Background: an optimization exercise with open tools, aiming at small area. Do not read the settings as production practice. Where RTL was checked, it was by simulation tests only, not by an equivalence proof against the original. Not every run is shown, and edits may drop behaviour that the tests do not exercise. Function not checked in runs 3 to 7, 13 and 14: the RTL went through the layout flow alone. No activity file was given, so power comes from the tool's default toggle rates. The flow treats the clock pin as an ideal source, which a real chip does not have.

[flow/run.sh]
#!/bin/bash
# synth_recipe.tcl (not shown) runs the flow's synth.tcl, then flattens the netlist and writes it again
# the make line also repeats each setting of config.mk as NAME=value (left out here)
make -C /OpenROAD-flow-scripts/flow DESIGN_CONFIG=/design/flow/config.mk WORK_HOME=/design/flow/orfs CLKGATE_MAP_FILE= SYNTH_SCRIPT=/design/flow/synth_recipe.tcl finish
[flow/design.v]
module FIFO #(
  parameter DEPTH   = 16,
  parameter DATA_W  = 32
)(
  input         wire              clk,
  input         wire              reset,
  input         wire              push_i,
  input         wire[DATA_W-1:0]  push_data_i,
  input         wire              pop_i,
  output        wire[DATA_W-1:0]  pop_data_o,
  output        wire              full_o,
  output        wire              empty_o
);
  logic [DATA_W - 1 : 0] mem [DEPTH - 1 : 0];  
  logic [$clog2(DEPTH) : 0] wp;  
  logic [$clog2(DEPTH) : 0] rp;  
  logic [DATA_W - 1 : 0] data_out;  
  always_ff @(posedge clk or posedge reset)
    begin
      if(reset)
        wp <= 0;
      else if(push_i & ~full_o)
        wp <= wp + 1;
      else
        wp <= wp;
    end
  always_ff @(posedge clk or posedge reset)
    begin
      if(reset)
        rp <= 0;
      else if(pop_i & ~empty_o)
        rp <= rp + 1;
      else
        rp <= rp;
    end
  assign full_o = (wp[$clog2(DEPTH)] != rp[$clog2(DEPTH)] &
                   wp[$clog2(DEPTH) - 1 : 0] == rp[$clog2(DEPTH) - 1 : 0]);
  assign empty_o = (wp == rp);
  always_ff @(posedge clk or posedge reset)
    begin
      if(reset)
        begin
          for(int i =0; i<DEPTH; i++)
            begin
              mem[i] <= 0;
            end
        end
      else if(push_i & ~full_o)
        mem[wp[$clog2(DEPTH) - 1 : 0]] <= push_data_i;
      else
        mem[wp[$clog2(DEPTH) - 1 : 0]] <= mem[wp[$clog2(DEPTH) - 1 : 0]] ;
    end
  always_ff @(posedge clk or posedge reset)
    begin
      if(reset)
        data_out <= 0;
      else if(pop_i & ~empty_o)
        data_out <= mem[rp[$clog2(DEPTH) - 1 : 0]];
      else
        data_out <= 0;
    end
  assign pop_data_o = data_out;
endmodule 
[flow/config.mk]
export PLATFORM = sky130hd
export DESIGN_NAME = FIFO
export DESIGN_NICKNAME = FIFO
export VERILOG_FILES = /design/flow/design.v
export SDC_FILE = /design/flow/constraint.sdc
export NUM_CORES = 4
export LEC_CHECK = 0
export CAP_MARGIN = 20
export CORE_MARGIN = 2
export CORE_UTILIZATION = 40
export SLEW_MARGIN = 20
[flow/constraint.sdc]
create_clock -name core_clock -period 5.0 [get_ports {clk}]
set_input_delay 1.0000 -clock core_clock [delete_from_list [all_inputs] [get_ports {clk}]]
set_output_delay 1.0000 -clock core_clock [all_outputs]
set_load 0.01 [all_outputs]
**Run 1: close-up of the layout**

Window x 125 to 145, y 71 to 91 um. Cells in grey, sequential cells in the stronger grey; small squares are vias.
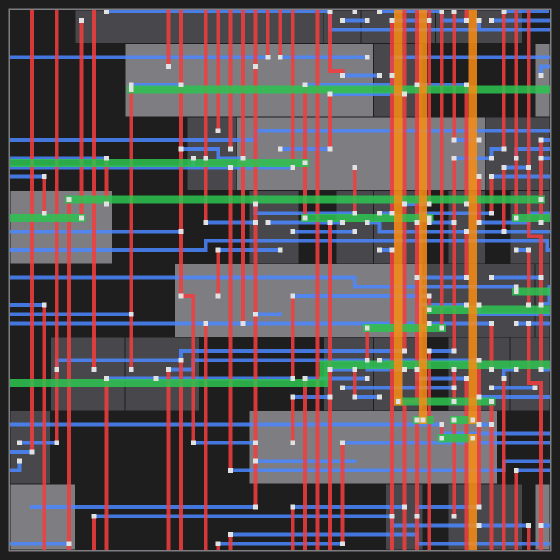
metal 2 -> red
metal 3 -> green
metal 4 -> orange
metal 1 -> blue
netlist names of flops here include = mem (4)
cells with their middle in the window = 21
sequential cells in the window = 4
most frequent = dfrtp_1 (4), buf_4 (4), o21ai_0 (3)

**Run 1: cell sizes after repair**

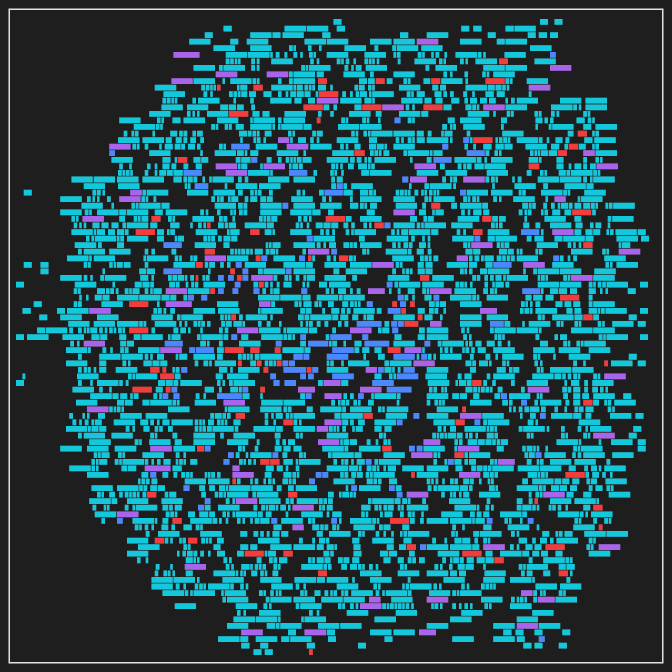
_3 and _4 cells -> blue  # cells 125, share 4.2%, most used buf_4
_0 and _1 cells -> cyan  # cells 2665, share 89%, most used dfrtp_1
_2 cells -> red  # cells 101, share 3.4%, most used mux2_2
_6 and larger -> purple  # cells 91, share 3.1%, most used clkbuf_16
nonclk buf count: 170
area growth from synthesis to layout: 12.35%
post-route cell area: 31830 sq um

==> flow_metrics.env, run 1 <==
export IMPL_status="timing/DRC/antenna clean"
export IMPL_htree_levels=2
export IMPL_worstHoldEndpoint="mem[10][11]"
export IMPL_seq_area_frac_synth_pct=48.93
export IMPL_antenna_found_initial=2
export IMPL_seq_cells=554
export IMPL_synth_xor_area_share_pct=0.4327
export IMPL_max_freq_mhz=252.4
export IMPL_clock_buffers=91
export IMPL_cts_sinks=554
export IMPL_hold_buffers=0
export IMPL_multi_input_area_share_pct=40.91
export IMPL_largest_class="sequential cells"
export IMPL_cts_inserted_buffers=61
export IMPL_holdWs_ns=0.5053
export IMPL_nNetsFinal=2979
export IMPL_cap_violations=0
export IMPL_p_sw_mw=12.63
export IMPL_buf_share_pct=5.007
export IMPL_cts_resized=0
export IMPL_final_cells=3922
export IMPL_comb_power_share_pct=49.6
export IMPL_drcViolationCount=0
export IMPL_setup_slack_ns=1.038
export IMPL_initial_core_util_pct=40.46
export IMPL_dpl_hpwl_um=61840
export IMPL_swShare_pct=47.25
export IMPL_final_setup_skew_ns=0.01280
export IMPL_synth_compound_area_share_pct=28.26
export IMPL_endpoint_kind="primary output"
export IMPL_layout_area_seq_sq_um=13880
export IMPL_final_cell_mix="550 x dfrtp_1, 546 x nand2_1, 540 x o21ai_0"
export IMPL_final_hold_viol_count=0
export IMPL_cp_start_kind="flip-flop"
export IMPL_peakVddDrop_mv=0.4123
export IMPL_critPathMaxStageDelay_ns=0.82
export IMPL_synth_top_family_by_area="compound AO/OA/AOI/OAI gates"
export IMPL_ant_nets=0
export IMPL_setup_worst_path_start="wp[3]"
export IMPL_grt_pass1_vias=25360
export IMPL_r2r_start="wp[3]"
export IMPL_finalCriticalPeriod_ns=3.962
export IMPL_syn_area_sq_um=28330
export IMPL_diodes=0
export IMPL_ioPinCount=70
export IMPL_final_util_pct=45.46
export IMPL_seq_share_pct=43.60
export IMPL_via_count=25510
export IMPL_grtUsageTotal_pct=29.26
export IMPL_overflow=0
export IMPL_critPathKind="reg2out"
export IMPL_synthMuxAreaShare_pct=3.749
export IMPL_post_cts_buffers=0
export IMPL_cts_root_buf="clkbuf_16"
export IMPL_dp_slack_ns=1.300
export IMPL_synth_distinct_cells=62
export IMPL_powerDensity_nw_per_um2=839.7
export IMPL_rsz0062_at_grt="false"
export IMPL_die_y_um=270.2
export IMPL_worstMarginPinSlew_ns=1.105
export IMPL_die_w_um=270.2
export IMPL_tns_ns=0
export IMPL_rrSetupSlack_ns=1.25
export IMPL_hp_start="mem[10][11]"
export IMPL_path_cells="xnor2_1, nand4_1, nor2_1, clkdlybuf4s50_1"
export IMPL_p_clk_share_pct=17.0
export IMPL_cts_tree="done"
export IMPL_finalSetupViolCount=0
export IMPL_drive_above_1_share_pct=10.63
export IMPL_r2r_end="mem[10][23]"
export IMPL_dp_cells=3812
export IMPL_mostFrequentLayoutCell="dfrtp_1"
export IMPL_synthSimpleGateAreaFrac_pct=12.43
export IMPL_grt_pass1_wl_um=162900
export IMPL_crit_required_ns=4.00
export IMPL_leakagePower_nw=13.45
**Run 1: cell area per tile**

The die is cut into 27 by 27 equal tiles; white is low, dark blue is high, 0 to 100% covered.
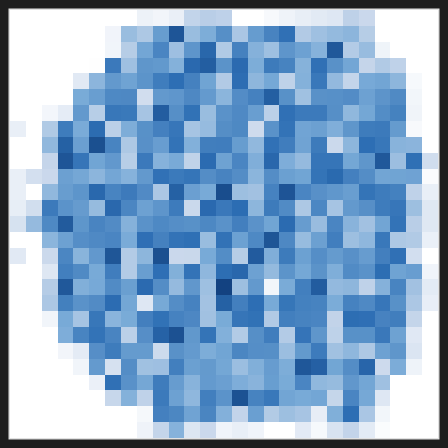
tiles over 75% full = 6.4%
densest ninth of the die = middle
mean over tiles = 42%
fullest tile = 93%
nearly empty tiles = 18%

-- run 1: synthesized netlist by cell type (28+ instances only) --
master	count	area, sq um
a2111o_1	28	315.3
a21oi_1	87	435.4
a221oi_1	103	902.1
a222oi_1	79	790.8
a22o_1	70	613.1
a22oi_1	76	570.6
buf_2	28	140.1
clkbuf_1	235	882.1
dfrtp_1	554	13860
inv_1	47	176.4
mux2_2	41	461.7
nand2_1	562	2110
nand3_1	67	335.3
nor2_1	80	300.3
nor3_1	35	175.2
nor4_1	30	187.7
o211ai_1	38	285.3
o21ai_0	540	2703
o2bb2ai_1	28	245.2
-- run 1: layer usage --
metal  global-route usage (%)  vias to the layer above  wire (um)
li1                         -                    11010          -
met1                    39.99                    12530      43840
met2                    44.42                     1634      47470
met3                    6.072                      340      11930
met4                    13.95                        0       5367
met5                        0                        -          0
-- run 1: worst reg2reg max path, cell delays in order, from the launching register on --
cell and delay, ns:
dfrtp_4 0.82, buf_4 0.48, nor2b_4 0.31, buf_4 0.34, a32o_1 0.24, a2111o_1 0.43
o31ai_2 0.77, o21ai_0 0.21
-- run 1: flip-flops by register name, indices dropped and copies added (netlist names) --
register / count
rp: 5
mem: 512
data_out: 32
wp: 5
--- run 2 (diff from run 1) ---
==> flow/design.v (replaced) <==
module FIFO #(
  parameter DEPTH   = 16,
  parameter DATA_W  = 32
)(
  input         wire              clk,
  input         wire              reset,
  input         wire              push_i,
  input         wire[DATA_W-1:0]  push_data_i,
  input         wire              pop_i,
  output        wire[DATA_W-1:0]  pop_data_o,
  output        wire              full_o,
  output        wire              empty_o
);
  localparam AW = $clog2(DEPTH);
  logic [DATA_W-1:0] mem [DEPTH];   
  logic [AW:0]       cnt;           
  logic              popped;        
  assign full_o  = cnt[AW];
  assign empty_o = (cnt == 0);
  wire push_ok = push_i & ~full_o;
  wire pop_ok  = pop_i & ~empty_o;
  always_ff @(posedge clk or posedge reset)
    if (reset) begin
      cnt    <= '0;
      popped <= 1'b0;
    end else begin
      cnt    <= cnt + {{AW{1'b0}}, push_ok} - {{AW{1'b0}}, pop_ok};
      popped <= pop_ok;
    end
  always_ff @(posedge clk)
    if (push_ok) begin
      mem[0] <= push_data_i;
      for (int i = 1; i < DEPTH; i++)
        mem[i] <= mem[i-1];
    end
  assign pop_data_o = popped ? mem[cnt[AW-1:0]] : '0;
endmodule
**Run 2: cell sizes after repair**

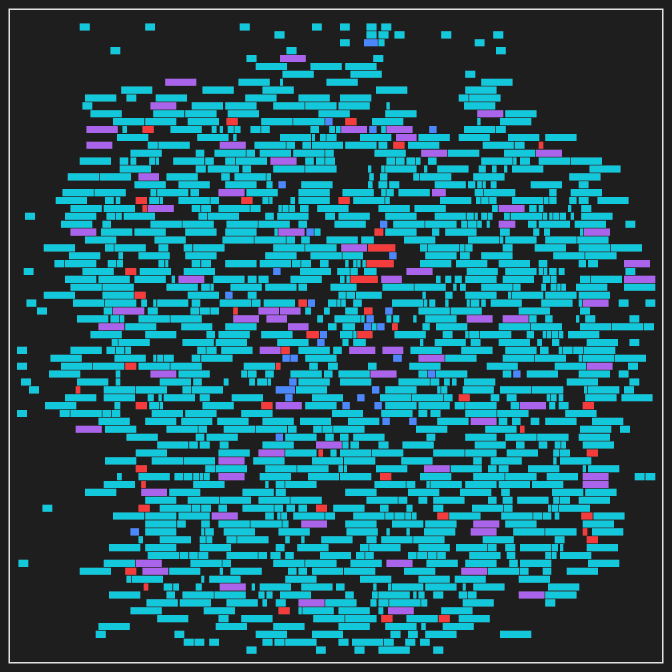
Final Worst Setup Slack: 0.2173 ns
nonclk buf count: 104

==> run 2 against run 1 <==
Still clean on timing, DRC and antenna. First-iteration DRC count fell by 64%. Wire length fell by 58%. Maximum frequency fell by 17%. Sequential power fell by 25%. Critical path type unchanged. Critical endpoint is now pop_data_o[5]. Largest power group is now registers.
==> flow_metrics.env, run 2 <==
export IMPL_max_freq_mhz=209.1
export IMPL_cts_root_buf="clkbuf_16"
export IMPL_overflow=0
export IMPL_die_y_um=224.8
export IMPL_drive_above_1_share_pct=12.49
export IMPL_dieArea_sq_um=50540
export IMPL_initial_core_util_pct=40.68
export IMPL_final_setup_skew_ns=0.02908
export IMPL_coreArea_sq_um=47950
export IMPL_synth_edf_count=512
export IMPL_yosysTopAreaCellShare_pct=78.82
export IMPL_mostFrequentLayoutCell="edfxtp_1"
export IMPL_yosysMostFrequentCell="edfxtp_1"
export IMPL_final_cell_mix="512 x edfxtp_1, 100 x a22o_1, 69 x clkdlybuf4s50_1"
export IMPL_cts_resized=0
export IMPL_largest_reg_flops=512
export IMPL_die_w_um=224.8
export IMPL_cap_violations=0
export IMPL_grt_pass1_vias=10870
export IMPL_use_met1_pct=25.45
export IMPL_yosys_area_top_type="edfxtp_1"
export IMPL_ant_nets=0
export IMPL_via_count=10730
export IMPL_crit_required_ns=4.00
export IMPL_synthAdderAreaFrac_pct=0.6158
export IMPL_syn_area_sq_um=19500
export IMPL_cp_slowest_cell="clkdlybuf4s50_1"
export IMPL_rrSetupSlack_ns=1.62
export IMPL_leakagePower_nw=7.332
export IMPL_peakVddDrop_mv=0.3446
export IMPL_seq_area_frac_synth_pct=79.59
export IMPL_grtUsageTotal_pct=18.11
export IMPL_synthSimpleGateAreaFrac_pct=2.797
export IMPL_regMostFlops="mem"
export IMPL_synthMuxAreaShare_pct=2.117
export IMPL_status="timing/DRC/antenna clean"
export IMPL_powerDensity_nw_per_um2=648.1
export IMPL_finalCriticalPeriod_ns=4.783
export IMPL_cts_inserted_buffers=52
export IMPL_worstMarginPinSlew_ns=0.9230
export IMPL_grt_pass1_wl_um=68480
export IMPL_syn2layout_area_growth_pct=16.00
export IMPL_arrival_ns=3.78
export IMPL_largestRegisters="mem: 512 flops, cnt: 5 flops, popped: 1 flops"
export IMPL_clk_path_buf_depth=3
export IMPL_p_total_mw=14.67
export IMPL_period_share_pct=95.65
export IMPL_hp_start="mem[2][19]"
export IMPL_endpoint_kind="primary output"
export IMPL_dp_slack_ns=0.8970
export IMPL_worstHoldEndpoint="mem[3][19]"
export IMPL_nNetsFinal=1188
export IMPL_use_met3_pct=3.383
export IMPL_gr_max_usage_layer="met2"
export IMPL_ioPinCount=70
export IMPL_r2r_start="cnt[0]"
export IMPL_htree_levels=2
export IMPL_r2r_end="cnt[4]"
export IMPL_rsz0062_at_grt="false"
export IMPL_final_hold_viol_count=0
export IMPL_netlist_top_cells_count="512 x edfxtp_1, 100 x a22o_1, 57 x a222oi_1"
export IMPL_synth_distinct_cells=48
export IMPL_path_cells="inv_1, ha_2, buf_4, nor3b_4, buf_4, nand2_1, and3_1, a31oi_1, clkdlybuf4s50_1"
export IMPL_synthTopCellsByArea="edfxtp_1 79%, a22o_1 4.5%, a222oi_1 2.9%"
export IMPL_hold_buffers=0
export IMPL_synth_top_family_by_area="compound AO/OA/AOI/OAI gates"
export IMPL_post_cts_buffers=0
export IMPL_synth_xor_area_share_pct=0.1796
export IMPL_finalSetupViolCount=0
export IMPL_synth_seq_cells=518
export IMPL_drcViolationCount=0
export IMPL_critPathKind="reg2out"
export IMPL_dpl_hpwl_um=25190
export IMPL_setup_worst_path_start="cnt[3]"
export IMPL_diodes=0
export IMPL_cp_start_kind="flip-flop"
export IMPL_grt_use_met2_pct=28.80
export IMPL_synth_compound_area_share_pct=12.38
export IMPL_critPathBufInv=4
export IMPL_antenna_found_initial=0
export IMPL_cp_top_family="buffers and inverters"
export IMPL_cts_sinks=518
export IMPL_cts_tree="done"
export IMPL_critPathMaxStageDelay_ns=0.62
**Run 2: close-up of the layout**

Window x 102 to 122, y 57 to 77 um. Cells in grey, sequential cells in the stronger grey; small squares are vias.
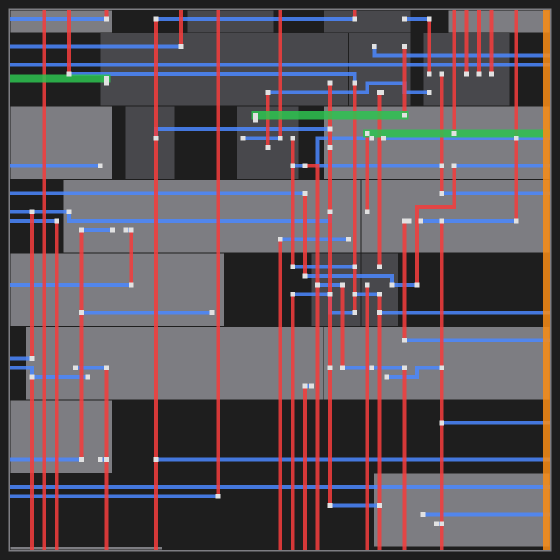
metal 1 -> blue
metal 4 -> orange
metal 3 -> green
metal 2 -> red
netlist names of flops here include = mem (7)
cells with their middle in the window = 14
most frequent = edfxtp_1 (7)
sequential cells in the window = 7

run 2: logic make-up after synthesis:
| logic type | after synthesis |
|---|---|
| fa+ha+maj | 9 |
| mux | 38 |
| buf+inv | 91 |
| xor+xnor | 4 |
| compound gates | 301 |
| flops | 518 |
| simple gates | 104 |
run 2: area by class of cell:
type                            count  area, sq um
Clock buffer                       67         1410
Clock inverter                     29        251.5
Fill cell                        4040        25320
Inverter                           11        45.04
Multi-Input combinational cell    456         3556
Sequential cell                   518        15530
Tap cell                          615        769.5
Timing Repair Buffer              104         1066
run 2: metrics by stage:
stage	std cells	util (%)	hold WS, ns	TNS (ns)	area (sq um)
3_3_place_gp	1704	43.73	0.4219	0	20970
2_1_floorplan	1065	-	0.4204	-2128.29	19520
4_1_cts	1800	47.19	0.4290	0	22630
5_1_grt	1800	47.19	0.4434	0	22630
3_5_place_dp	1704	43.73	0.4317	0	20970
6_report	1800	47.19	0.4324	0	22630
run 2: power by group:
group	internal, mW	switching [mW]
combinational	1.63	2.53
sequential	6.10	0.570
clock	2.19	1.64
total	9.93	4.74
run 2: metal layers:
layer  vias up  part of all wire (%)
li1       4626                     -
met1      5508                    42
met2       505                    48
met3        92                   7.7
met4         0                   2.4
met5         -                     0
--- run 3 (diff from run 2) ---
--- a/flow/design.v
+++ b/flow/design.v
@@ -34,4 +34,29 @@
         mem[i] <= mem[i-1];
     end
-  assign pop_data_o = popped ? mem[cnt[AW-1:0]] : '0;
+  logic [15:0] sel;
+  always_comb
+    for (int i = 0; i < 16; i++)
+      sel[i] = popped & (cnt[AW-1:0] == AW'(i));
+  for (genvar b = 0; b < DATA_W; b++) begin : g_rd
+    wire [5:0] t;
+    wire [1:0] u;
+    FIFO_aoi222 u_t0 (.a(sel[0]),  .b(mem[0][b]),  .c(sel[1]),  .d(mem[1][b]),  .e(sel[2]),  .f(mem[2][b]),  .y(t[0]));
+    FIFO_aoi222 u_t1 (.a(sel[3]),  .b(mem[3][b]),  .c(sel[4]),  .d(mem[4][b]),  .e(sel[5]),  .f(mem[5][b]),  .y(t[1]));
+    FIFO_aoi222 u_t2 (.a(sel[6]),  .b(mem[6][b]),  .c(sel[7]),  .d(mem[7][b]),  .e(sel[8]),  .f(mem[8][b]),  .y(t[2]));
+    FIFO_aoi222 u_t3 (.a(sel[9]),  .b(mem[9][b]),  .c(sel[10]), .d(mem[10][b]), .e(sel[11]), .f(mem[11][b]), .y(t[3]));
+    FIFO_aoi222 u_t4 (.a(sel[12]), .b(mem[12][b]), .c(sel[13]), .d(mem[13][b]), .e(sel[14]), .f(mem[14][b]), .y(t[4]));
+    FIFO_nand2  u_t5 (.a(sel[15]), .b(mem[15][b]), .y(t[5]));
+    FIFO_nand3  u_u0 (.a(t[0]), .b(t[1]), .c(t[2]), .y(u[0]));
+    FIFO_nand3  u_u1 (.a(t[3]), .b(t[4]), .c(t[5]), .y(u[1]));
+    assign pop_data_o[b] = u[0] | u[1];
+  end
 endmodule
+module FIFO_aoi222 (input wire a, b, c, d, e, f, output wire y);
+  assign y = ~((a & b) | (c & d) | (e & f));
+endmodule
+module FIFO_nand2 (input wire a, b, output wire y);
+  assign y = ~(a & b);
+endmodule
+module FIFO_nand3 (input wire a, b, c, output wire y);
+  assign y = ~(a & b & c);
+endmodule
--- a/flow/config.mk
+++ b/flow/config.mk
@@ -8,4 +8,6 @@
 export CAP_MARGIN = 20
 export CORE_MARGIN = 2
-export CORE_UTILIZATION = 40
+export CORE_UTILIZATION = 60
+export CTS_BUF_LIST = sky130_fd_sc_hd__clkbuf_2 sky130_fd_sc_hd__clkbuf_4 sky130_fd_sc_hd__clkbuf_8
 export SLEW_MARGIN = 20
+export SYNTH_HIERARCHICAL = 1
**Run 3: metal 1**

Scale bar: 50 um. Supply wires on this layer in grey. Cells faint in the background.
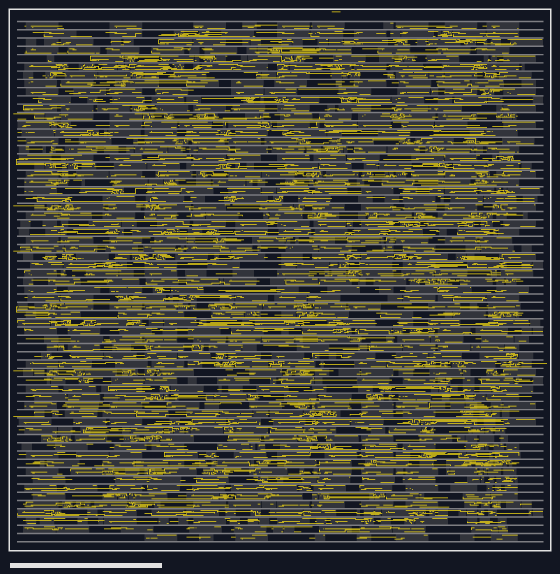
nets with wire on the layer = 1048
share of all routed wire = 41%
Vias: 9951
final WL: 38310 um
routing usage on met1: 36.19%

==> run 3 against run 2 <==
Final cell count decreased by 17%. Clock skew decreased by 0.0042 ns. Sequential power decreased by 1%. Die area decreased by 37%. Total power decreased by 16%. Cell area decreased by 6.0%. Area after synthesis decreased by 7.0%. Worst hold slack improved by 0.0088 ns. Worst setup slack improved by 0.17 ns. Synthesized cell count decreased by 19%. Critical endpoint is now pop_data_o[11]. Largest power group unchanged.
==> flow_metrics.env, run 3 <==
export IMPL_status="timing/DRC/antenna clean"
export IMPL_synthTopCellsByArea="edfxtp_1 85%, a222oi_1 8.8%, nand3_1 1.8%"
export IMPL_cp_top_family="simple AND/OR/NAND/NOR gates"
export IMPL_leakagePower_nw=7.105
export IMPL_drive_above_1_share_pct=18.60
export IMPL_powerDensity_nw_per_um2=579.8
export IMPL_worst_r2r_cell_count=12
export IMPL_cts_sinks=518
export IMPL_clock_buffers=109
export IMPL_cap_violations=0
export IMPL_multi_input_area_share_pct=12.63
export IMPL_final_hold_viol_count=0
export IMPL_dieArea_sq_um=31650
export IMPL_dp_cells=1353
export IMPL_largestRegisters="mem: 512 flops, cnt: 5 flops, popped: 1 flops"
export IMPL_yosys_area_top_type="edfxtp_1"
export IMPL_first_pass_iters=9
export IMPL_syn_area_sq_um=18140
export IMPL_largest_reg_flops=512
export IMPL_critPathMaxStageDelay_ns=0.67
export IMPL_inv_count=9
export IMPL_diodes=0
export IMPL_dpl_cell_area_sq_um=19770
export IMPL_final_setup_skew_ns=0.02486
export IMPL_endpoint_kind="primary output"
export IMPL_cts_resized=0
export IMPL_mostFrequentLayoutCell="edfxtp_1"
export IMPL_cp_start_kind="flip-flop"
export IMPL_cts_inserted_buffers=79
export IMPL_dp_slack_ns=0.9972
export IMPL_synth_distinct_cells=21
export IMPL_dr_max_layer_used="met4"
export IMPL_regMostFlops="mem"
export IMPL_final_cell_mix="512 x edfxtp_1, 160 x a222oi_1, 82 x clkbuf_8"
export IMPL_synth_seq_cells=518
export IMPL_finalCriticalPeriod_ns=4.614
export IMPL_drcViolationCount=0
export IMPL_holdPathStages=0
export IMPL_ioPinCount=70
export IMPL_htree_levels=3
export IMPL_yosysTopAreaCellShare_pct=84.74
export IMPL_final_util_pct=71.55
export IMPL_clk_share_pct=7.015
export IMPL_final_cells=1492
export IMPL_post_cts_buffers=0
export IMPL_tapCellCount=390
export IMPL_use_met3_pct=5.677
export IMPL_synth_edf_count=512
export IMPL_ant_nets=0
export IMPL_peakVddDrop_mv=0.2988
export IMPL_r2r_end="cnt[4]"
export IMPL_worstMarginPinSlew_ns=0.7796
export IMPL_tns_ns=0
export IMPL_critPathBufInv=3
export IMPL_clk_path_buf_depth=3
export IMPL_rsz0062_at_grt="false"
export IMPL_dpl_hpwl_um=20690
export IMPL_nFillCells=1821
export IMPL_multi_input_gates=333
export IMPL_antenna_found_initial=0
export IMPL_cts_root_buf="clkbuf_8"
export IMPL_wl_met3_um=3998
export IMPL_finalSetupViolCount=0
export IMPL_seq_share_pct=73.02
export IMPL_place_congestion=0.7726
export IMPL_coreArea_sq_um=29720
export IMPL_seq_area_frac_synth_pct=85.57
export IMPL_largest_class="sequential cells"
export IMPL_grtUsageTotal_pct=24.64
export IMPL_p_total_mw=12.33
export IMPL_buf_share_pct=4.861
export IMPL_die_w_um=177.9
export IMPL_crit_required_ns=4.00
export IMPL_seq_cells=518
export IMPL_gr_max_usage_layer="met2"
export IMPL_holdWs_ns=0.4412
export IMPL_layout_area_seq_sq_um=15520
export IMPL_initial_core_util_pct=61.05
export IMPL_grt_pass1_vias=10060
export IMPL_r2r_start="cnt[3]"
export IMPL_yosysMostFrequentCell="edfxtp_1"
export IMPL_overflow=0
export IMPL_critPathKind="reg2out"
export IMPL_nNetsFinal=1089
export IMPL_multiInputGateArea_sq_um=2686
export IMPL_netlist_top_cells_count="512 x edfxtp_1, 160 x a222oi_1, 64 x nand3_1"
export IMPL_path_cells="inv_1, nand2_1, nor2_4, buf_4, a222oi_1, nand3_1, or2_2, clkdlybuf4s50_1"
export IMPL_grt_pass1_wl_um=58570
export IMPL_die_y_um=177.9
**Run 3: cell sizes after repair**

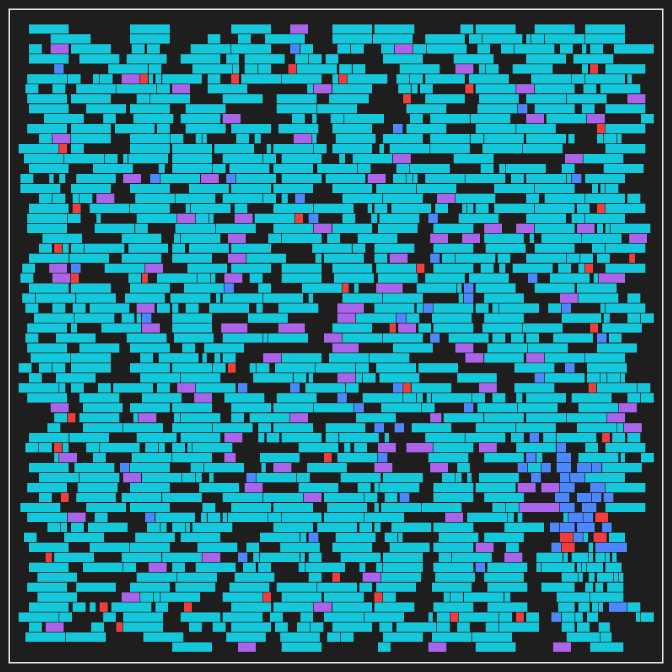
_2 cells -> red  # cells 42, share 3.8%, most used or2_2
_3 and _4 cells -> blue  # cells 71, share 6.4%
_0 and _1 cells -> cyan  # cells 897, share 81%, most used edfxtp_1
_6 and larger -> purple  # cells 92, share 8.3%, most used clkbuf_8
area growth from synthesis to layout: 17.18%
Final Worst Setup Slack: 0.3860 ns
nonclk buf count: 103
post-route cell area: 21260 sq um

[run 3: per-module statistics from Yosys (local to each module, per instance)]
module,cells inside,flip-flops and latches
FIFO_nand3,1,0
FIFO,606,518
FIFO_nand2,1,0
FIFO_aoi222,1,0
[run 3: worst max-delay path by stage]
stage / from / end / slack (ns) / depth (start not counted)
final: cnt[1] / pop_data_o[11] / 0.39 / 8
after global routing: cnt[1] / pop_data_o[5] / 0.16 / 7
after CTS: cnt[1] / pop_data_o[11] / 0.35 / 8
after detailed placement: cnt[1] / pop_data_o[11] / 1.0 / 8
after global placement: cnt[1] / pop_data_o[18] / 1.10 / 7
after floorplan: push_i / mem[0][0] / -4.16 / 2
[run 3: cell families after synthesis]
logic type | Yosys count | synth area share, %
compound gates | 163 | 8.924
fa+ha+maj | 9 | 0.6620
buf+inv | 11 | 0.2758
xor+xnor | 4 | 0.1931
flops | 518 | 85.57
simple gates | 157 | 4.379
[run 3: power breakdown]
part / internal [mW] / switching (mW)
clock network: 1.77 / 1.57
logic: 1.04 / 1.36
registers: 6.09 / 0.485
--- run 4 (diff from run 3) ---
--- a/flow/config.mk
+++ b/flow/config.mk
@@ -10,4 +10,6 @@
 export CORE_UTILIZATION = 60
 export CTS_BUF_LIST = sky130_fd_sc_hd__clkbuf_2 sky130_fd_sc_hd__clkbuf_4 sky130_fd_sc_hd__clkbuf_8
+export CTS_CLUSTER_DIAMETER = 60
+export CTS_CLUSTER_SIZE = 20
 export SLEW_MARGIN = 20
 export SYNTH_HIERARCHICAL = 1
**Run 4: cell area per tile**

The die is cut into 18 by 18 equal tiles; white is low, dark blue is high, 0 to 100% covered.
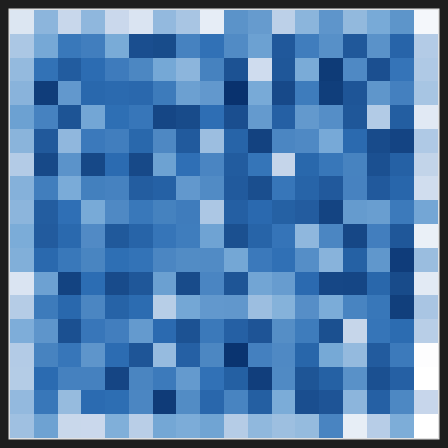
tiles over 75% full = 34%
mean over tiles = 63%
fullest tile = 99%
Initial Util: 61.05%
core area: 29720 sq um
Final Util: 68.97%

==> run 4 against run 3 <==
Still clean on timing, DRC and antenna. Clock power down 34%. Flip-flop and latch count unchanged. Total power down 9.3%. Combinational power about the same. Synthesized cell count unchanged. Critical path depth unchanged. Maximum frequency up 0.18%. Register-to-register slack about the same. Area after synthesis unchanged. Non-clock buffer count unchanged. Wire length down 2.4%.
==> flow_metrics.env, run 4 <==
export IMPL_multi_input_area_share_pct=13.11
export IMPL_clk_share_pct=3.541
export IMPL_setup_slack_ns=0.3944
export IMPL_dp_slack_ns=0.9972
export IMPL_cp_top_family="simple AND/OR/NAND/NOR gates"
export IMPL_worstMarginPinSlew_ns=0.7867
export IMPL_gr_max_usage_layer="met2"
export IMPL_synth_xor_area_share_pct=0.1931
export IMPL_status="timing/DRC/antenna clean"
export IMPL_multiInputGateArea_sq_um=2686
export IMPL_syn2layout_area_growth_pct=12.96
export IMPL_dpl_hpwl_um=20690
export IMPL_signal_buffers=103
export IMPL_use_met1_pct=35.67
export IMPL_rsz0062_at_grt="false"
export IMPL_drive_above_1_share_pct=13.54
export IMPL_synth_edf_count=512
export IMPL_nNetsFinal=1046
export IMPL_finalSetupViolCount=0
export IMPL_drt_wl_total_um=37370
export IMPL_ant_nets=0
export IMPL_yosysMostFrequentCell="edfxtp_1"
export IMPL_syn_area_sq_um=18140
export IMPL_netlist_top_cells_count="512 x edfxtp_1, 160 x a222oi_1, 64 x nand3_1"
export IMPL_cap_violations=0
export IMPL_largest_class="sequential cells"
export IMPL_synthSimpleGateAreaFrac_pct=4.379
export IMPL_leakagePower_nw=6.673
export IMPL_peakVddDrop_mv=0.3157
export IMPL_crit_required_ns=4.00
export IMPL_yosys_area_top_type="edfxtp_1"
export IMPL_layout_area_seq_sq_um=15520
export IMPL_seq_share_pct=75.75
export IMPL_final_hold_viol_count=0
export IMPL_synth_top_family_by_area="compound AO/OA/AOI/OAI gates"
export IMPL_regMostFlops="mem"
export IMPL_grt_pass1_vias=9604
export IMPL_place_congestion=0.7726
export IMPL_tns_ns=0
export IMPL_finalCriticalPeriod_ns=4.606
export IMPL_cts_sinks=518
export IMPL_first_pass_iters=7
**Run 4: cell sizes after repair**

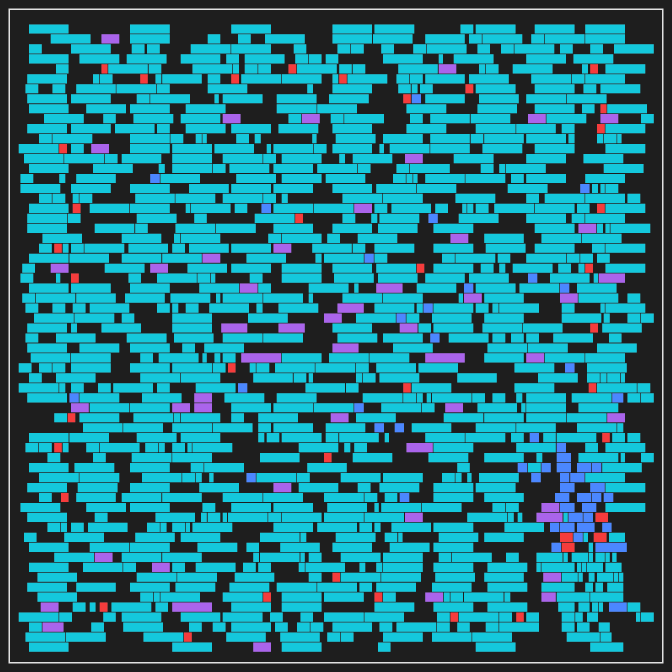
_3 and _4 cells -> blue  # cells 50, share 4.9%, most used buf_4
_6 and larger -> purple  # cells 50, share 4.9%, most used clkbuf_8
_0 and _1 cells -> cyan  # cells 881, share 86%, most used edfxtp_1
_2 cells -> red  # cells 38, share 3.7%, most used or2_2

==> run 4: per-stage QoR <==
stage	total power, mW	hold slack (ns)	instance area (sq um)
finish	11.19	0.4519	20500
CTS	11.26	0.4531	20500
global route	11.68	0.4551	20500
detailed placement	9.057	0.4318	19770
floorplan	8.065	0.4252	18150
global placement	8.912	0.4304	19770
==> run 4: final timing paths <==
kind / slack [ns] / startpoint / to / cells after the start
max reg2reg: 2.39 / cnt[3] / cnt[4] / 12
max in group asynchronous: 4.17 / reset / cnt[1] / 2
min: 0.45 / mem[3][7] / mem[4][7] / 0
min reg2reg: 0.45 / mem[3][7] / mem[4][7] / 0
max: 0.39 / cnt[1] / pop_data_o[11] / 8
min in group asynchronous: 0.64 / reset / cnt[4] / 2
==> run 4: routing by layer <==
layer | share of wire [%] | vias to the layer above
li1 | - | 4115
met2 | 46 | 543
met4 | 2.3 | 0
met3 | 10 | 68
met5 | 0 | -
met1 | 41 | 4905
==> run 4: power by group <==
group          internal, mW  total, mW  switching (mW)
sequential             6.08       6.56           0.482
clock                 0.894       2.22            1.33
combinational          1.04       2.41            1.36
--- run 5 (diff from run 4) ---
--- a/flow/config.mk
+++ b/flow/config.mk
@@ -9,7 +9,5 @@
 export CORE_MARGIN = 2
 export CORE_UTILIZATION = 60
-export CTS_BUF_LIST = sky130_fd_sc_hd__clkbuf_2 sky130_fd_sc_hd__clkbuf_4 sky130_fd_sc_hd__clkbuf_8
-export CTS_CLUSTER_DIAMETER = 60
-export CTS_CLUSTER_SIZE = 20
+export CTS_BUF_LIST = sky130_fd_sc_hd__clkbuf_4
 export SLEW_MARGIN = 20
 export SYNTH_HIERARCHICAL = 1
**Run 5: metal 1**

Scale bar: 50 um. Supply wires on this layer in grey. Cells faint in the background.
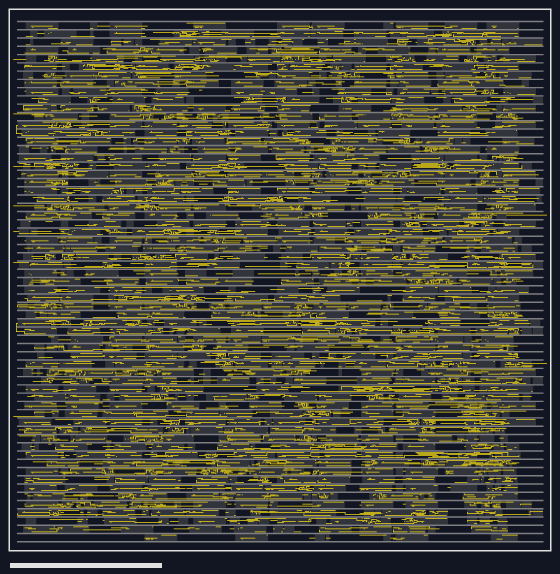
Vias: 10300
routing usage on met1: 36.26%

==> run 5 against run 4 <==
Maximum frequency is essentially flat. Still clean. Via count increased by 7.0%. Clock-buffer cell count up 147. Wire length is 4.1% higher. Final cell count rose by 12%. Critical endpoint unchanged.
==> flow_metrics.env, run 5 <==
export IMPL_status="timing/DRC/antenna clean"
export IMPL_min_path_type="reg2reg"
export IMPL_dp_cells=1353
export IMPL_grt_max_degree=128
export IMPL_regMostFlops="mem"
export IMPL_grt_use_met2_pct=37.10
export IMPL_mostFrequentLayoutCell="edfxtp_1"
export IMPL_grt_pass1_vias=10560
export IMPL_fin_area_sq_um=21430
export IMPL_ys_flop_type="edfxtp_1"
export IMPL_synthSimpleGateAreaFrac_pct=4.379
export IMPL_p_total_mw=12.47
export IMPL_final_util_pct=72.12
export IMPL_place_congestion=0.7726
export IMPL_syn_nets=907
export IMPL_gr_max_usage_layer="met2"
export IMPL_wl_met1_um=15510
export IMPL_initial_core_util_pct=61.05
export IMPL_powerDensity_nw_per_um2=581.7
export IMPL_holdWs_ns=0.4201
export IMPL_dpl_hpwl_um=20690
export IMPL_syn2layout_area_growth_pct=18.13
export IMPL_setup_slack_ns=0.3969
export IMPL_cp_max_fo=19
export IMPL_netlist_top_cells_count="512 x edfxtp_1, 160 x a222oi_1, 64 x nand3_1"
export IMPL_syn_area_sq_um=18140
export IMPL_crit_required_ns=4.00
export IMPL_final_hold_viol_count=0
export IMPL_yosys_warnings=9
export IMPL_worstMarginPinSlew_ns=0.7993
export IMPL_cts_tree="done"
export IMPL_finalCriticalPeriod_ns=4.603
export IMPL_drcViolationCount=0
export IMPL_coreArea_sq_um=29720
export IMPL_drt_first_iter_violations=2002
export IMPL_peakVddDrop_mv=0.3456
export IMPL_synth_xor_area_share_pct=0.1931
export IMPL_synth_distinct_cells=21
export IMPL_die_y_um=177.9
export IMPL_grt_pass1_wl_um=59720
export IMPL_antenna_found_initial=1
export IMPL_row_count=63
export IMPL_dpl_cell_area_sq_um=19770
export IMPL_seq_area_frac_synth_pct=85.57
export IMPL_wl_per_cell_um=24.63
export IMPL_final_cells=1580
export IMPL_cts_inserted_buffers=134
export IMPL_synth_seq_cells=518
export IMPL_period_share_pct=92.06
export IMPL_ant_nets=0
export IMPL_first_pass_iters=6
export IMPL_finalSetupViolCount=0
export IMPL_largest_reg_flops=512
export IMPL_dr_max_layer_used="met4"
export IMPL_synth_edf_count=512
export IMPL_dr_wl_met2_um=18460
export IMPL_leakagePower_nw=7.286
export IMPL_synth_top_family_by_area="compound AO/OA/AOI/OAI gates"
export IMPL_yosys_area_top_type="edfxtp_1"
export IMPL_max_freq_mhz=217.2
export IMPL_io_buffers=69
export IMPL_wl_met3_um=4360
export IMPL_synth_avg_cell_area_sq_um=21.05
export IMPL_via_per_inst=6.520
export IMPL_rsz0062_at_grt="false"
export IMPL_critPathKind="reg2out"
export IMPL_max_slew_margin_pct=46.60
export IMPL_tns_ns=0
export IMPL_synth_compound_area_share_pct=8.924
export IMPL_yosysMostFrequentCell="edfxtp_1"
export IMPL_synth_async_sr_flop_share_pct=1.158
export IMPL_drt_wl_total_um=38910
export IMPL_nNetsFinal=1148
export IMPL_cap_violations=0
export IMPL_drive_above_1_share_pct=24.39
export IMPL_overflow=0
export IMPL_clk_path_buf_depth=3
export IMPL_dp_slack_ns=0.9972
export IMPL_cts_sinks=518
**Run 5: close-up of the layout**

Window x 79 to 99, y 43 to 63 um. Cells in grey, sequential cells in the stronger grey; small squares are vias.
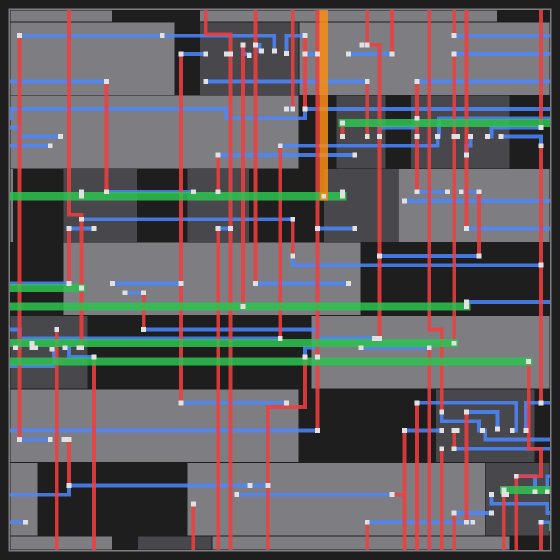
metal 1 -> blue
metal 3 -> green
metal 2 -> red
metal 4 -> orange
cells with their middle in the window = 17
sequential cells in the window = 8
most frequent = edfxtp_1 (8), a222oi_1 (5), clkbuf_4 (2)
netlist names of flops here include = mem (8)

-- run 5: critical path: stages (launching register included) --
cell	delay (ns)
dfrtp_2	0.54
inv_1	0.11
nand2_1	0.30
nor2_4	0.18
buf_4	0.28
a222oi_1	0.38
nand3_1	0.21
or2_2	0.35
clkdlybuf4s50_1	0.48
-- run 5: power breakdown --
group	total, mW	internal (mW)	switching, mW	leakage, nW
Sequential	6.58	6.09	0.486	4.87
Combinational	2.41	1.05	1.36	1.46
Clock	3.48	1.82	1.66	0.949
Total	12.5	8.96	3.51	7.29
-- run 5: final cells by class --
type / instances / area, sq um
clock buffer: 186 / 1396
tap: 390 / 488.0
multi-input combinational: 333 / 2686
timing repair buffer: 107 / 1076
antenna: 1 / 2.502
clock inverter: 36 / 220.2
fill: 1824 / 8284
inverter: 9 / 37.54
sequential: 518 / 15530
-- run 5: worst paths after layout --
kind	start	end	slack, ns	depth (start not counted)
max in group asynchronous	reset	cnt[1]	4.33	2
max reg2reg	cnt[3]	cnt[4]	2.42	12
min	mem[10][12]	mem[11][12]	0.42	0
max	cnt[1]	pop_data_o[11]	0.40	8
min reg2reg	mem[10][12]	mem[11][12]	0.42	0
min in group asynchronous	reset	cnt[0]	0.46	2
--- run 6 (diff from run 5) ---
==> flow/flow/run.sh (new file) <==
#!/bin/bash
set -e
export BUFFER_PORTS_ARGS="-buffer_cell sky130_fd_sc_hd__buf_1"
export CTS_ARGS="-sink_clustering_enable -repair_clock_nets -sink_clustering_size 24 -sink_clustering_max_diameter 80 -buf_list {sky130_fd_sc_hd__clkbuf_8 sky130_fd_sc_hd__clkbuf_16} -root_buf sky130_fd_sc_hd__clkbuf_16 -dont_use_dummy_load"
bash standard.sh > standard.log 2>&1
==> flow/standard.sh (new file) <==
#!/bin/bash
# synth_recipe.tcl (not shown) runs the flow's synth.tcl, then flattens the netlist and writes it again
# the make line also repeats each setting of config.mk as NAME=value (left out here)
make -C /OpenROAD-flow-scripts/flow DESIGN_CONFIG=/design/flow/config.mk WORK_HOME=/design/flow/orfs CLKGATE_MAP_FILE= SYNTH_SCRIPT=/design/flow/synth_recipe.tcl "${@:-finish}"
--- a/flow/config.mk
+++ b/flow/config.mk
@@ -8,6 +8,5 @@
 export CAP_MARGIN = 20
 export CORE_MARGIN = 2
-export CORE_UTILIZATION = 60
-export CTS_BUF_LIST = sky130_fd_sc_hd__clkbuf_4
+export CORE_UTILIZATION = 70
 export SLEW_MARGIN = 20
 export SYNTH_HIERARCHICAL = 1
removed: flow/run.sh
**Run 6: cell sizes after repair**

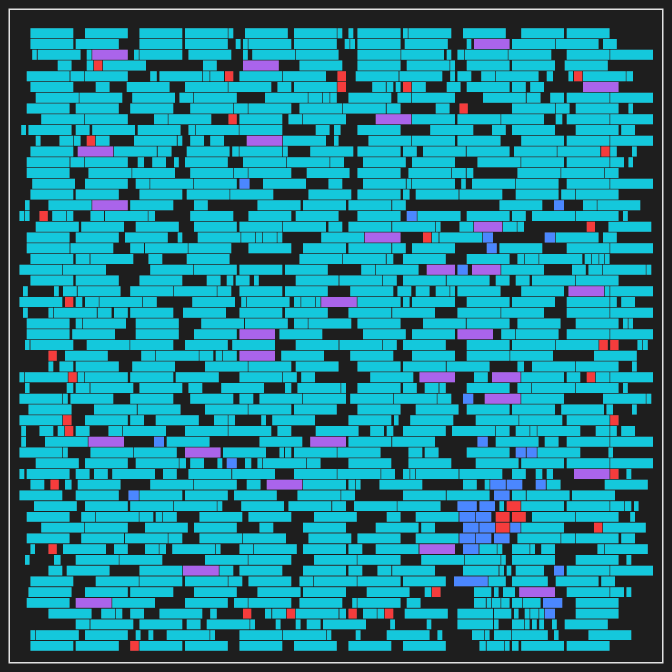
_3 and _4 cells -> blue  # cells 33, share 3.4%, most used buf_4
_6 and larger -> purple  # cells 29, share 3.0%, most used clkbuf_16
_2 cells -> red  # cells 36, share 3.7%, most used or2_2
_0 and _1 cells -> cyan  # cells 877, share 90%, most used edfxtp_1

==> run 6 against run 5 <==
Still clean on timing, DRC and antenna. Critical path depth increased by 1. Combinational power decreased by 16%. Die area decreased by 14%. Register-to-register slack got worse by 0.06 ns. Non-clock buffer count decreased by 17. Clock power decreased by 41%. Largest power group unchanged.
==> flow_metrics.env, run 6 <==
export IMPL_worstMarginPinSlew_ns=1.232
export IMPL_yosys_warnings=9
export IMPL_io_buffers=69
export IMPL_multiInputGateArea_sq_um=2686
export IMPL_min_path_type="in2async"
export IMPL_dpl_cell_area_sq_um=19110
export IMPL_critPathKind="reg2out"
export IMPL_signal_buffers=90
export IMPL_tapCellCount=330
export IMPL_period_share_pct=89.47
export IMPL_dp_cells=1279
export IMPL_nNetsFinal=1022
export IMPL_coreArea_sq_um=25330
export IMPL_inv_count=9
export IMPL_largest_reg_flops=512
export IMPL_multi_input_gates=333
export IMPL_finalCriticalPeriod_ns=4.474
export IMPL_p_total_mw=10.69
export IMPL_diodes=0
export IMPL_cap_violations=0
export IMPL_place_congestion=0.8574
export IMPL_drt_wl_total_um=36120
export IMPL_final_util_pct=78.00
export IMPL_swShare_pct=28.26
export IMPL_rsz0062_at_grt="false"
export IMPL_cp_max_fo=21
export IMPL_drt_first_iter_violations=1799
export IMPL_status="timing/DRC/antenna clean"
export IMPL_mostFrequentLayoutCell="edfxtp_1"
export IMPL_row_count=58
export IMPL_synth_async_sr_flop_share_pct=1.158
export IMPL_yosysMostFrequentCell="edfxtp_1"
export IMPL_syn2layout_area_growth_pct=8.875
export IMPL_synth_edf_count=512
export IMPL_max_slew_margin_pct=17.87
export IMPL_pg_seq_mw=6.59
export IMPL_synth_distinct_cells=21
export IMPL_initial_core_util_pct=71.64
export IMPL_comb_power_mw=2.03
export IMPL_cp_slowest_cell="nor3_2"
export IMPL_peakVddDrop_mv=0.3791
export IMPL_grt_pass1_vias=9455
export IMPL_ant_nets=0
export IMPL_antenna_found_initial=1
export IMPL_largest_class="sequential cells"
export IMPL_clock_buffers=25
export IMPL_p_sw_mw=3.022
export IMPL_dp_slack_ns=1.185
export IMPL_seq_area_frac_synth_pct=85.57
export IMPL_crit_required_ns=4.00
export IMPL_nFillCells=1336
export IMPL_regMostFlops="mem"
export IMPL_final_cells=1305
export IMPL_layout_area_seq_sq_um=15520
export IMPL_p_seq_share_pct=61.6
export IMPL_die_y_um=165.0
export IMPL_drcViolationCount=0
export IMPL_syn_nets=907
export IMPL_buf_share_pct=2.363
export IMPL_multi_input_area_share_pct=13.60
export IMPL_p_int_mw=7.670
export IMPL_clk_share_pct=3.167
export IMPL_cts_tree="done"
export IMPL_ys_flop_type="edfxtp_1"
export IMPL_path_cells="inv_1, ha_1, nand2_1, nor3_2, buf_4, a222oi_1, nand3_1, or2_2, buf_1"
export IMPL_cts_sinks=518
export IMPL_netlist_top_cells_count="512 x edfxtp_1, 160 x a222oi_1, 64 x nand3_1"
export IMPL_cp_top_family="simple AND/OR/NAND/NOR gates"
export IMPL_power_leader="registers"
export IMPL_powerDensity_nw_per_um2=541.3
export IMPL_synth_avg_cell_area_sq_um=21.05
export IMPL_seq_cells=518
export IMPL_cts_inserted_buffers=25
export IMPL_drive_above_1_share_pct=10.05
export IMPL_max_freq_mhz=223.5
export IMPL_critPathBufInv=3
export IMPL_critPathMaxStageDelay_ns=0.84
export IMPL_holdWs_ns=0.3268
export IMPL_via_per_inst=7.297
export IMPL_finalSetupViolCount=0
**Run 6: routing view**

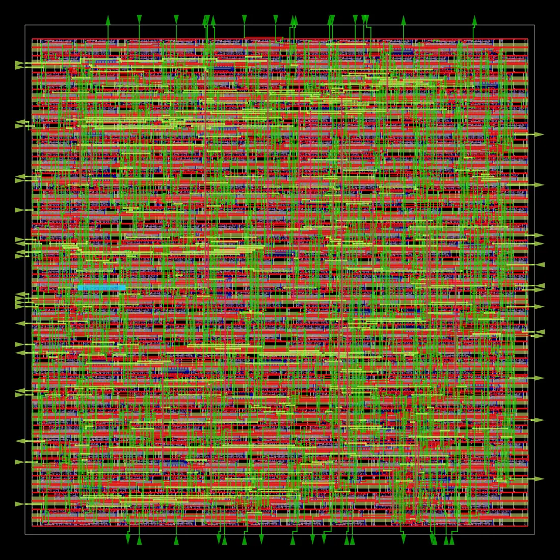
Vias: 9522
routed metal-1 wirelength: 13910 um
post-DR wirelength/cell: 27.68 um
Met3 Wirelength: 3538 um
GRT Util Overall: 26.86%

-- run 6: cell counts after synthesis --
No cell type changed its count.
-- run 6: path summary, 6_finish.rpt --
check | slack [ns] | start | endpoint | depth (start not counted)
max | 0.53 | cnt[2] | pop_data_o[0] | 9
min | 0.33 | reset | cnt[0] | 2
max reg2reg | 2.36 | cnt[4] | mem[5][13] | 4
min reg2reg | 0.43 | mem[5][13] | mem[6][13] | 0
max in group asynchronous | 4.48 | reset | popped | 2
min in group core_clock | 0.43 | mem[5][13] | mem[6][13] | 0
-- run 6: layer usage --
metal / wire length, um / part of all wire [%] / global-route usage (%)
met1: 13910 / 39 / 39.24
met2: 17910 / 50 / 43.39
met3: 3538 / 9.8 / 4.043
met4: 745 / 2.1 / 7.747
met5: 13 / 0.036 / 0
-- run 6: cell families after synthesis --
logic type / Yosys count / synth area share, %
adder cells (fa/ha/maj): 9 / 0.6620
flip-flops: 518 / 85.57
AND/OR/NAND/NOR: 157 / 4.379
AO/OA/AOI/OAI: 163 / 8.924
XOR/XNOR: 4 / 0.1931
buffers and inverters: 11 / 0.2758
--- run 7 (diff from run 6) ---
==> flow/flow/run.sh (replaced) <==
#!/bin/bash
set -e
export BUFFER_PORTS_ARGS="-buffer_cell sky130_fd_sc_hd__buf_1"
export CTS_ARGS="-sink_clustering_enable -repair_clock_nets -sink_clustering_size 20 -sink_clustering_max_diameter 60 -buf_list {sky130_fd_sc_hd__clkbuf_4 sky130_fd_sc_hd__clkbuf_8} -root_buf sky130_fd_sc_hd__clkbuf_16 -dont_use_dummy_load"
bash standard.sh > standard.log 2>&1
**Run 7: routing view**

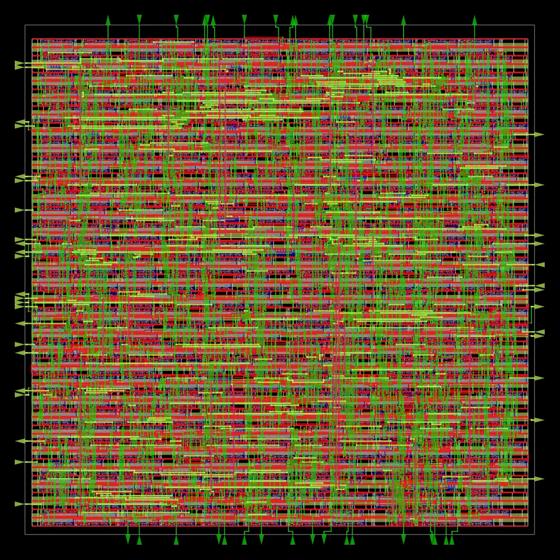
DR top layer: met4
GRT Util Overall: 27.07%
final WL: 36410 um

==> run 7 against run 6 <==
Worst hold slack gained 0.058 ns. Sequential share of layout area up 0.41 points. Wire length grew 0.80%. Non-clock buffer count unchanged. Critical path depth unchanged. Clock skew grew 0.019 ns. Still clean. Critical path type unchanged. Flip-flop and latch count is the same. Clock power is 9% lower. Largest cell class unchanged.
==> flow_metrics.env, run 7 <==
export IMPL_grt_pass1_wl_um=54620
export IMPL_regMostFlops="mem"
export IMPL_setup_slack_ns=0.5478
export IMPL_comb_power_mw=2.02
export IMPL_finalSetupViolCount=0
export IMPL_cp_max_fo=21
export IMPL_r2r_start="cnt[4]"
export IMPL_dr_wl_met2_um=17740
export IMPL_endpoint_kind="primary output"
export IMPL_status="timing/DRC/antenna clean"
export IMPL_diodes=0
export IMPL_seq_area_frac_synth_pct=85.57
export IMPL_holdWs_ns=0.3848
export IMPL_clock_latency_ns=0.51
export IMPL_place_congestion=0.8574
export IMPL_p_seq_share_pct=62.8
export IMPL_coreArea_sq_um=25330
export IMPL_dp_slack_ns=1.185
export IMPL_synth_avg_cell_area_sq_um=21.05
export IMPL_p_int_mw=7.482
export IMPL_fin_area_sq_um=19650
export IMPL_overflow=0
export IMPL_synth_async_sr_flop_share_pct=1.158
export IMPL_cts_root_buf="clkbuf_16"
export IMPL_nNetsFinal=1031
export IMPL_mostFrequentLayoutCell="edfxtp_1"
export IMPL_pg_seq_mw=6.59
export IMPL_ys_flop_type="edfxtp_1"
export IMPL_netlist_top_cells_count="512 x edfxtp_1, 160 x a222oi_1, 64 x nand3_1"
export IMPL_row_count=58
export IMPL_syn_area_sq_um=18140
export IMPL_grt_pass1_vias=9515
export IMPL_dpl_hpwl_um=20330
export IMPL_pg_clk_mw=1.88
export IMPL_syn_inst=862
export IMPL_dpl_cell_area_sq_um=19110
export IMPL_worstMarginPinSlew_ns=1.186
export IMPL_power_leader="registers"
export IMPL_htree_levels=2
export IMPL_clkTransAtPathRegs_ns=0.11
export IMPL_finalCriticalPeriod_ns=4.452
export IMPL_largest_reg_flops=512
export IMPL_die_y_um=165.0
export IMPL_p_total_mw=10.49
export IMPL_post_cts_buffers=0
export IMPL_arrival_ns=3.45
export IMPL_synth_edf_count=512
export IMPL_initial_core_util_pct=71.64
export IMPL_final_setup_skew_ns=0.04784
export IMPL_use_met3_pct=4.219
export IMPL_yosysMostFrequentCell="edfxtp_1"
export IMPL_via_per_inst=7.304
export IMPL_grt_max_degree=218
export IMPL_drt_first_iter_violations=2180
export IMPL_p_clk_share_pct=17.9
export IMPL_antenna_found_initial=0
export IMPL_wl_met3_um=3600
export IMPL_gr_max_usage_layer="met2"
export IMPL_critPathKind="reg2out"
export IMPL_rsz0062_at_grt="false"
export IMPL_die_w_um=165.0
export IMPL_cp_start_kind="flip-flop"
export IMPL_min_path_type="in2async"
export IMPL_synth_seq_cells=518
export IMPL_slew_violations=0
export IMPL_final_hold_viol_count=0
export IMPL_syn2layout_area_growth_pct=8.317
export IMPL_yosys_warnings=9
export IMPL_first_pass_iters=10
export IMPL_drive_above_1_share_pct=10.87
export IMPL_setup_worst_path_start="cnt[2]"
export IMPL_worst_r2r_cell_count=4
export IMPL_max_freq_mhz=224.6
export IMPL_nFillCells=1348
export IMPL_syn_nets=907
export IMPL_tns_ns=0
export IMPL_yosysTopAreaCellShare_pct=84.74
export IMPL_clk_path_buf_depth=3
export IMPL_swShare_pct=28.66
export IMPL_largestRegisters="mem: 512 flops, cnt: 5 flops, popped: 1 flops"
export IMPL_powerDensity_nw_per_um2=533.6
export IMPL_rrSetupSlack_ns=2.37
export IMPL_drcViolationCount=0
export IMPL_ioPinCount=70
export IMPL_hold_buffers=0
export IMPL_dieArea_sq_um=27220
export IMPL_final_cell_mix="512 x edfxtp_1, 160 x a222oi_1, 69 x buf_1"
export IMPL_dp_cells=1279
export IMPL_peakVddDrop_mv=0.4191
export IMPL_synth_distinct_cells=21
export IMPL_max_slew_margin_pct=20.74
export IMPL_cap_violations=0
export IMPL_cts_tree="done"
export IMPL_cts_resized=0
export IMPL_cts_sinks=518
export IMPL_io_buffers=69
export IMPL_final_util_pct=77.60
export IMPL_crit_required_ns=4.00
export IMPL_wl_met1_um=14290
export IMPL_cp_endpoint="pop_data_o[0]"
export IMPL_r2r_end="mem[5][7]"
export IMPL_cts_inserted_buffers=34
export IMPL_p_sw_mw=3.005
export IMPL_yosys_area_top_type="edfxtp_1"
export IMPL_grt_use_met2_pct=43.16
export IMPL_final_cells=1314
export IMPL_wl_per_cell_um=27.71
export IMPL_ant_nets=0
export IMPL_synthTopCellsByArea="edfxtp_1 85%, a222oi_1 8.8%, nand3_1 1.8%"
export IMPL_period_share_pct=89.04
**Run 7: metal 1**

Scale bar: 50 um. Supply wires on this layer in grey. Cells faint in the background.
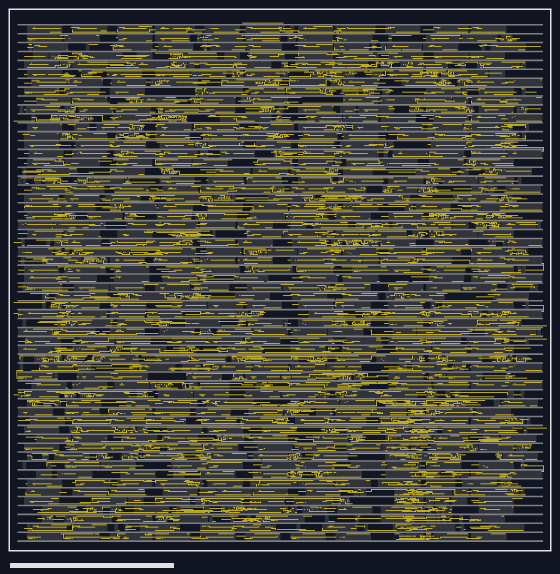
nets with wire on the layer = 981
main direction = horizontal
longest straight run = 66.2 um
Vias: 9597
routing usage on met1: 40.30%

run 7: changes by cell type in the layout (fill, tap and decap cells not counted), sizes merged:
cell,before,now
clkbuf,25,34
run 7: per-module statistics from Yosys (local to each module, per instance):
module | copies in the design | cell area (sq um) | cells inside
FIFO_aoi222 | 160 | 10.01 | 1
FIFO | 1 | 16100 | 606
FIFO_nand3 | 64 | 5.005 | 1
FIFO_nand2 | 32 | 3.754 | 1
run 7: cell type report:
type / instances / area, sq um / area share (%)
multi-input combinational: 333 / 2686 / 13.67
inverter: 9 / 37.54 / 0.1910
clock buffer: 34 / 524.3 / 2.668
timing repair buffer: 90 / 466.7 / 2.375
sequential: 518 / 15520 / 79.00
tap: 330 / 412.9 / 2.101
run 7: cells by family after synthesis:
kind of cell	synth area share, %
buffers and inverters	0.2758
DFF	85.57
xor gates and xnor gates	0.1931
AOI/OAI and AO/OA	8.924
adders and majority gates	0.6620
and+or+nand+nor	4.379
run 7: critical path, cell delays in order, from the launching register on:
cell and delay, ns:
dfrtp_1 0.43, inv_1 0.12, ha_1 0.18, nand2_1 0.22, nor3_2 0.86, buf_4 0.51
a222oi_1 0.19, nand3_1 0.18, or2_2 0.13, buf_1 0.15
--- run 8 (diff from run 7) ---
--- a/flow/design.v
+++ b/flow/design.v
@@ -12,18 +12,29 @@
   output        wire              empty_o
 );
-  localparam AW = $clog2(DEPTH);
-  logic [DATA_W-1:0] mem [DEPTH];   
-  logic [AW:0]       cnt;           
-  logic              popped;        
-  assign full_o  = cnt[AW];
-  assign empty_o = (cnt == 0);
+  logic [DATA_W-1:0] mem [16];   
+  logic [4:0]        cnt;        
+  logic              popped;     
+  assign full_o  = cnt[4];
+  assign empty_o = (cnt == 5'd0);
   wire push_ok = push_i & ~full_o;
   wire pop_ok  = pop_i & ~empty_o;
+  wire up      = push_ok & ~pop_ok;
+  wire down    = pop_ok & ~push_ok;
+  logic [4:0] tog, ones, zeros;   
+  always_comb begin
+    ones[0]  = 1'b1;
+    zeros[0] = 1'b1;
+    for (int i = 1; i < 5; i++) begin
+      ones[i]  = ones[i-1] & cnt[i-1];
+      zeros[i] = zeros[i-1] & ~cnt[i-1];
+    end
+    tog = ({5{up}} & ones) | ({5{down}} & zeros);
+  end
   always_ff @(posedge clk or posedge reset)
     if (reset) begin
-      cnt    <= '0;
+      cnt    <= 5'd0;
       popped <= 1'b0;
     end else begin
-      cnt    <= cnt + {{AW{1'b0}}, push_ok} - {{AW{1'b0}}, pop_ok};
+      cnt    <= cnt ^ tog;
       popped <= pop_ok;
     end
@@ -31,5 +42,5 @@
     if (push_ok) begin
       mem[0] <= push_data_i;
-      for (int i = 1; i < DEPTH; i++)
+      for (int i = 1; i < 16; i++)
         mem[i] <= mem[i-1];
     end
@@ -37,8 +48,8 @@
   always_comb
     for (int i = 0; i < 16; i++)
-      sel[i] = popped & (cnt[AW-1:0] == AW'(i));
+      sel[i] = popped & (cnt[3:0] == 4'(i));
   for (genvar b = 0; b < DATA_W; b++) begin : g_rd
     wire [5:0] t;
-    wire [1:0] u;
+    wire       x;
     FIFO_aoi222 u_t0 (.a(sel[0]),  .b(mem[0][b]),  .c(sel[1]),  .d(mem[1][b]),  .e(sel[2]),  .f(mem[2][b]),  .y(t[0]));
     FIFO_aoi222 u_t1 (.a(sel[3]),  .b(mem[3][b]),  .c(sel[4]),  .d(mem[4][b]),  .e(sel[5]),  .f(mem[5][b]),  .y(t[1]));
@@ -47,7 +58,6 @@
     FIFO_aoi222 u_t4 (.a(sel[12]), .b(mem[12][b]), .c(sel[13]), .d(mem[13][b]), .e(sel[14]), .f(mem[14][b]), .y(t[4]));
     FIFO_nand2  u_t5 (.a(sel[15]), .b(mem[15][b]), .y(t[5]));
-    FIFO_nand3  u_u0 (.a(t[0]), .b(t[1]), .c(t[2]), .y(u[0]));
-    FIFO_nand3  u_u1 (.a(t[3]), .b(t[4]), .c(t[5]), .y(u[1]));
-    assign pop_data_o[b] = u[0] | u[1];
+    FIFO_nand3  u_x  (.a(t[0]), .b(t[1]), .c(t[2]), .y(x));
+    FIFO_nand4b u_o  (.a_n(x), .b(t[3]), .c(t[4]), .d(t[5]), .y(pop_data_o[b]));
   end
 endmodule
@@ -61,2 +71,5 @@
   assign y = ~(a & b & c);
 endmodule
+module FIFO_nand4b (input wire a_n, b, c, d, output wire y);
+  assign y = ~(~a_n & b & c & d);
+endmodule
==> flow/flow/run.sh (replaced) <==
#!/bin/bash
set -e
export BUFFER_PORTS_ARGS="-buffer_cell sky130_fd_sc_hd__buf_1"
export CTS_ARGS="-sink_clustering_enable -repair_clock_nets -sink_clustering_size 16 -sink_clustering_max_diameter 50 -buf_list {sky130_fd_sc_hd__clkbuf_8} -root_buf sky130_fd_sc_hd__clkbuf_16 -dont_use_dummy_load"
bash standard.sh > standard.log 2>&1
--- a/flow/config.mk
+++ b/flow/config.mk
@@ -8,5 +8,5 @@
 export CAP_MARGIN = 20
 export CORE_MARGIN = 2
-export CORE_UTILIZATION = 70
+export CORE_UTILIZATION = 80
 export SLEW_MARGIN = 20
 export SYNTH_HIERARCHICAL = 1
**Run 8: metal 1**

Scale bar: 50 um. Supply wires on this layer in grey. Cells faint in the background.
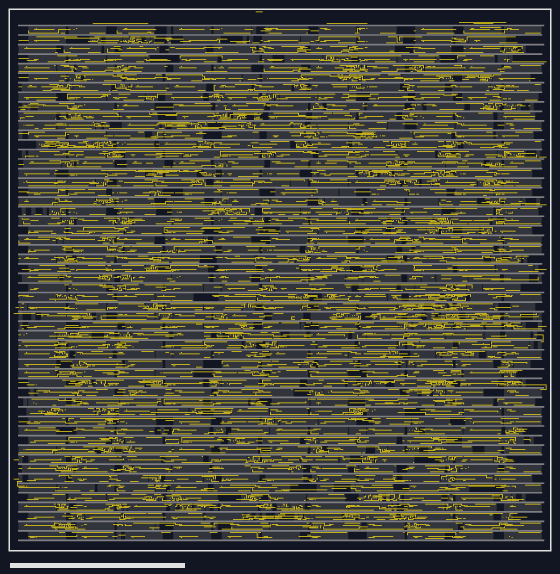
Vias: 9761
routing usage on met1: 45.27%
final WL: 37600 um

==> run 8 against run 7 <==
Clock skew shrank 0.024 ns. Still clean. Final cell count shrank 6.5%. Highest routed layer unchanged. Combinational power shrank 6%. Core utilization grew 12 points. Area after synthesis shrank 0.77%. Largest cell class unchanged. Total power grew 1.1%. Wire length grew 3.3%. Sequential share of layout area grew 0.29 points. First-iteration DRC count grew 4.8%.
==> flow_metrics.env, run 8 <==
export IMPL_synth_compound_area_share_pct=8.999
export IMPL_ant_nets=0
export IMPL_yosysMostFrequentCell="edfxtp_1"
export IMPL_status="timing/DRC/antenna clean"
export IMPL_row_count=54
export IMPL_initial_core_util_pct=81.99
export IMPL_antenna_found_initial=0
export IMPL_yosys_area_top_type="edfxtp_1"
export IMPL_ioPinCount=70
export IMPL_slew_violations=0
export IMPL_tns_ns=0
export IMPL_yosys_warnings=9
export IMPL_cap_violations=0
export IMPL_drive_above_1_share_pct=8.544
export IMPL_synth_avg_cell_area_sq_um=21.88
export IMPL_dp_cells=1182
export IMPL_p_total_mw=10.60
export IMPL_cts_resized=0
export IMPL_cp_slowest_cell="nor2_4"
export IMPL_grt_pass1_wl_um=55450
export IMPL_seq_area_frac_synth_pct=86.23
export IMPL_final_hold_viol_count=0
export IMPL_grt_pass1_vias=9726
export IMPL_cp_top_family="simple AND/OR/NAND/NOR gates"
export IMPL_pg_clk_mw=2.02
export IMPL_io_buffers=69
export IMPL_grt_use_met2_pct=47.11
export IMPL_place_congestion=0.8054
export IMPL_clk_path_buf_depth=3
export IMPL_synthTopCellsByArea="edfxtp_1 85%, a222oi_1 8.9%, nand4b_1 1.6%"
export IMPL_ys_flop_type="edfxtp_1"
export IMPL_largest_reg_flops=512
export IMPL_endpoint_kind="primary output"
export IMPL_finalCriticalPeriod_ns=4.124
export IMPL_regMostFlops="mem"
export IMPL_wl_met3_um=5240
export IMPL_final_util_pct=89.17
export IMPL_largestRegisters="mem: 512 flops, cnt: 5 flops, popped: 1 flops"
export IMPL_max_slew_margin_pct=22.54
export IMPL_final_setup_skew_ns=0.02411
export IMPL_arrival_ns=3.12
export IMPL_first_pass_iters=7
export IMPL_dpl_hpwl_um=19970
export IMPL_syn_area_sq_um=18000
export IMPL_p_int_mw=7.536
export IMPL_worstMarginPinSlew_ns=1.159
export IMPL_p_clk_share_pct=19.0
export IMPL_dieArea_sq_um=23720
export IMPL_htree_levels=2
export IMPL_cts_sinks=518
export IMPL_cts_tree="done"
export IMPL_grt_max_degree=193
export IMPL_powerDensity_nw_per_um2=541.4
export IMPL_rsz0062_at_grt="false"
export IMPL_setup_slack_ns=0.8761
export IMPL_syn2layout_area_growth_pct=8.749
export IMPL_max_freq_mhz=242.5
export IMPL_finalSetupViolCount=0
export IMPL_nNetsFinal=989
export IMPL_synth_seq_cells=518
export IMPL_synthMuxAreaShare_pct=0.05559
export IMPL_r2r_end="mem[4][4]"
export IMPL_synth_xor_area_share_pct=0.2432
**Run 8: cell sizes after repair**

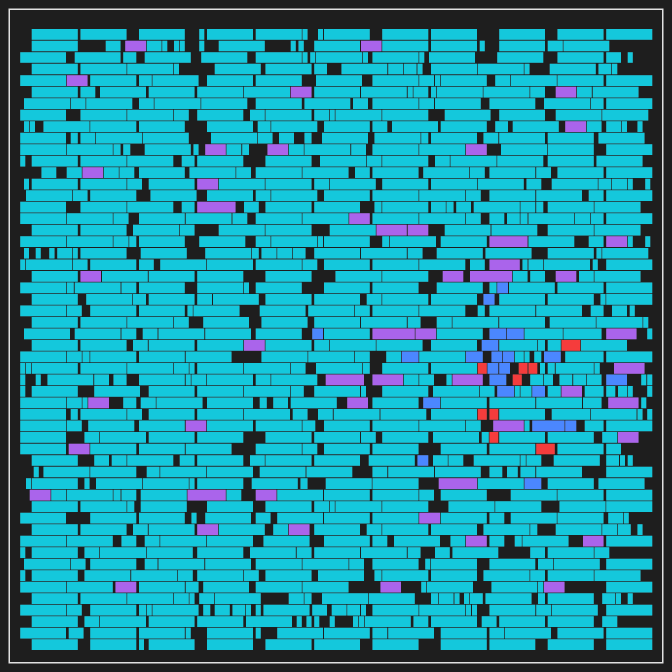
_3 and _4 cells -> blue  # cells 22, share 2.3%
_2 cells -> red  # cells 9, share 0.95%, most used nor2_2
_0 and _1 cells -> cyan  # cells 867, share 91%, most used edfxtp_1
_6 and larger -> purple  # cells 50, share 5.3%, most used clkbuf_8

-- run 8: cell count changes after synthesis, sizes merged, moves of 3 or more --
cell    change
nand4b     +32
or2        -31
nor2        +4
xnor2       +3
nand3      -30
nor3        -4
inv         -6
ha          -5
nand2       -4
-- run 8: Yosys stat by module, one instance, submodules excluded --
| module | times used | cells |
|---|---|---|
| FIFO | 1 | 567 |
| FIFO_aoi222 | 160 | 1 |
| FIFO_nand2 | 32 | 1 |
| FIFO_nand3 | 32 | 1 |
| FIFO_nand4b | 32 | 1 |
-- run 8: worst min-delay path by stage --
| stage | end | slack (ns) | depth (start not counted) |
|---|---|---|---|
| after floorplan | mem[10][0] | 0.43 | 0 |
| after global placement | mem[3][1] | 0.43 | 0 |
| after detailed placement | mem[5][22] | 0.43 | 0 |
| after CTS | popped | 0.37 | 2 |
| after global routing | cnt[2] | 0.37 | 2 |
| final | cnt[2] | 0.38 | 2 |
-- run 8: cell type report --
type                    count  area (sq um)
flip-flops and latches    518         15520
multi-input cells         299          2545
fillers                   782          2379
clock buffers              40         606.8
repair buffers             88         541.8
well taps                 280         350.3
inverters                   3         11.26
--- run 9 (diff from run 8) ---
==> flow/flow/run.sh (replaced) <==
#!/bin/bash
set -e
export BUFFER_PORTS_ARGS="-buffer_cell sky130_fd_sc_hd__buf_1"
export CTS_ARGS="-sink_clustering_enable -repair_clock_nets -sink_clustering_size 24 -sink_clustering_max_diameter 80 -buf_list {sky130_fd_sc_hd__clkbuf_16} -root_buf sky130_fd_sc_hd__clkbuf_16 -dont_use_dummy_load"
bash standard.sh > standard.log 2>&1
**Run 9: routing view**

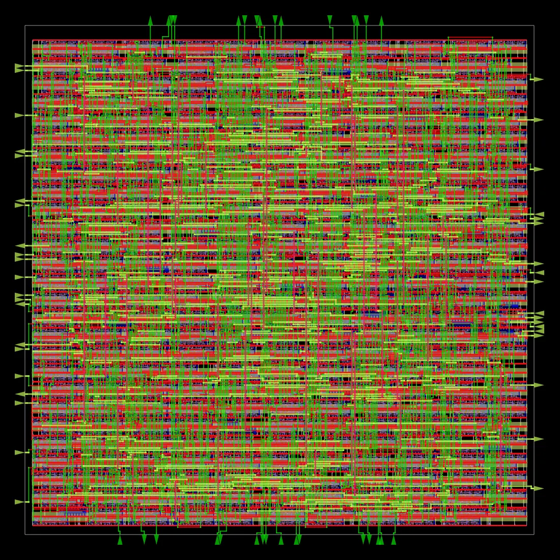
routed wl met2: 18860 um
post-DR wirelength/cell: 32.19 um

==> run 9 against run 8 <==
Still clean on timing, DRC and antenna. Clock-buffer cell count down 15. Core utilization about the same. Cell area barely moved. Global-route usage up 0.55 points. Sequential power about the same. Flip-flop and latch count unchanged. Final cell count down 1.3%. Critical path type unchanged.
==> flow_metrics.env, run 9 <==
export IMPL_largest_reg_flops=512
export IMPL_tns_ns=0
export IMPL_nNetsFinal=973
export IMPL_status="timing/DRC/antenna clean"
export IMPL_endpoint_kind="primary output"
export IMPL_grt_pass1_wl_um=56390
export IMPL_io_buffers=69
export IMPL_finalCriticalPeriod_ns=4.292
export IMPL_clk_path_buf_depth=3
export IMPL_worstMarginPinSlew_ns=1.208
export IMPL_powerDensity_nw_per_um2=546.6
export IMPL_ioPinCount=70
export IMPL_max_freq_mhz=233.0
export IMPL_cts_resized=0
export IMPL_max_slew_margin_pct=19.28
export IMPL_p_total_mw=10.70
export IMPL_p_clk_share_pct=19.5
export IMPL_dp_cells=1182
export IMPL_largestRegisters="mem: 512 flops, cnt: 5 flops, popped: 1 flops"
export IMPL_rsz0062_at_grt="false"
export IMPL_dpl_hpwl_um=19970
export IMPL_use_met1_pct=46.01
export IMPL_cts_tree="done"
export IMPL_synth_seq_cells=518
export IMPL_place_congestion=0.8054
export IMPL_first_pass_iters=9
export IMPL_initial_core_util_pct=81.99
export IMPL_mostFrequentLayoutCell="edfxtp_1"
export IMPL_r2r_end="cnt[2]"
export IMPL_dieArea_sq_um=23720
export IMPL_syn_area_sq_um=18000
export IMPL_finalSetupViolCount=0
export IMPL_final_hold_viol_count=0
export IMPL_arrival_ns=3.29
export IMPL_yosys_area_top_type="edfxtp_1"
export IMPL_row_count=54
export IMPL_via_count=9794
export IMPL_grt_use_met2_pct=48.99
export IMPL_ys_flop_type="edfxtp_1"
export IMPL_drive_above_1_share_pct=6.974
export IMPL_cp_slowest_cell="nor2_4"
export IMPL_grt_max_degree=193
export IMPL_synthTopCellsByArea="edfxtp_1 85%, a222oi_1 8.9%, nand4b_1 1.6%"
export IMPL_final_util_pct=89.16
export IMPL_syn2layout_area_growth_pct=8.742
export IMPL_synth_avg_cell_area_sq_um=21.88
export IMPL_yosysMostFrequentCell="edfxtp_1"
export IMPL_p_int_mw=7.614
**Run 9: cell area per tile**

The die is cut into 15 by 15 equal tiles; white is low, dark blue is high, 0 to 100% covered.
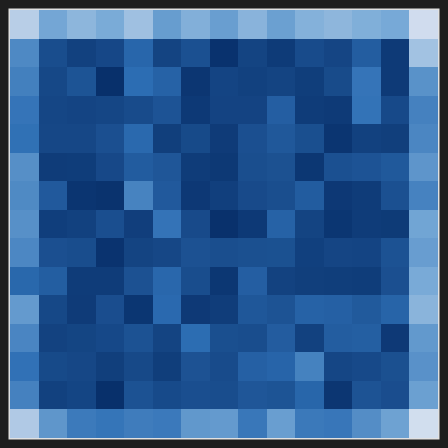
mean over tiles = 81%
tiles over 75% full = 73%
fullest tile = 100%

[run 9: cell counts after synthesis]
Identical to the previous run, type by type.
[run 9: area by class of cell]
class                      count  area, sq um
timing repair buffer          87        521.8
multi-input combinational    299         2545
clock buffer                  25        625.6
sequential                   518        15520
tap                          280        350.3
fill                         757         2380
inverter                       3        11.26
[run 9: power groups by stage]
stage | registers [mW] | logic (mW) | clock network, mW
after global routing | 6.78 | 2.03 | 2.22
after detailed placement | 6.73 | 1.84 | 0
after CTS | 6.67 | 1.85 | 2.09
after floorplan | 6.72 | 1.18 | 0
final | 6.70 | 1.91 | 2.09
after global placement | 6.62 | 1.74 | 0
[run 9: kinds of logic after synthesis]
logic type	after synthesis	share of synthesized area [%]
buf+inv	6	0.1806
mux	1	0.05560
xor+xnor	5	0.2432
fa+ha+maj	3	0.2085
flops	518	86.23
compound gates	163	8.999
simple gates	127	4.086
[run 9: worst reg2reg max path, delay by kind of cell, from the launching register on]
family,cells,cell delay [ns]
compound gates,1,0.19
xor+xnor,1,0.14
fa+ha+maj,1,0.24
flops,1,0.52
simple gates,4,0.87
[run 9: routing by layer]
metal,up-vias,part of all wire [%]
met5,-,0
met4,0,3.4
met3,125,14
met2,930,48
met1,4769,34
li1,3970,-
--- run 10 (diff from run 9) ---
==> flow/flow/run.sh (replaced) <==
#!/bin/bash
set -e
export BUFFER_PORTS_ARGS="-buffer_cell sky130_fd_sc_hd__buf_1"
export CTS_ARGS="-sink_clustering_enable -repair_clock_nets -sink_clustering_size 32 -sink_clustering_max_diameter 100 -buf_list {sky130_fd_sc_hd__clkbuf_16} -root_buf sky130_fd_sc_hd__clkbuf_16 -dont_use_dummy_load"
bash standard.sh > standard.log 2>&1
**Run 10: close-up of the layout**

Window x 67 to 87, y 36 to 56 um. Cells in grey, sequential cells in the stronger grey; small squares are vias.
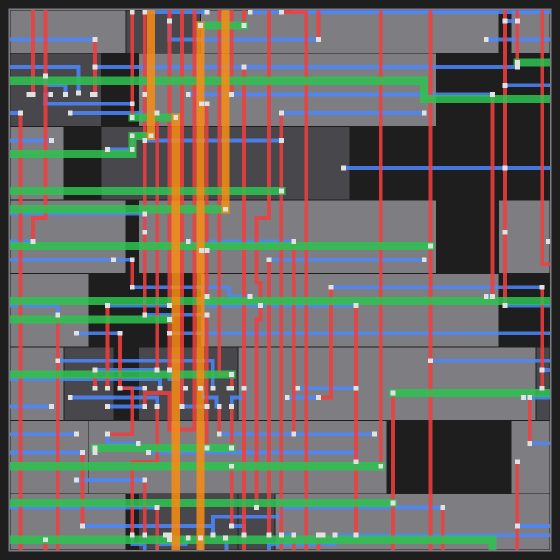
metal 2 -> red
metal 1 -> blue
metal 3 -> green
metal 4 -> orange
most frequent = edfxtp_1 (7), a222oi_1 (3)
netlist names of flops here include = mem (7)
sequential cells in the window = 7
cells with their middle in the window = 14

==> run 10 against run 9 <==
Sequential power about the same. Highest routed layer unchanged. Register-to-register slack got worse by 0.02 ns. Total power decreased by 1.8%. Non-clock buffer count decreased by 1. Still clean. Global-route usage increased by 0.54 points. Clock skew increased by 0.030 ns. Critical path type unchanged. Worst hold slack about the same. Flip-flop and latch count unchanged. Critical path depth increased by 2. Clock power decreased by 9.6%. Clock-buffer cell count decreased by 5.
==> flow_metrics.env, run 10 <==
export IMPL_status="timing/DRC/antenna clean"
export IMPL_leakagePower_nw=6.040
export IMPL_use_met1_pct=46.36
export IMPL_antenna_found_initial=0
export IMPL_synth_seq_cells=518
export IMPL_swShare_pct=29.16
export IMPL_gr_max_usage_layer="met2"
export IMPL_dr_max_layer_used="met4"
export IMPL_diodes=0
export IMPL_final_setup_skew_ns=0.06452
export IMPL_rrSetupSlack_ns=2.95
export IMPL_pg_clk_mw=1.89
export IMPL_ys_flop_type="edfxtp_1"
export IMPL_wl_met1_um=13280
export IMPL_clk_path_buf_depth=3
export IMPL_worstMarginPinSlew_ns=1.185
export IMPL_dieArea_sq_um=23720
export IMPL_nNetsFinal=967
export IMPL_wl_per_cell_um=32.24
export IMPL_endpoint_kind="primary output"
export IMPL_grt_use_met2_pct=50.78
export IMPL_p_int_mw=7.443
export IMPL_critPathMaxStageDelay_ns=0.61
export IMPL_largestRegisters="mem: 512 flops, cnt: 5 flops, popped: 1 flops"
export IMPL_overflow=0
export IMPL_cp_start_kind="flip-flop"
export IMPL_grt_max_degree=193
export IMPL_arrival_ns=3.23
export IMPL_grt_pass1_vias=9841
export IMPL_place_congestion=0.8054
export IMPL_yosys_area_top_type="edfxtp_1"
export IMPL_grt_pass1_wl_um=57400
export IMPL_wl_met3_um=5521
export IMPL_cts_tree="done"
export IMPL_syn_area_sq_um=18000
export IMPL_initial_core_util_pct=81.99
export IMPL_final_cells=1206
export IMPL_largest_reg_flops=512
export IMPL_cp_slowest_cell="nor2_4"
export IMPL_yosysTopAreaCellShare_pct=85.39
export IMPL_min_path_type="in2async"
export IMPL_p_clk_share_pct=18.0
export IMPL_cap_violations=0
export IMPL_max_freq_mhz=236.6
export IMPL_cts_resized=0
export IMPL_synthTopCellsByArea="edfxtp_1 85%, a222oi_1 8.9%, nand4b_1 1.6%"
export IMPL_dpl_hpwl_um=19970
export IMPL_critPathKind="reg2out"
export IMPL_mostFrequentLayoutCell="edfxtp_1"
export IMPL_r2r_start="cnt[4]"
export IMPL_synth_avg_cell_area_sq_um=21.88
export IMPL_finalCriticalPeriod_ns=4.227
export IMPL_finalSetupViolCount=0
export IMPL_final_util_pct=88.57
export IMPL_rsz0062_at_grt="false"
export IMPL_synth_async_sr_flop_share_pct=1.158
export IMPL_pg_seq_mw=6.70
export IMPL_dr_wl_met2_um=18810
export IMPL_comb_power_mw=1.92
export IMPL_first_pass_iters=10
export IMPL_power_leader="registers"
export IMPL_drive_above_1_share_pct=6.371
export IMPL_die_w_um=154.0
export IMPL_via_per_inst=8.155
export IMPL_regMostFlops="mem"
export IMPL_via_count=9835
export IMPL_crit_required_ns=4.00
export IMPL_dp_cells=1182
export IMPL_drt_wl_total_um=38880
export IMPL_io_buffers=69
export IMPL_row_count=54
export IMPL_p_total_mw=10.51
export IMPL_powerDensity_nw_per_um2=540.2
export IMPL_max_slew_margin_pct=20.82
export IMPL_dpl_cell_area_sq_um=18840
export IMPL_ioPinCount=70
export IMPL_yosysMostFrequentCell="edfxtp_1"
export IMPL_r2r_end="mem[14][24]"
export IMPL_tns_ns=0
export IMPL_final_hold_viol_count=0
**Run 10: cell sizes after repair**

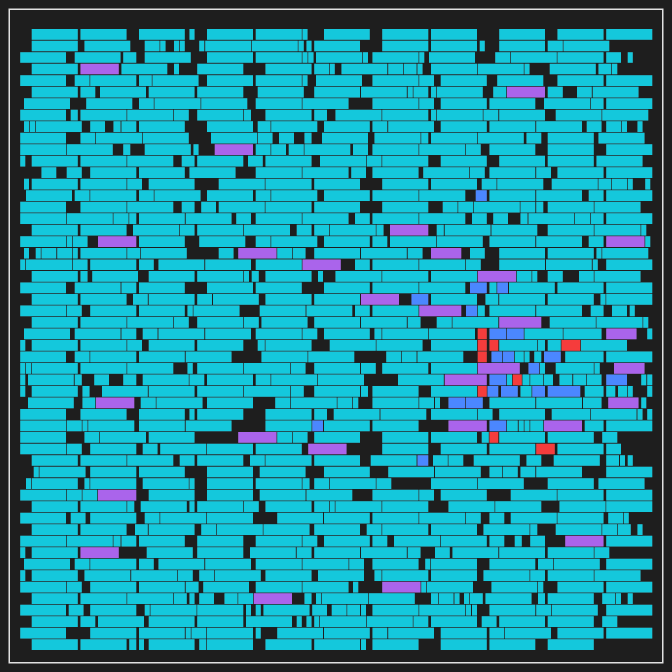
area growth from synthesis to layout: 8.020%
nonclk buf count: 86
post-route cell area: 19450 sq um
Final Worst Setup Slack: 0.7728 ns

run 10: worst min path at each step:
stage,startpoint,end,slack (ns),cells after the start
6_report,reset,cnt[2],0.34,2
5_1_grt,reset,cnt[2],0.35,2
4_1_cts,reset,cnt[2],0.35,2
3_5_place_dp,mem[4][22],mem[5][22],0.43,0
3_3_place_gp,mem[2][1],mem[3][1],0.43,0
2_1_floorplan,mem[9][0],mem[10][0],0.43,0
run 10: final cells by class:
type,instances,area [sq um]
Inverter,3,11.26
Multi-Input combinational cell,299,2545
Timing Repair Buffer,86,516.7
Fill cell,786,2510
Tap cell,280,350.3
Clock buffer,20,500.5
Sequential cell,518,15520
run 10: cell families (layout without fill, tap and decap cells):
group / count (synthesis) / after routing / share of synthesized area (%)
AOI/OAI and AO/OA: 163 / 163 / 8.999
xor gates and xnor gates: 5 / 5 / 0.2432
adders and majority gates: 3 / 3 / 0.2085
buffers and inverters: 6 / 109 / 0.1806
DFF: 518 / 518 / 86.23
muxes: 1 / 1 / 0.05560
and+or+nand+nor: 127 / 127 / 4.086
--- run 11 (diff from run 10) ---
--- a/flow/config.mk
+++ b/flow/config.mk
@@ -6,7 +6,7 @@
 export NUM_CORES = 4
 export LEC_CHECK = 0
-export CAP_MARGIN = 20
+export CAP_MARGIN = 5
 export CORE_MARGIN = 2
 export CORE_UTILIZATION = 80
-export SLEW_MARGIN = 20
+export SLEW_MARGIN = 5
 export SYNTH_HIERARCHICAL = 1
**Run 11: close-up of the layout**

Window x 67 to 87, y 36 to 56 um. Cells in grey, sequential cells in the stronger grey; small squares are vias.
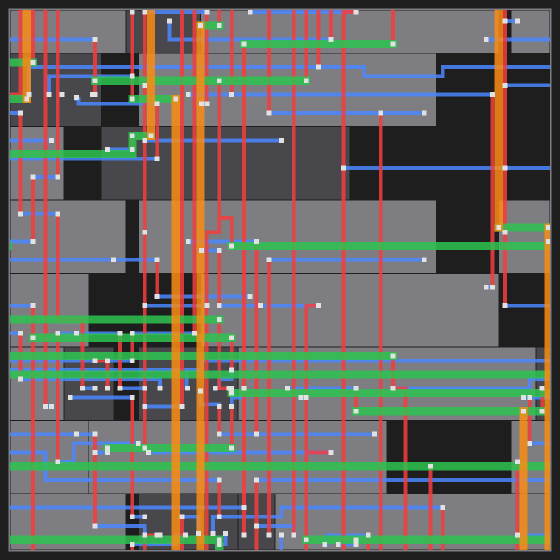
metal 2 -> red
metal 4 -> orange
metal 3 -> green
metal 1 -> blue
most frequent = edfxtp_1 (7), a222oi_1 (3)
netlist names of flops here include = mem (7)
cells with their middle in the window = 14
sequential cells in the window = 7

==> run 11 against run 10 <==
Still clean on timing, DRC and antenna. Core utilization fell by 0.50 points. Maximum frequency decreased by 0.28%. Combinational power is 2% lower. Sequential share of layout area increased by 0.45 points. Non-clock buffer count fell by 4. Worst hold slack gained 0.0058 ns. First-iteration DRC count shrank 2.2%. Register-to-register slack about the same. Die area unchanged. Wire length is 0.86% lower. Synthesized cell count unchanged. Largest cell class unchanged.
==> flow_metrics.env, run 11 <==
export IMPL_wl_met3_um=5326
export IMPL_seq_cells=518
export IMPL_dr_wl_met2_um=18530
export IMPL_clock_buffers=20
export IMPL_use_met1_pct=46.36
export IMPL_cp_start_kind="flip-flop"
export IMPL_max_freq_mhz=235.9
export IMPL_arrival_ns=3.24
export IMPL_first_pass_iters=12
export IMPL_io_buffers=69
export IMPL_status="timing/DRC/antenna clean"
export IMPL_grt_use_met2_pct=50.78
export IMPL_largest_reg_flops=512
export IMPL_final_setup_skew_ns=0.06368
export IMPL_place_congestion=0.8054
export IMPL_gr_max_usage_layer="met2"
export IMPL_fin_area_sq_um=19340
export IMPL_buf_share_pct=2.103
export IMPL_via_per_inst=8.161
export IMPL_synth_seq_cells=518
export IMPL_dp_cells=1182
export IMPL_wl_per_cell_um=32.07
export IMPL_die_w_um=154.0
export IMPL_pg_seq_mw=6.70
export IMPL_multi_input_area_share_pct=13.16
export IMPL_grt_pass1_wl_um=57400
export IMPL_power_leader="registers"
export IMPL_largest_class="sequential cells"
export IMPL_ys_flop_type="edfxtp_1"
export IMPL_min_path_type="in2async"
export IMPL_htree_levels=1
export IMPL_syn_area_sq_um=18000
export IMPL_tns_ns=0
export IMPL_inv_count=3
export IMPL_crit_required_ns=4.00
export IMPL_row_count=54
export IMPL_clk_path_buf_depth=3
export IMPL_p_clk_share_pct=18.0
export IMPL_finalCriticalPeriod_ns=4.239
export IMPL_drt_wl_total_um=38550
export IMPL_yosys_area_top_type="edfxtp_1"
export IMPL_dieArea_sq_um=23720
export IMPL_grt_max_degree=193
export IMPL_antenna_found_initial=0
export IMPL_dpl_hpwl_um=19970
export IMPL_critPathKind="reg2out"
export IMPL_max_slew_margin_pct=14.79
export IMPL_dr_max_layer_used="met4"
export IMPL_cap_violations=0
export IMPL_grt_pass1_vias=9841
export IMPL_endpoint_kind="primary output"
export IMPL_critPathMaxStageDelay_ns=1.03
export IMPL_diodes=0
export IMPL_signal_buffers=82
export IMPL_yosysMostFrequentCell="edfxtp_1"
export IMPL_pg_clk_mw=1.88
export IMPL_syn2layout_area_growth_pct=7.408
export IMPL_clk_share_pct=2.588
export IMPL_leakagePower_nw=5.994
export IMPL_final_cells=1202
export IMPL_ioPinCount=70
export IMPL_mostFrequentLayoutCell="edfxtp_1"
export IMPL_yosysTopAreaCellShare_pct=85.39
export IMPL_rsz0062_at_grt="false"
export IMPL_final_hold_viol_count=0
export IMPL_p_total_mw=10.46
export IMPL_comb_power_mw=1.88
export IMPL_swShare_pct=29.06
export IMPL_multi_input_gates=299
export IMPL_largestRegisters="mem: 512 flops, cnt: 5 flops, popped: 1 flops"
export IMPL_cts_tree="done"
export IMPL_synth_async_sr_flop_share_pct=1.158
export IMPL_overflow=0
export IMPL_cts_resized=0
export IMPL_powerDensity_nw_per_um2=541.0
export IMPL_nFillCells=802
export IMPL_layout_area_seq_sq_um=15520
export IMPL_via_count=9809
export IMPL_synthTopCellsByArea="edfxtp_1 85%, a222oi_1 8.9%, nand4b_1 1.6%"
export IMPL_regMostFlops="mem"
export IMPL_synth_avg_cell_area_sq_um=21.88
**Run 11: cell area per tile**

The die is cut into 15 by 15 equal tiles; white is low, dark blue is high, 0 to 100% covered.
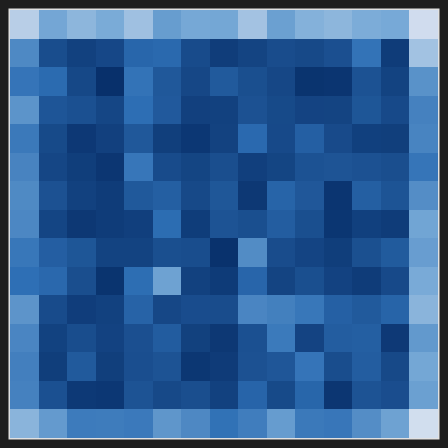
mean over tiles = 80%
tiles over 75% full = 71%
fullest tile = 100%
core area: 21960 sq um
Final Util: 88.07%
Initial Util: 81.99%

run 11: cell counts after synthesis:
Identical to the previous run, type by type.
run 11: worst paths after layout:
check	start	endpoint	slack, ns	cells after the start
worst max register to register	cnt[4]	mem[11][9]	2.94	2
worst min register to register	mem[6][24]	mem[7][24]	0.40	0
max in group asynchronous	reset	popped	4.45	2
worst max-delay path	cnt[2]	pop_data_o[9]	0.76	6
min in group core_clock	mem[6][24]	mem[7][24]	0.40	0
worst min-delay path	reset	cnt[2]	0.34	2
run 11: worst reg2reg max path, cell delays in order, from the launching register on:
cell and delay [ns]:
dfrtp_1 0.50, nor2b_4 0.29, buf_12 0.65
run 11: modules after synthesis (local to each module, per instance):
module	area, sq um	flops+latches
FIFO_nand4b	8.758	0
FIFO_aoi222	10.01	0
FIFO_nand2	3.754	0
FIFO	15840	518
FIFO_nand3	5.005	0
run 11: logic make-up after synthesis:
logic type                 count (synthesis)  share of synthesized area [%]
AOI/OAI and AO/OA                        163                          8.999
xor gates and xnor gates                   5                         0.2432
adders and majority gates                  3                         0.2085
buffers and inverters                      6                         0.1806
DFF                                      518                          86.23
muxes                                      1                        0.05560
and+or+nand+nor                          127                          4.086
--- run 12 (diff from run 11) ---
==> flow/flow/run.sh (replaced) <==
#!/bin/bash
set -e
export BUFFER_PORTS_ARGS="-buffer_cell sky130_fd_sc_hd__buf_1"
export CTS_ARGS="-sink_clustering_enable -repair_clock_nets -sink_clustering_size 28 -sink_clustering_max_diameter 90 -buf_list {sky130_fd_sc_hd__clkbuf_16} -root_buf sky130_fd_sc_hd__clkbuf_16 -dont_use_dummy_load"
bash standard.sh > standard.log 2>&1
--- a/flow/config.mk
+++ b/flow/config.mk
@@ -8,5 +8,5 @@
 export CAP_MARGIN = 5
 export CORE_MARGIN = 2
-export CORE_UTILIZATION = 80
+export CORE_UTILIZATION = 88
 export SLEW_MARGIN = 5
 export SYNTH_HIERARCHICAL = 1
==> run 12 against run 11 <==
Area after synthesis did not move. The flow now stops in detailed placement (3_5_place_dp). Synthesized cell count did not move.
==> flow_metrics.env, run 12 <==
export IMPL_initial_core_util_pct=89.27
export IMPL_yosys_area_top_type="edfxtp_1"
export IMPL_synth_edf_count=512
export IMPL_syn_nets=862
export IMPL_ys_flop_type="edfxtp_1"
export IMPL_yosys_warnings=9
export IMPL_io_buffers=69
export IMPL_syn_inst=823
export IMPL_die_y_um=147.0
export IMPL_synth_avg_cell_area_sq_um=21.88
export IMPL_yosysMostFrequentCell="edfxtp_1"
export IMPL_status="stopped before the end"
export IMPL_synth_async_sr_flop_share_pct=1.158
export IMPL_die_w_um=147.0
export IMPL_seq_area_frac_synth_pct=86.23
export IMPL_first_error="[ERROR DPL-0033] detailed placement checks failed during check placement."
export IMPL_dpl_hpwl_um=24730
export IMPL_stop_stage="detailed placement (3_5_place_dp)"
export IMPL_synthTopCellsByArea="edfxtp_1 85%, a222oi_1 8.9%, nand4b_1 1.6%"
export IMPL_netlist_top_cells_count="512 x edfxtp_1, 160 x a222oi_1, 34 x nand2_1, 34 x nand3_1, 32 x nand4b_1"
export IMPL_yosysTopAreaCellShare_pct=85.39
export IMPL_ioPinCount=70
export IMPL_synth_seq_cells=518
export IMPL_row_count=52
export IMPL_synth_distinct_cells=25
export IMPL_syn_area_sq_um=18000
export IMPL_place_congestion=0.8375
## run 12: cell counts after synthesis
Identical to the previous run, type by type.
## run 12: worst max-delay path by stage
stage                   startpoint  depth (start not counted)             end
after global placement      cnt[3]                          7  pop_data_o[17]
after floorplan             push_i                          5          cnt[4]
## run 12: power groups by stage
stage,sequential (mW),combinational (mW),clock [mW]
2_1_floorplan,6.72,1.18,0
3_3_place_gp,6.62,1.73,0
## run 12: per-module statistics from Yosys, one instance, submodules excluded
module,cells inside,copies in the design,area (sq um),flip-flops and latches
FIFO,567,1,15840,518
FIFO_aoi222,1,160,10.01,0
FIFO_nand2,1,32,3.754,0
FIFO_nand3,1,32,5.005,0
FIFO_nand4b,1,32,8.758,0
## run 12: logic make-up after synthesis
group	share of synthesized area, %
xor+xnor	0.2432
compound gates	8.999
fa+ha+maj	0.2085
buf+inv	0.1806
flops	86.23
mux	0.05560
simple gates	4.086
## run 12: per-stage QoR
stage | setup TNS (ns) | cells | cell area [sq um]
global placement | 0 | 1164 | 18790
floorplan | -2131.78 | 823 | 18020
--- run 13 (diff from run 12) ---
--- a/flow/design.v
+++ b/flow/design.v
@@ -58,6 +58,6 @@
     FIFO_aoi222 u_t4 (.a(sel[12]), .b(mem[12][b]), .c(sel[13]), .d(mem[13][b]), .e(sel[14]), .f(mem[14][b]), .y(t[4]));
     FIFO_nand2  u_t5 (.a(sel[15]), .b(mem[15][b]), .y(t[5]));
-    FIFO_nand3  u_x  (.a(t[0]), .b(t[1]), .c(t[2]), .y(x));
-    FIFO_nand4b u_o  (.a_n(x), .b(t[3]), .c(t[4]), .d(t[5]), .y(pop_data_o[b]));
+    FIFO_and3   u_x  (.a(t[0]), .b(t[1]), .c(t[2]), .y(x));
+    FIFO_nand4  u_o  (.a(x), .b(t[3]), .c(t[4]), .d(t[5]), .y(pop_data_o[b]));
   end
 endmodule
@@ -68,8 +68,8 @@
   assign y = ~(a & b);
 endmodule
-module FIFO_nand3 (input wire a, b, c, output wire y);
-  assign y = ~(a & b & c);
+module FIFO_and3 (input wire a, b, c, output wire y);
+  assign y = a & b & c;
 endmodule
-module FIFO_nand4b (input wire a_n, b, c, d, output wire y);
-  assign y = ~(~a_n & b & c & d);
+module FIFO_nand4 (input wire a, b, c, d, output wire y);
+  assign y = ~(a & b & c & d);
 endmodule
--- a/flow/config.mk
+++ b/flow/config.mk
@@ -8,5 +8,5 @@
 export CAP_MARGIN = 5
 export CORE_MARGIN = 2
-export CORE_UTILIZATION = 88
+export CORE_UTILIZATION = 84
 export SLEW_MARGIN = 5
 export SYNTH_HIERARCHICAL = 1
==> run 13 against run 12 <==
The flow stops in clock tree synthesis (4_1_cts). Area after synthesis decreased by 0.22%. Synthesized cell count unchanged.
==> flow_metrics.env, run 13 <==
export IMPL_post_cts_buffers=0
export IMPL_cts_sinks=518
export IMPL_seq_area_frac_synth_pct=86.42
export IMPL_stop_stage="clock tree synthesis (4_1_cts)"
export IMPL_yosysMostFrequentCell="edfxtp_1"
export IMPL_syn_inst=823
export IMPL_cts_inserted_buffers=22
export IMPL_dpl_hpwl_um=23090
export IMPL_netlist_top_cells_count="512 x edfxtp_1, 160 x a222oi_1, 34 x nand2_1"
export IMPL_yosys_area_top_type="edfxtp_1"
export IMPL_syn_area_sq_um=17960
export IMPL_syn_nets=862
export IMPL_synth_edf_count=512
export IMPL_cts_resized=0
export IMPL_ioPinCount=70
export IMPL_first_error="[ERROR DPL-0033] detailed placement checks failed during check placement."
export IMPL_yosysTopAreaCellShare_pct=85.58
export IMPL_synth_avg_cell_area_sq_um=21.83
export IMPL_synth_distinct_cells=26
export IMPL_synth_async_sr_flop_share_pct=1.158
export IMPL_initial_core_util_pct=85.46
export IMPL_ys_flop_type="edfxtp_1"
export IMPL_clk_path_buf_depth=3
export IMPL_die_w_um=150.2
export IMPL_cts_root_buf="clkbuf_16"
export IMPL_io_buffers=69
export IMPL_hold_buffers=0
export IMPL_synthTopCellsByArea="edfxtp_1 86%, a222oi_1 8.9%, and3_1 1.1%"
export IMPL_dp_cells=1185
export IMPL_synth_seq_cells=518
export IMPL_status="stopped before the end"
export IMPL_yosys_warnings=9
export IMPL_die_y_um=150.2
export IMPL_row_count=53
export IMPL_htree_levels=1
export IMPL_place_congestion=0.8118
==> run 13: per-stage QoR <==
stage               instance area (sq um)   TNS, ns  setup WS (ns)  total power [mW]  hold WS (ns)
floorplan                           17980  -2131.78         -4.919             7.893        0.4252
global placement                    18830         0          1.357             8.360        0.4297
detailed placement                  18830         0          1.007             8.620        0.4341
==> run 13: logic make-up after synthesis <==
kind of cell             share of synthesized area [%]
flip-flops                                       86.42
AO/OA/AOI/OAI                                    9.019
AND/OR/NAND/NOR                                  3.872
buffers and inverters                           0.1810
XOR/XNOR                                        0.2438
adder cells (fa/ha/maj)                         0.2090
multiplexers                                   0.05572
==> run 13: worst max-delay path by stage <==
stage           start             end  slack, ns
2_1_floorplan  push_i          cnt[4]      -4.92
3_3_place_gp   cnt[3]  pop_data_o[26]       1.36
3_5_place_dp   cnt[2]  pop_data_o[26]       1.01
==> run 13: power by group through the flow <==
stage | registers (mW) | logic, mW | clock network, mW
floorplan | 6.72 | 1.17 | 0
global placement | 6.62 | 1.74 | 0
detailed placement | 6.75 | 1.87 | 0
--- run 14 (diff from run 13) ---
==> flow/flow/run.sh (replaced) <==
#!/bin/bash
set -e
export BUFFER_PORTS_ARGS="-buffer_cell sky130_fd_sc_hd__buf_1"
export CTS_ARGS="-sink_clustering_enable -repair_clock_nets -sink_clustering_size 32 -sink_clustering_max_diameter 100 -buf_list {sky130_fd_sc_hd__clkbuf_16} -root_buf sky130_fd_sc_hd__clkbuf_16 -dont_use_dummy_load"
bash standard.sh > standard.log 2>&1
--- a/flow/config.mk
+++ b/flow/config.mk
@@ -8,5 +8,5 @@
 export CAP_MARGIN = 5
 export CORE_MARGIN = 2
-export CORE_UTILIZATION = 84
+export CORE_UTILIZATION = 80
 export SLEW_MARGIN = 5
 export SYNTH_HIERARCHICAL = 1
**Run 14: metal 1**

Scale bar: 50 um. Supply wires on this layer in grey. Cells faint in the background.
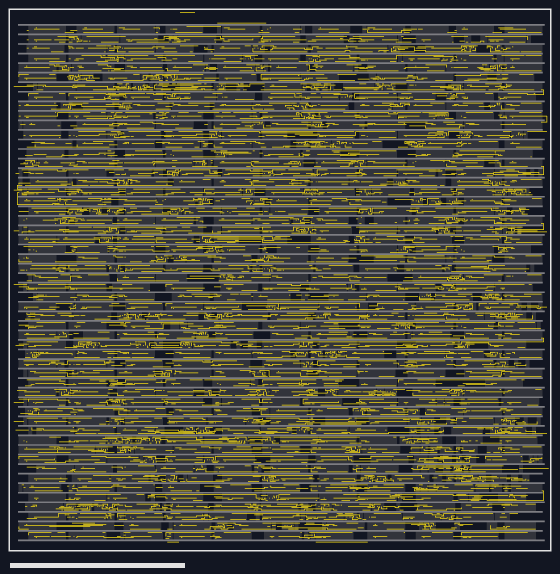
final WL: 39910 um
Vias: 9876
routing usage on met1: 47.73%

==> run 14 against run 13 <==
Now clean on timing, DRC and antenna. Synthesized cell count stayed put. Area after synthesis stayed put.
==> flow_metrics.env, run 14 <==
export IMPL_status="timing/DRC/antenna clean"
export IMPL_grt_pass1_vias=9852
export IMPL_row_count=54
export IMPL_overflow=0
export IMPL_rrSetupSlack_ns=2.53
export IMPL_arrival_ns=3.32
export IMPL_seq_area_frac_synth_pct=86.42
export IMPL_cp_slowest_cell="nor2_4"
export IMPL_synth_top_family_by_area="compound AO/OA/AOI/OAI gates"
export IMPL_fin_area_sq_um=19390
export IMPL_ioPinCount=70
export IMPL_synth_edf_count=512
export IMPL_die_y_um=153.9
export IMPL_post_cts_buffers=0
export IMPL_yosys_area_top_type="edfxtp_1"
export IMPL_synth_distinct_cells=26
export IMPL_cts_root_buf="clkbuf_16"
export IMPL_synthSimpleGateAreaFrac_pct=3.872
export IMPL_yosysMostFrequentCell="edfxtp_1"
export IMPL_yosysTopAreaCellShare_pct=85.58
export IMPL_synth_async_sr_flop_share_pct=1.158
export IMPL_synth_seq_cells=518
export IMPL_cap_violations=0
export IMPL_period_share_pct=86.46
export IMPL_ys_flop_type="edfxtp_1"
export IMPL_place_congestion=0.8024
export IMPL_cts_sinks=518
export IMPL_synth_compound_area_share_pct=9.019
export IMPL_initial_core_util_pct=81.81
export IMPL_peakVddDrop_mv=0.3709
export IMPL_io_buffers=69
export IMPL_htree_levels=1
export IMPL_wl_per_cell_um=32.88
export IMPL_hold_buffers=0
export IMPL_synthMuxAreaShare_pct=0.05572
export IMPL_synthTopCellsByArea="edfxtp_1 86%, a222oi_1 8.9%, and3_1 1.1%"
export IMPL_critPathMaxStageDelay_ns=1.04
export IMPL_cts_resized=0
export IMPL_synth_xor_area_share_pct=0.2438
export IMPL_syn_nets=862
export IMPL_dpl_cell_area_sq_um=18890
export IMPL_synthAdderAreaFrac_pct=0.2089
export IMPL_synth_avg_cell_area_sq_um=21.83
export IMPL_dp_slack_ns=1.350
export IMPL_die_w_um=153.9
export IMPL_dpl_hpwl_um=21760
export IMPL_netlist_top_cells_count="512 x edfxtp_1, 160 x a222oi_1, 34 x nand2_1"
export IMPL_clk_path_buf_depth=3
export IMPL_cp_top_family="simple AND/OR/NAND/NOR gates"
export IMPL_cts_inserted_buffers=20
export IMPL_syn_area_sq_um=17960
export IMPL_yosys_warnings=9
**Run 14: routing view**

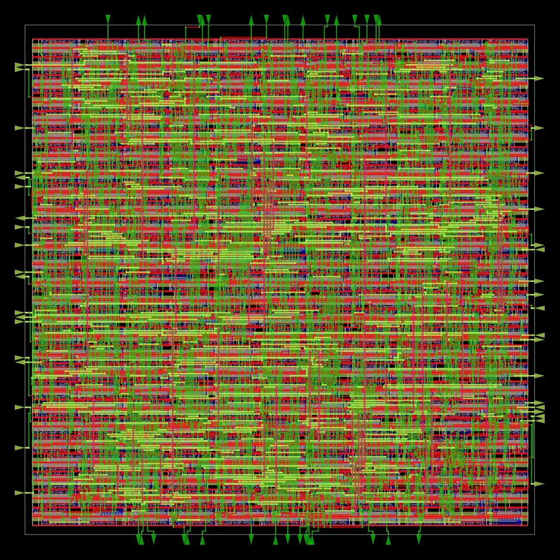
routed metal-1 wirelength: 13440 um
GRT Util Overall: 33.75%
routed wl met2: 19600 um

-- run 14: cell counts after synthesis --
Identical to the previous run, type by type.
-- run 14: through the flow --
stage	setup TNS (ns)	hold WS (ns)	std cells
3_5_place_dp	0	0.4316	1194
2_1_floorplan	-2131.78	0.4252	823
4_1_cts	0	0.3314	1214
5_1_grt	0	0.3542	1214
3_3_place_gp	0	0.4293	1194
6_report	0	0.3320	1214
-- run 14: kinds of logic (layout without fill, tap and decap cells) --
kind of cell / count (synthesis) / after routing
xor gates and xnor gates: 5 / 5
buffers and inverters: 6 / 117
DFF: 518 / 518
AOI/OAI and AO/OA: 163 / 163
adders and majority gates: 3 / 3
and+or+nand+nor: 127 / 127
muxes: 1 / 1
-- run 14: layout make-up --
class | count | area share, %
sequential | 518 | 80.05
multi-input combinational | 299 | 12.81
timing repair buffer | 94 | 2.690
clock buffer | 20 | 2.581
tap | 280 | 1.806
inverter | 3 | 0.05806
-- run 14: per-module statistics from Yosys, one instance, submodules excluded --
module	flops+latches	copies in the design
FIFO_aoi222	0	160
FIFO_nand2	0	32
FIFO_nand4	0	32
FIFO	518	1
FIFO_and3	0	32

## Gallery

Cell area per tile.
panel A
The die is cut into 16 by 16 equal tiles; white is low, dark blue is high, 0 to 100% covered.
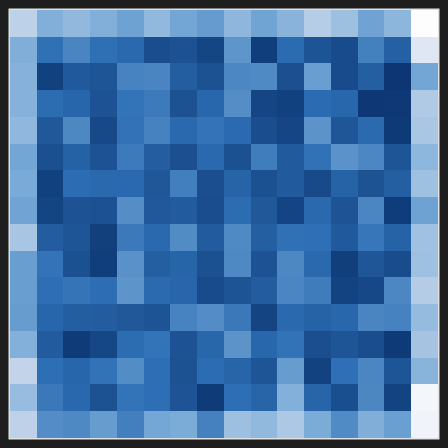
panel B
The die is cut into 15 by 15 equal tiles; white is low, dark blue is high, 0 to 100% covered.
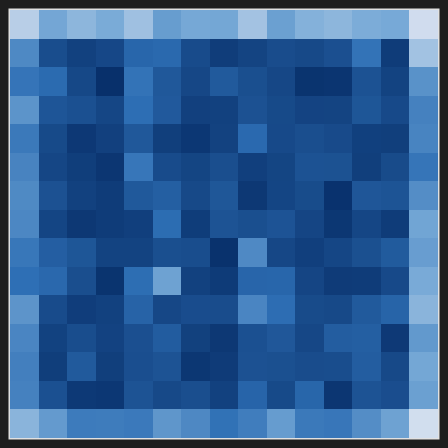
panel C
The die is cut into 18 by 18 equal tiles; white is low, dark blue is high, 0 to 100% covered.
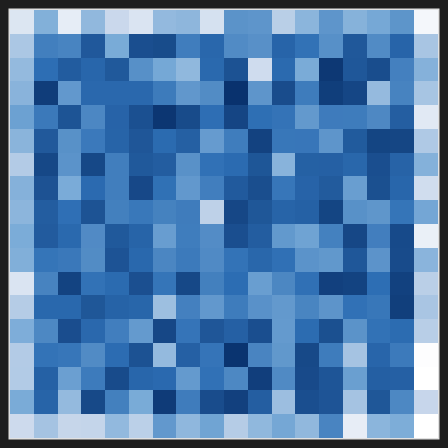
panel D
The die is cut into 22 by 22 equal tiles; white is low, dark blue is high, 0 to 100% covered.
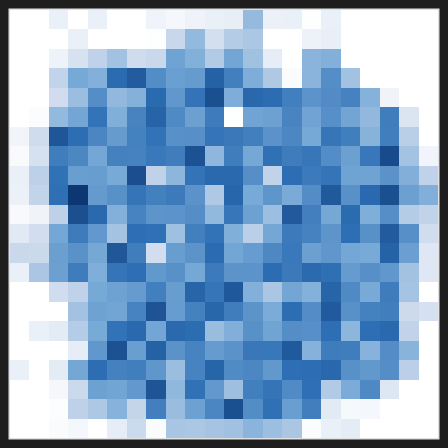
panel E
The die is cut into 15 by 15 equal tiles; white is low, dark blue is high, 0 to 100% covered.
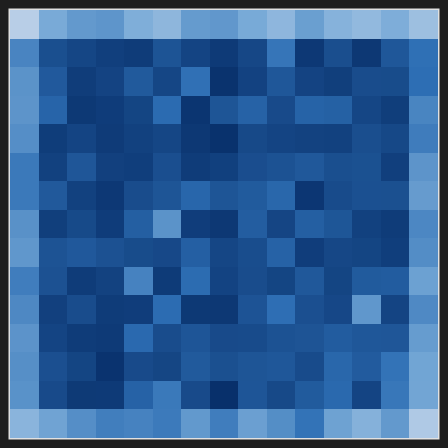
run 14: panel E
run 7: panel A
run 10: panel B
run 3: panel C
run 2: panel D
Of these, lowest utilization: panel D

Key to panel D:
emptiest ninth of the die = top right
mean over tiles = 43%
fullest tile = 97%
tiles over 75% full = 11%


==> gallery <==
Routing view.
Plate I
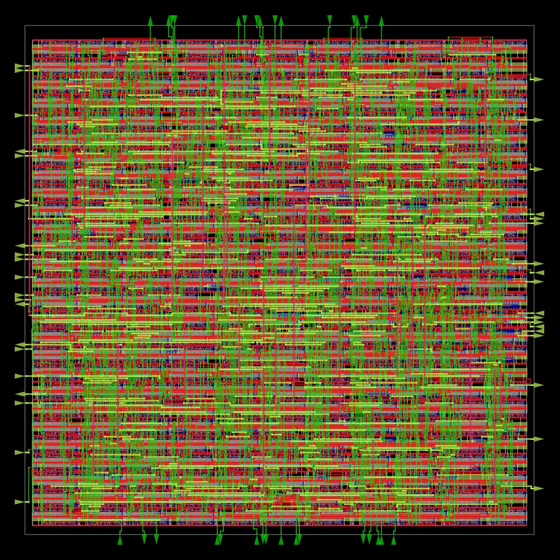
Plate II
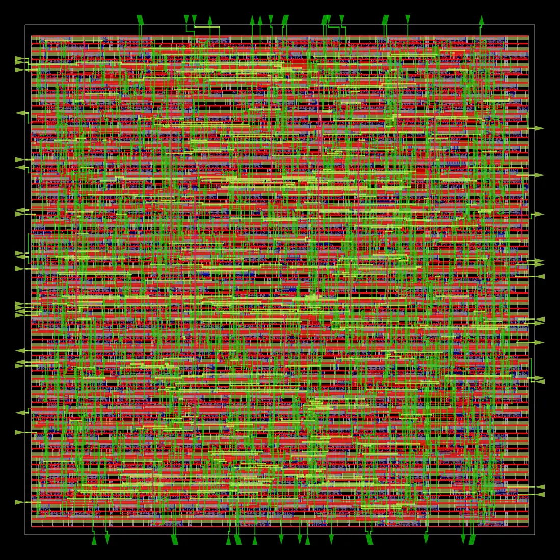
Plate III
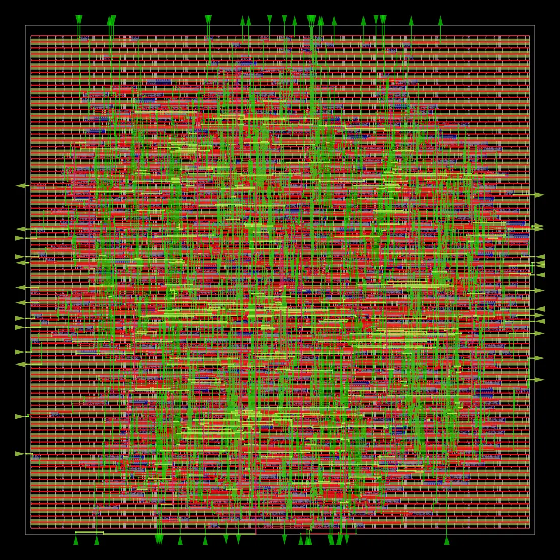
Plate IV
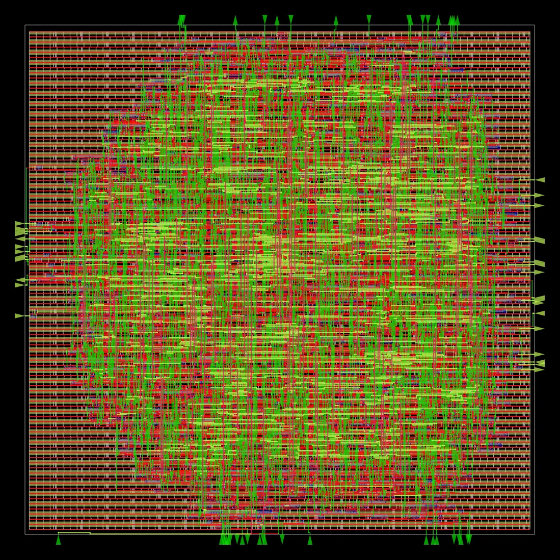
- run 8 = Plate I
- run 2 = Plate III
- run 5 = Plate II
- run 1 = Plate IV
- most wire: Plate IV
- lowest track usage: Plate III

-- re-timing with driven ports --
How much do the figures lean on ideal ports? The routed layouts below were timed once more, with nothing changed but the port constraints.
Step 1 (the two cells are an assumption about what drives the block):
set clk [get_ports {clk}]
set_driving_cell -lib_cell sky130_fd_sc_hd__clkbuf_16 $clk
set_driving_cell -lib_cell sky130_fd_sc_hd__buf_2 [delete_from_list [all_inputs] $clk]
Step 2 times the ports against the registers' clock, not the clock port: input delays grow and output delays shrink by t, the midpoint of the rising clock arrivals with the driver on.
a / b / c = no drivers / after step 1 / after step 2; a / b = the first two.
run | t, ns | slack for setup (ns) | hold slack, ns | slew at the worst register clock pin (ns)
run 1 | 0.698 | 1.038 / 0.976 / 1.249 | 0.505 / 0.505 / 0.505 | 0.06 / 0.06
run 2 | 0.639 | 0.217 / 0.164 / 0.803 | 0.432 / 0.432 / 0.432 | 0.06 / 0.06
run 3 | 0.627 | 0.386 / 0.340 / 0.968 | 0.441 / 0.441 / 0.441 | 0.07 / 0.07
run 4 | 0.605 | 0.394 / 0.350 / 0.955 | 0.452 / 0.452 / 0.452 | 0.12 / 0.12
run 5 | 0.807 | 0.397 / 0.348 / 1.155 | 0.420 / 0.420 / 0.420 | 0.07 / 0.07
run 6 | 0.586 | 0.526 / 0.479 / 1.065 | 0.327 / 0.305 / 0.432 | 0.09 / 0.09
run 7 | 0.531 | 0.548 / 0.500 / 1.031 | 0.385 / 0.362 / 0.412 | 0.12 / 0.12
run 8 | 0.544 | 0.876 / 0.829 / 1.374 | 0.381 / 0.355 / 0.430 | 0.10 / 0.10
run 9 | 0.596 | 0.708 / 0.659 / 1.255 | 0.339 / 0.312 / 0.436 | 0.10 / 0.10
run 10 | 0.579 | 0.773 / 0.725 / 1.304 | 0.339 / 0.313 / 0.399 | 0.12 / 0.12
run 11 | 0.575 | 0.761 / 0.714 / 1.289 | 0.345 / 0.320 / 0.404 | 0.12 / 0.12
run 14 | 0.577 | 0.677 / 0.628 / 1.205 | 0.332 / 0.310 / 0.394 | 0.12 / 0.12
After both steps every run listed still meets setup and hold.
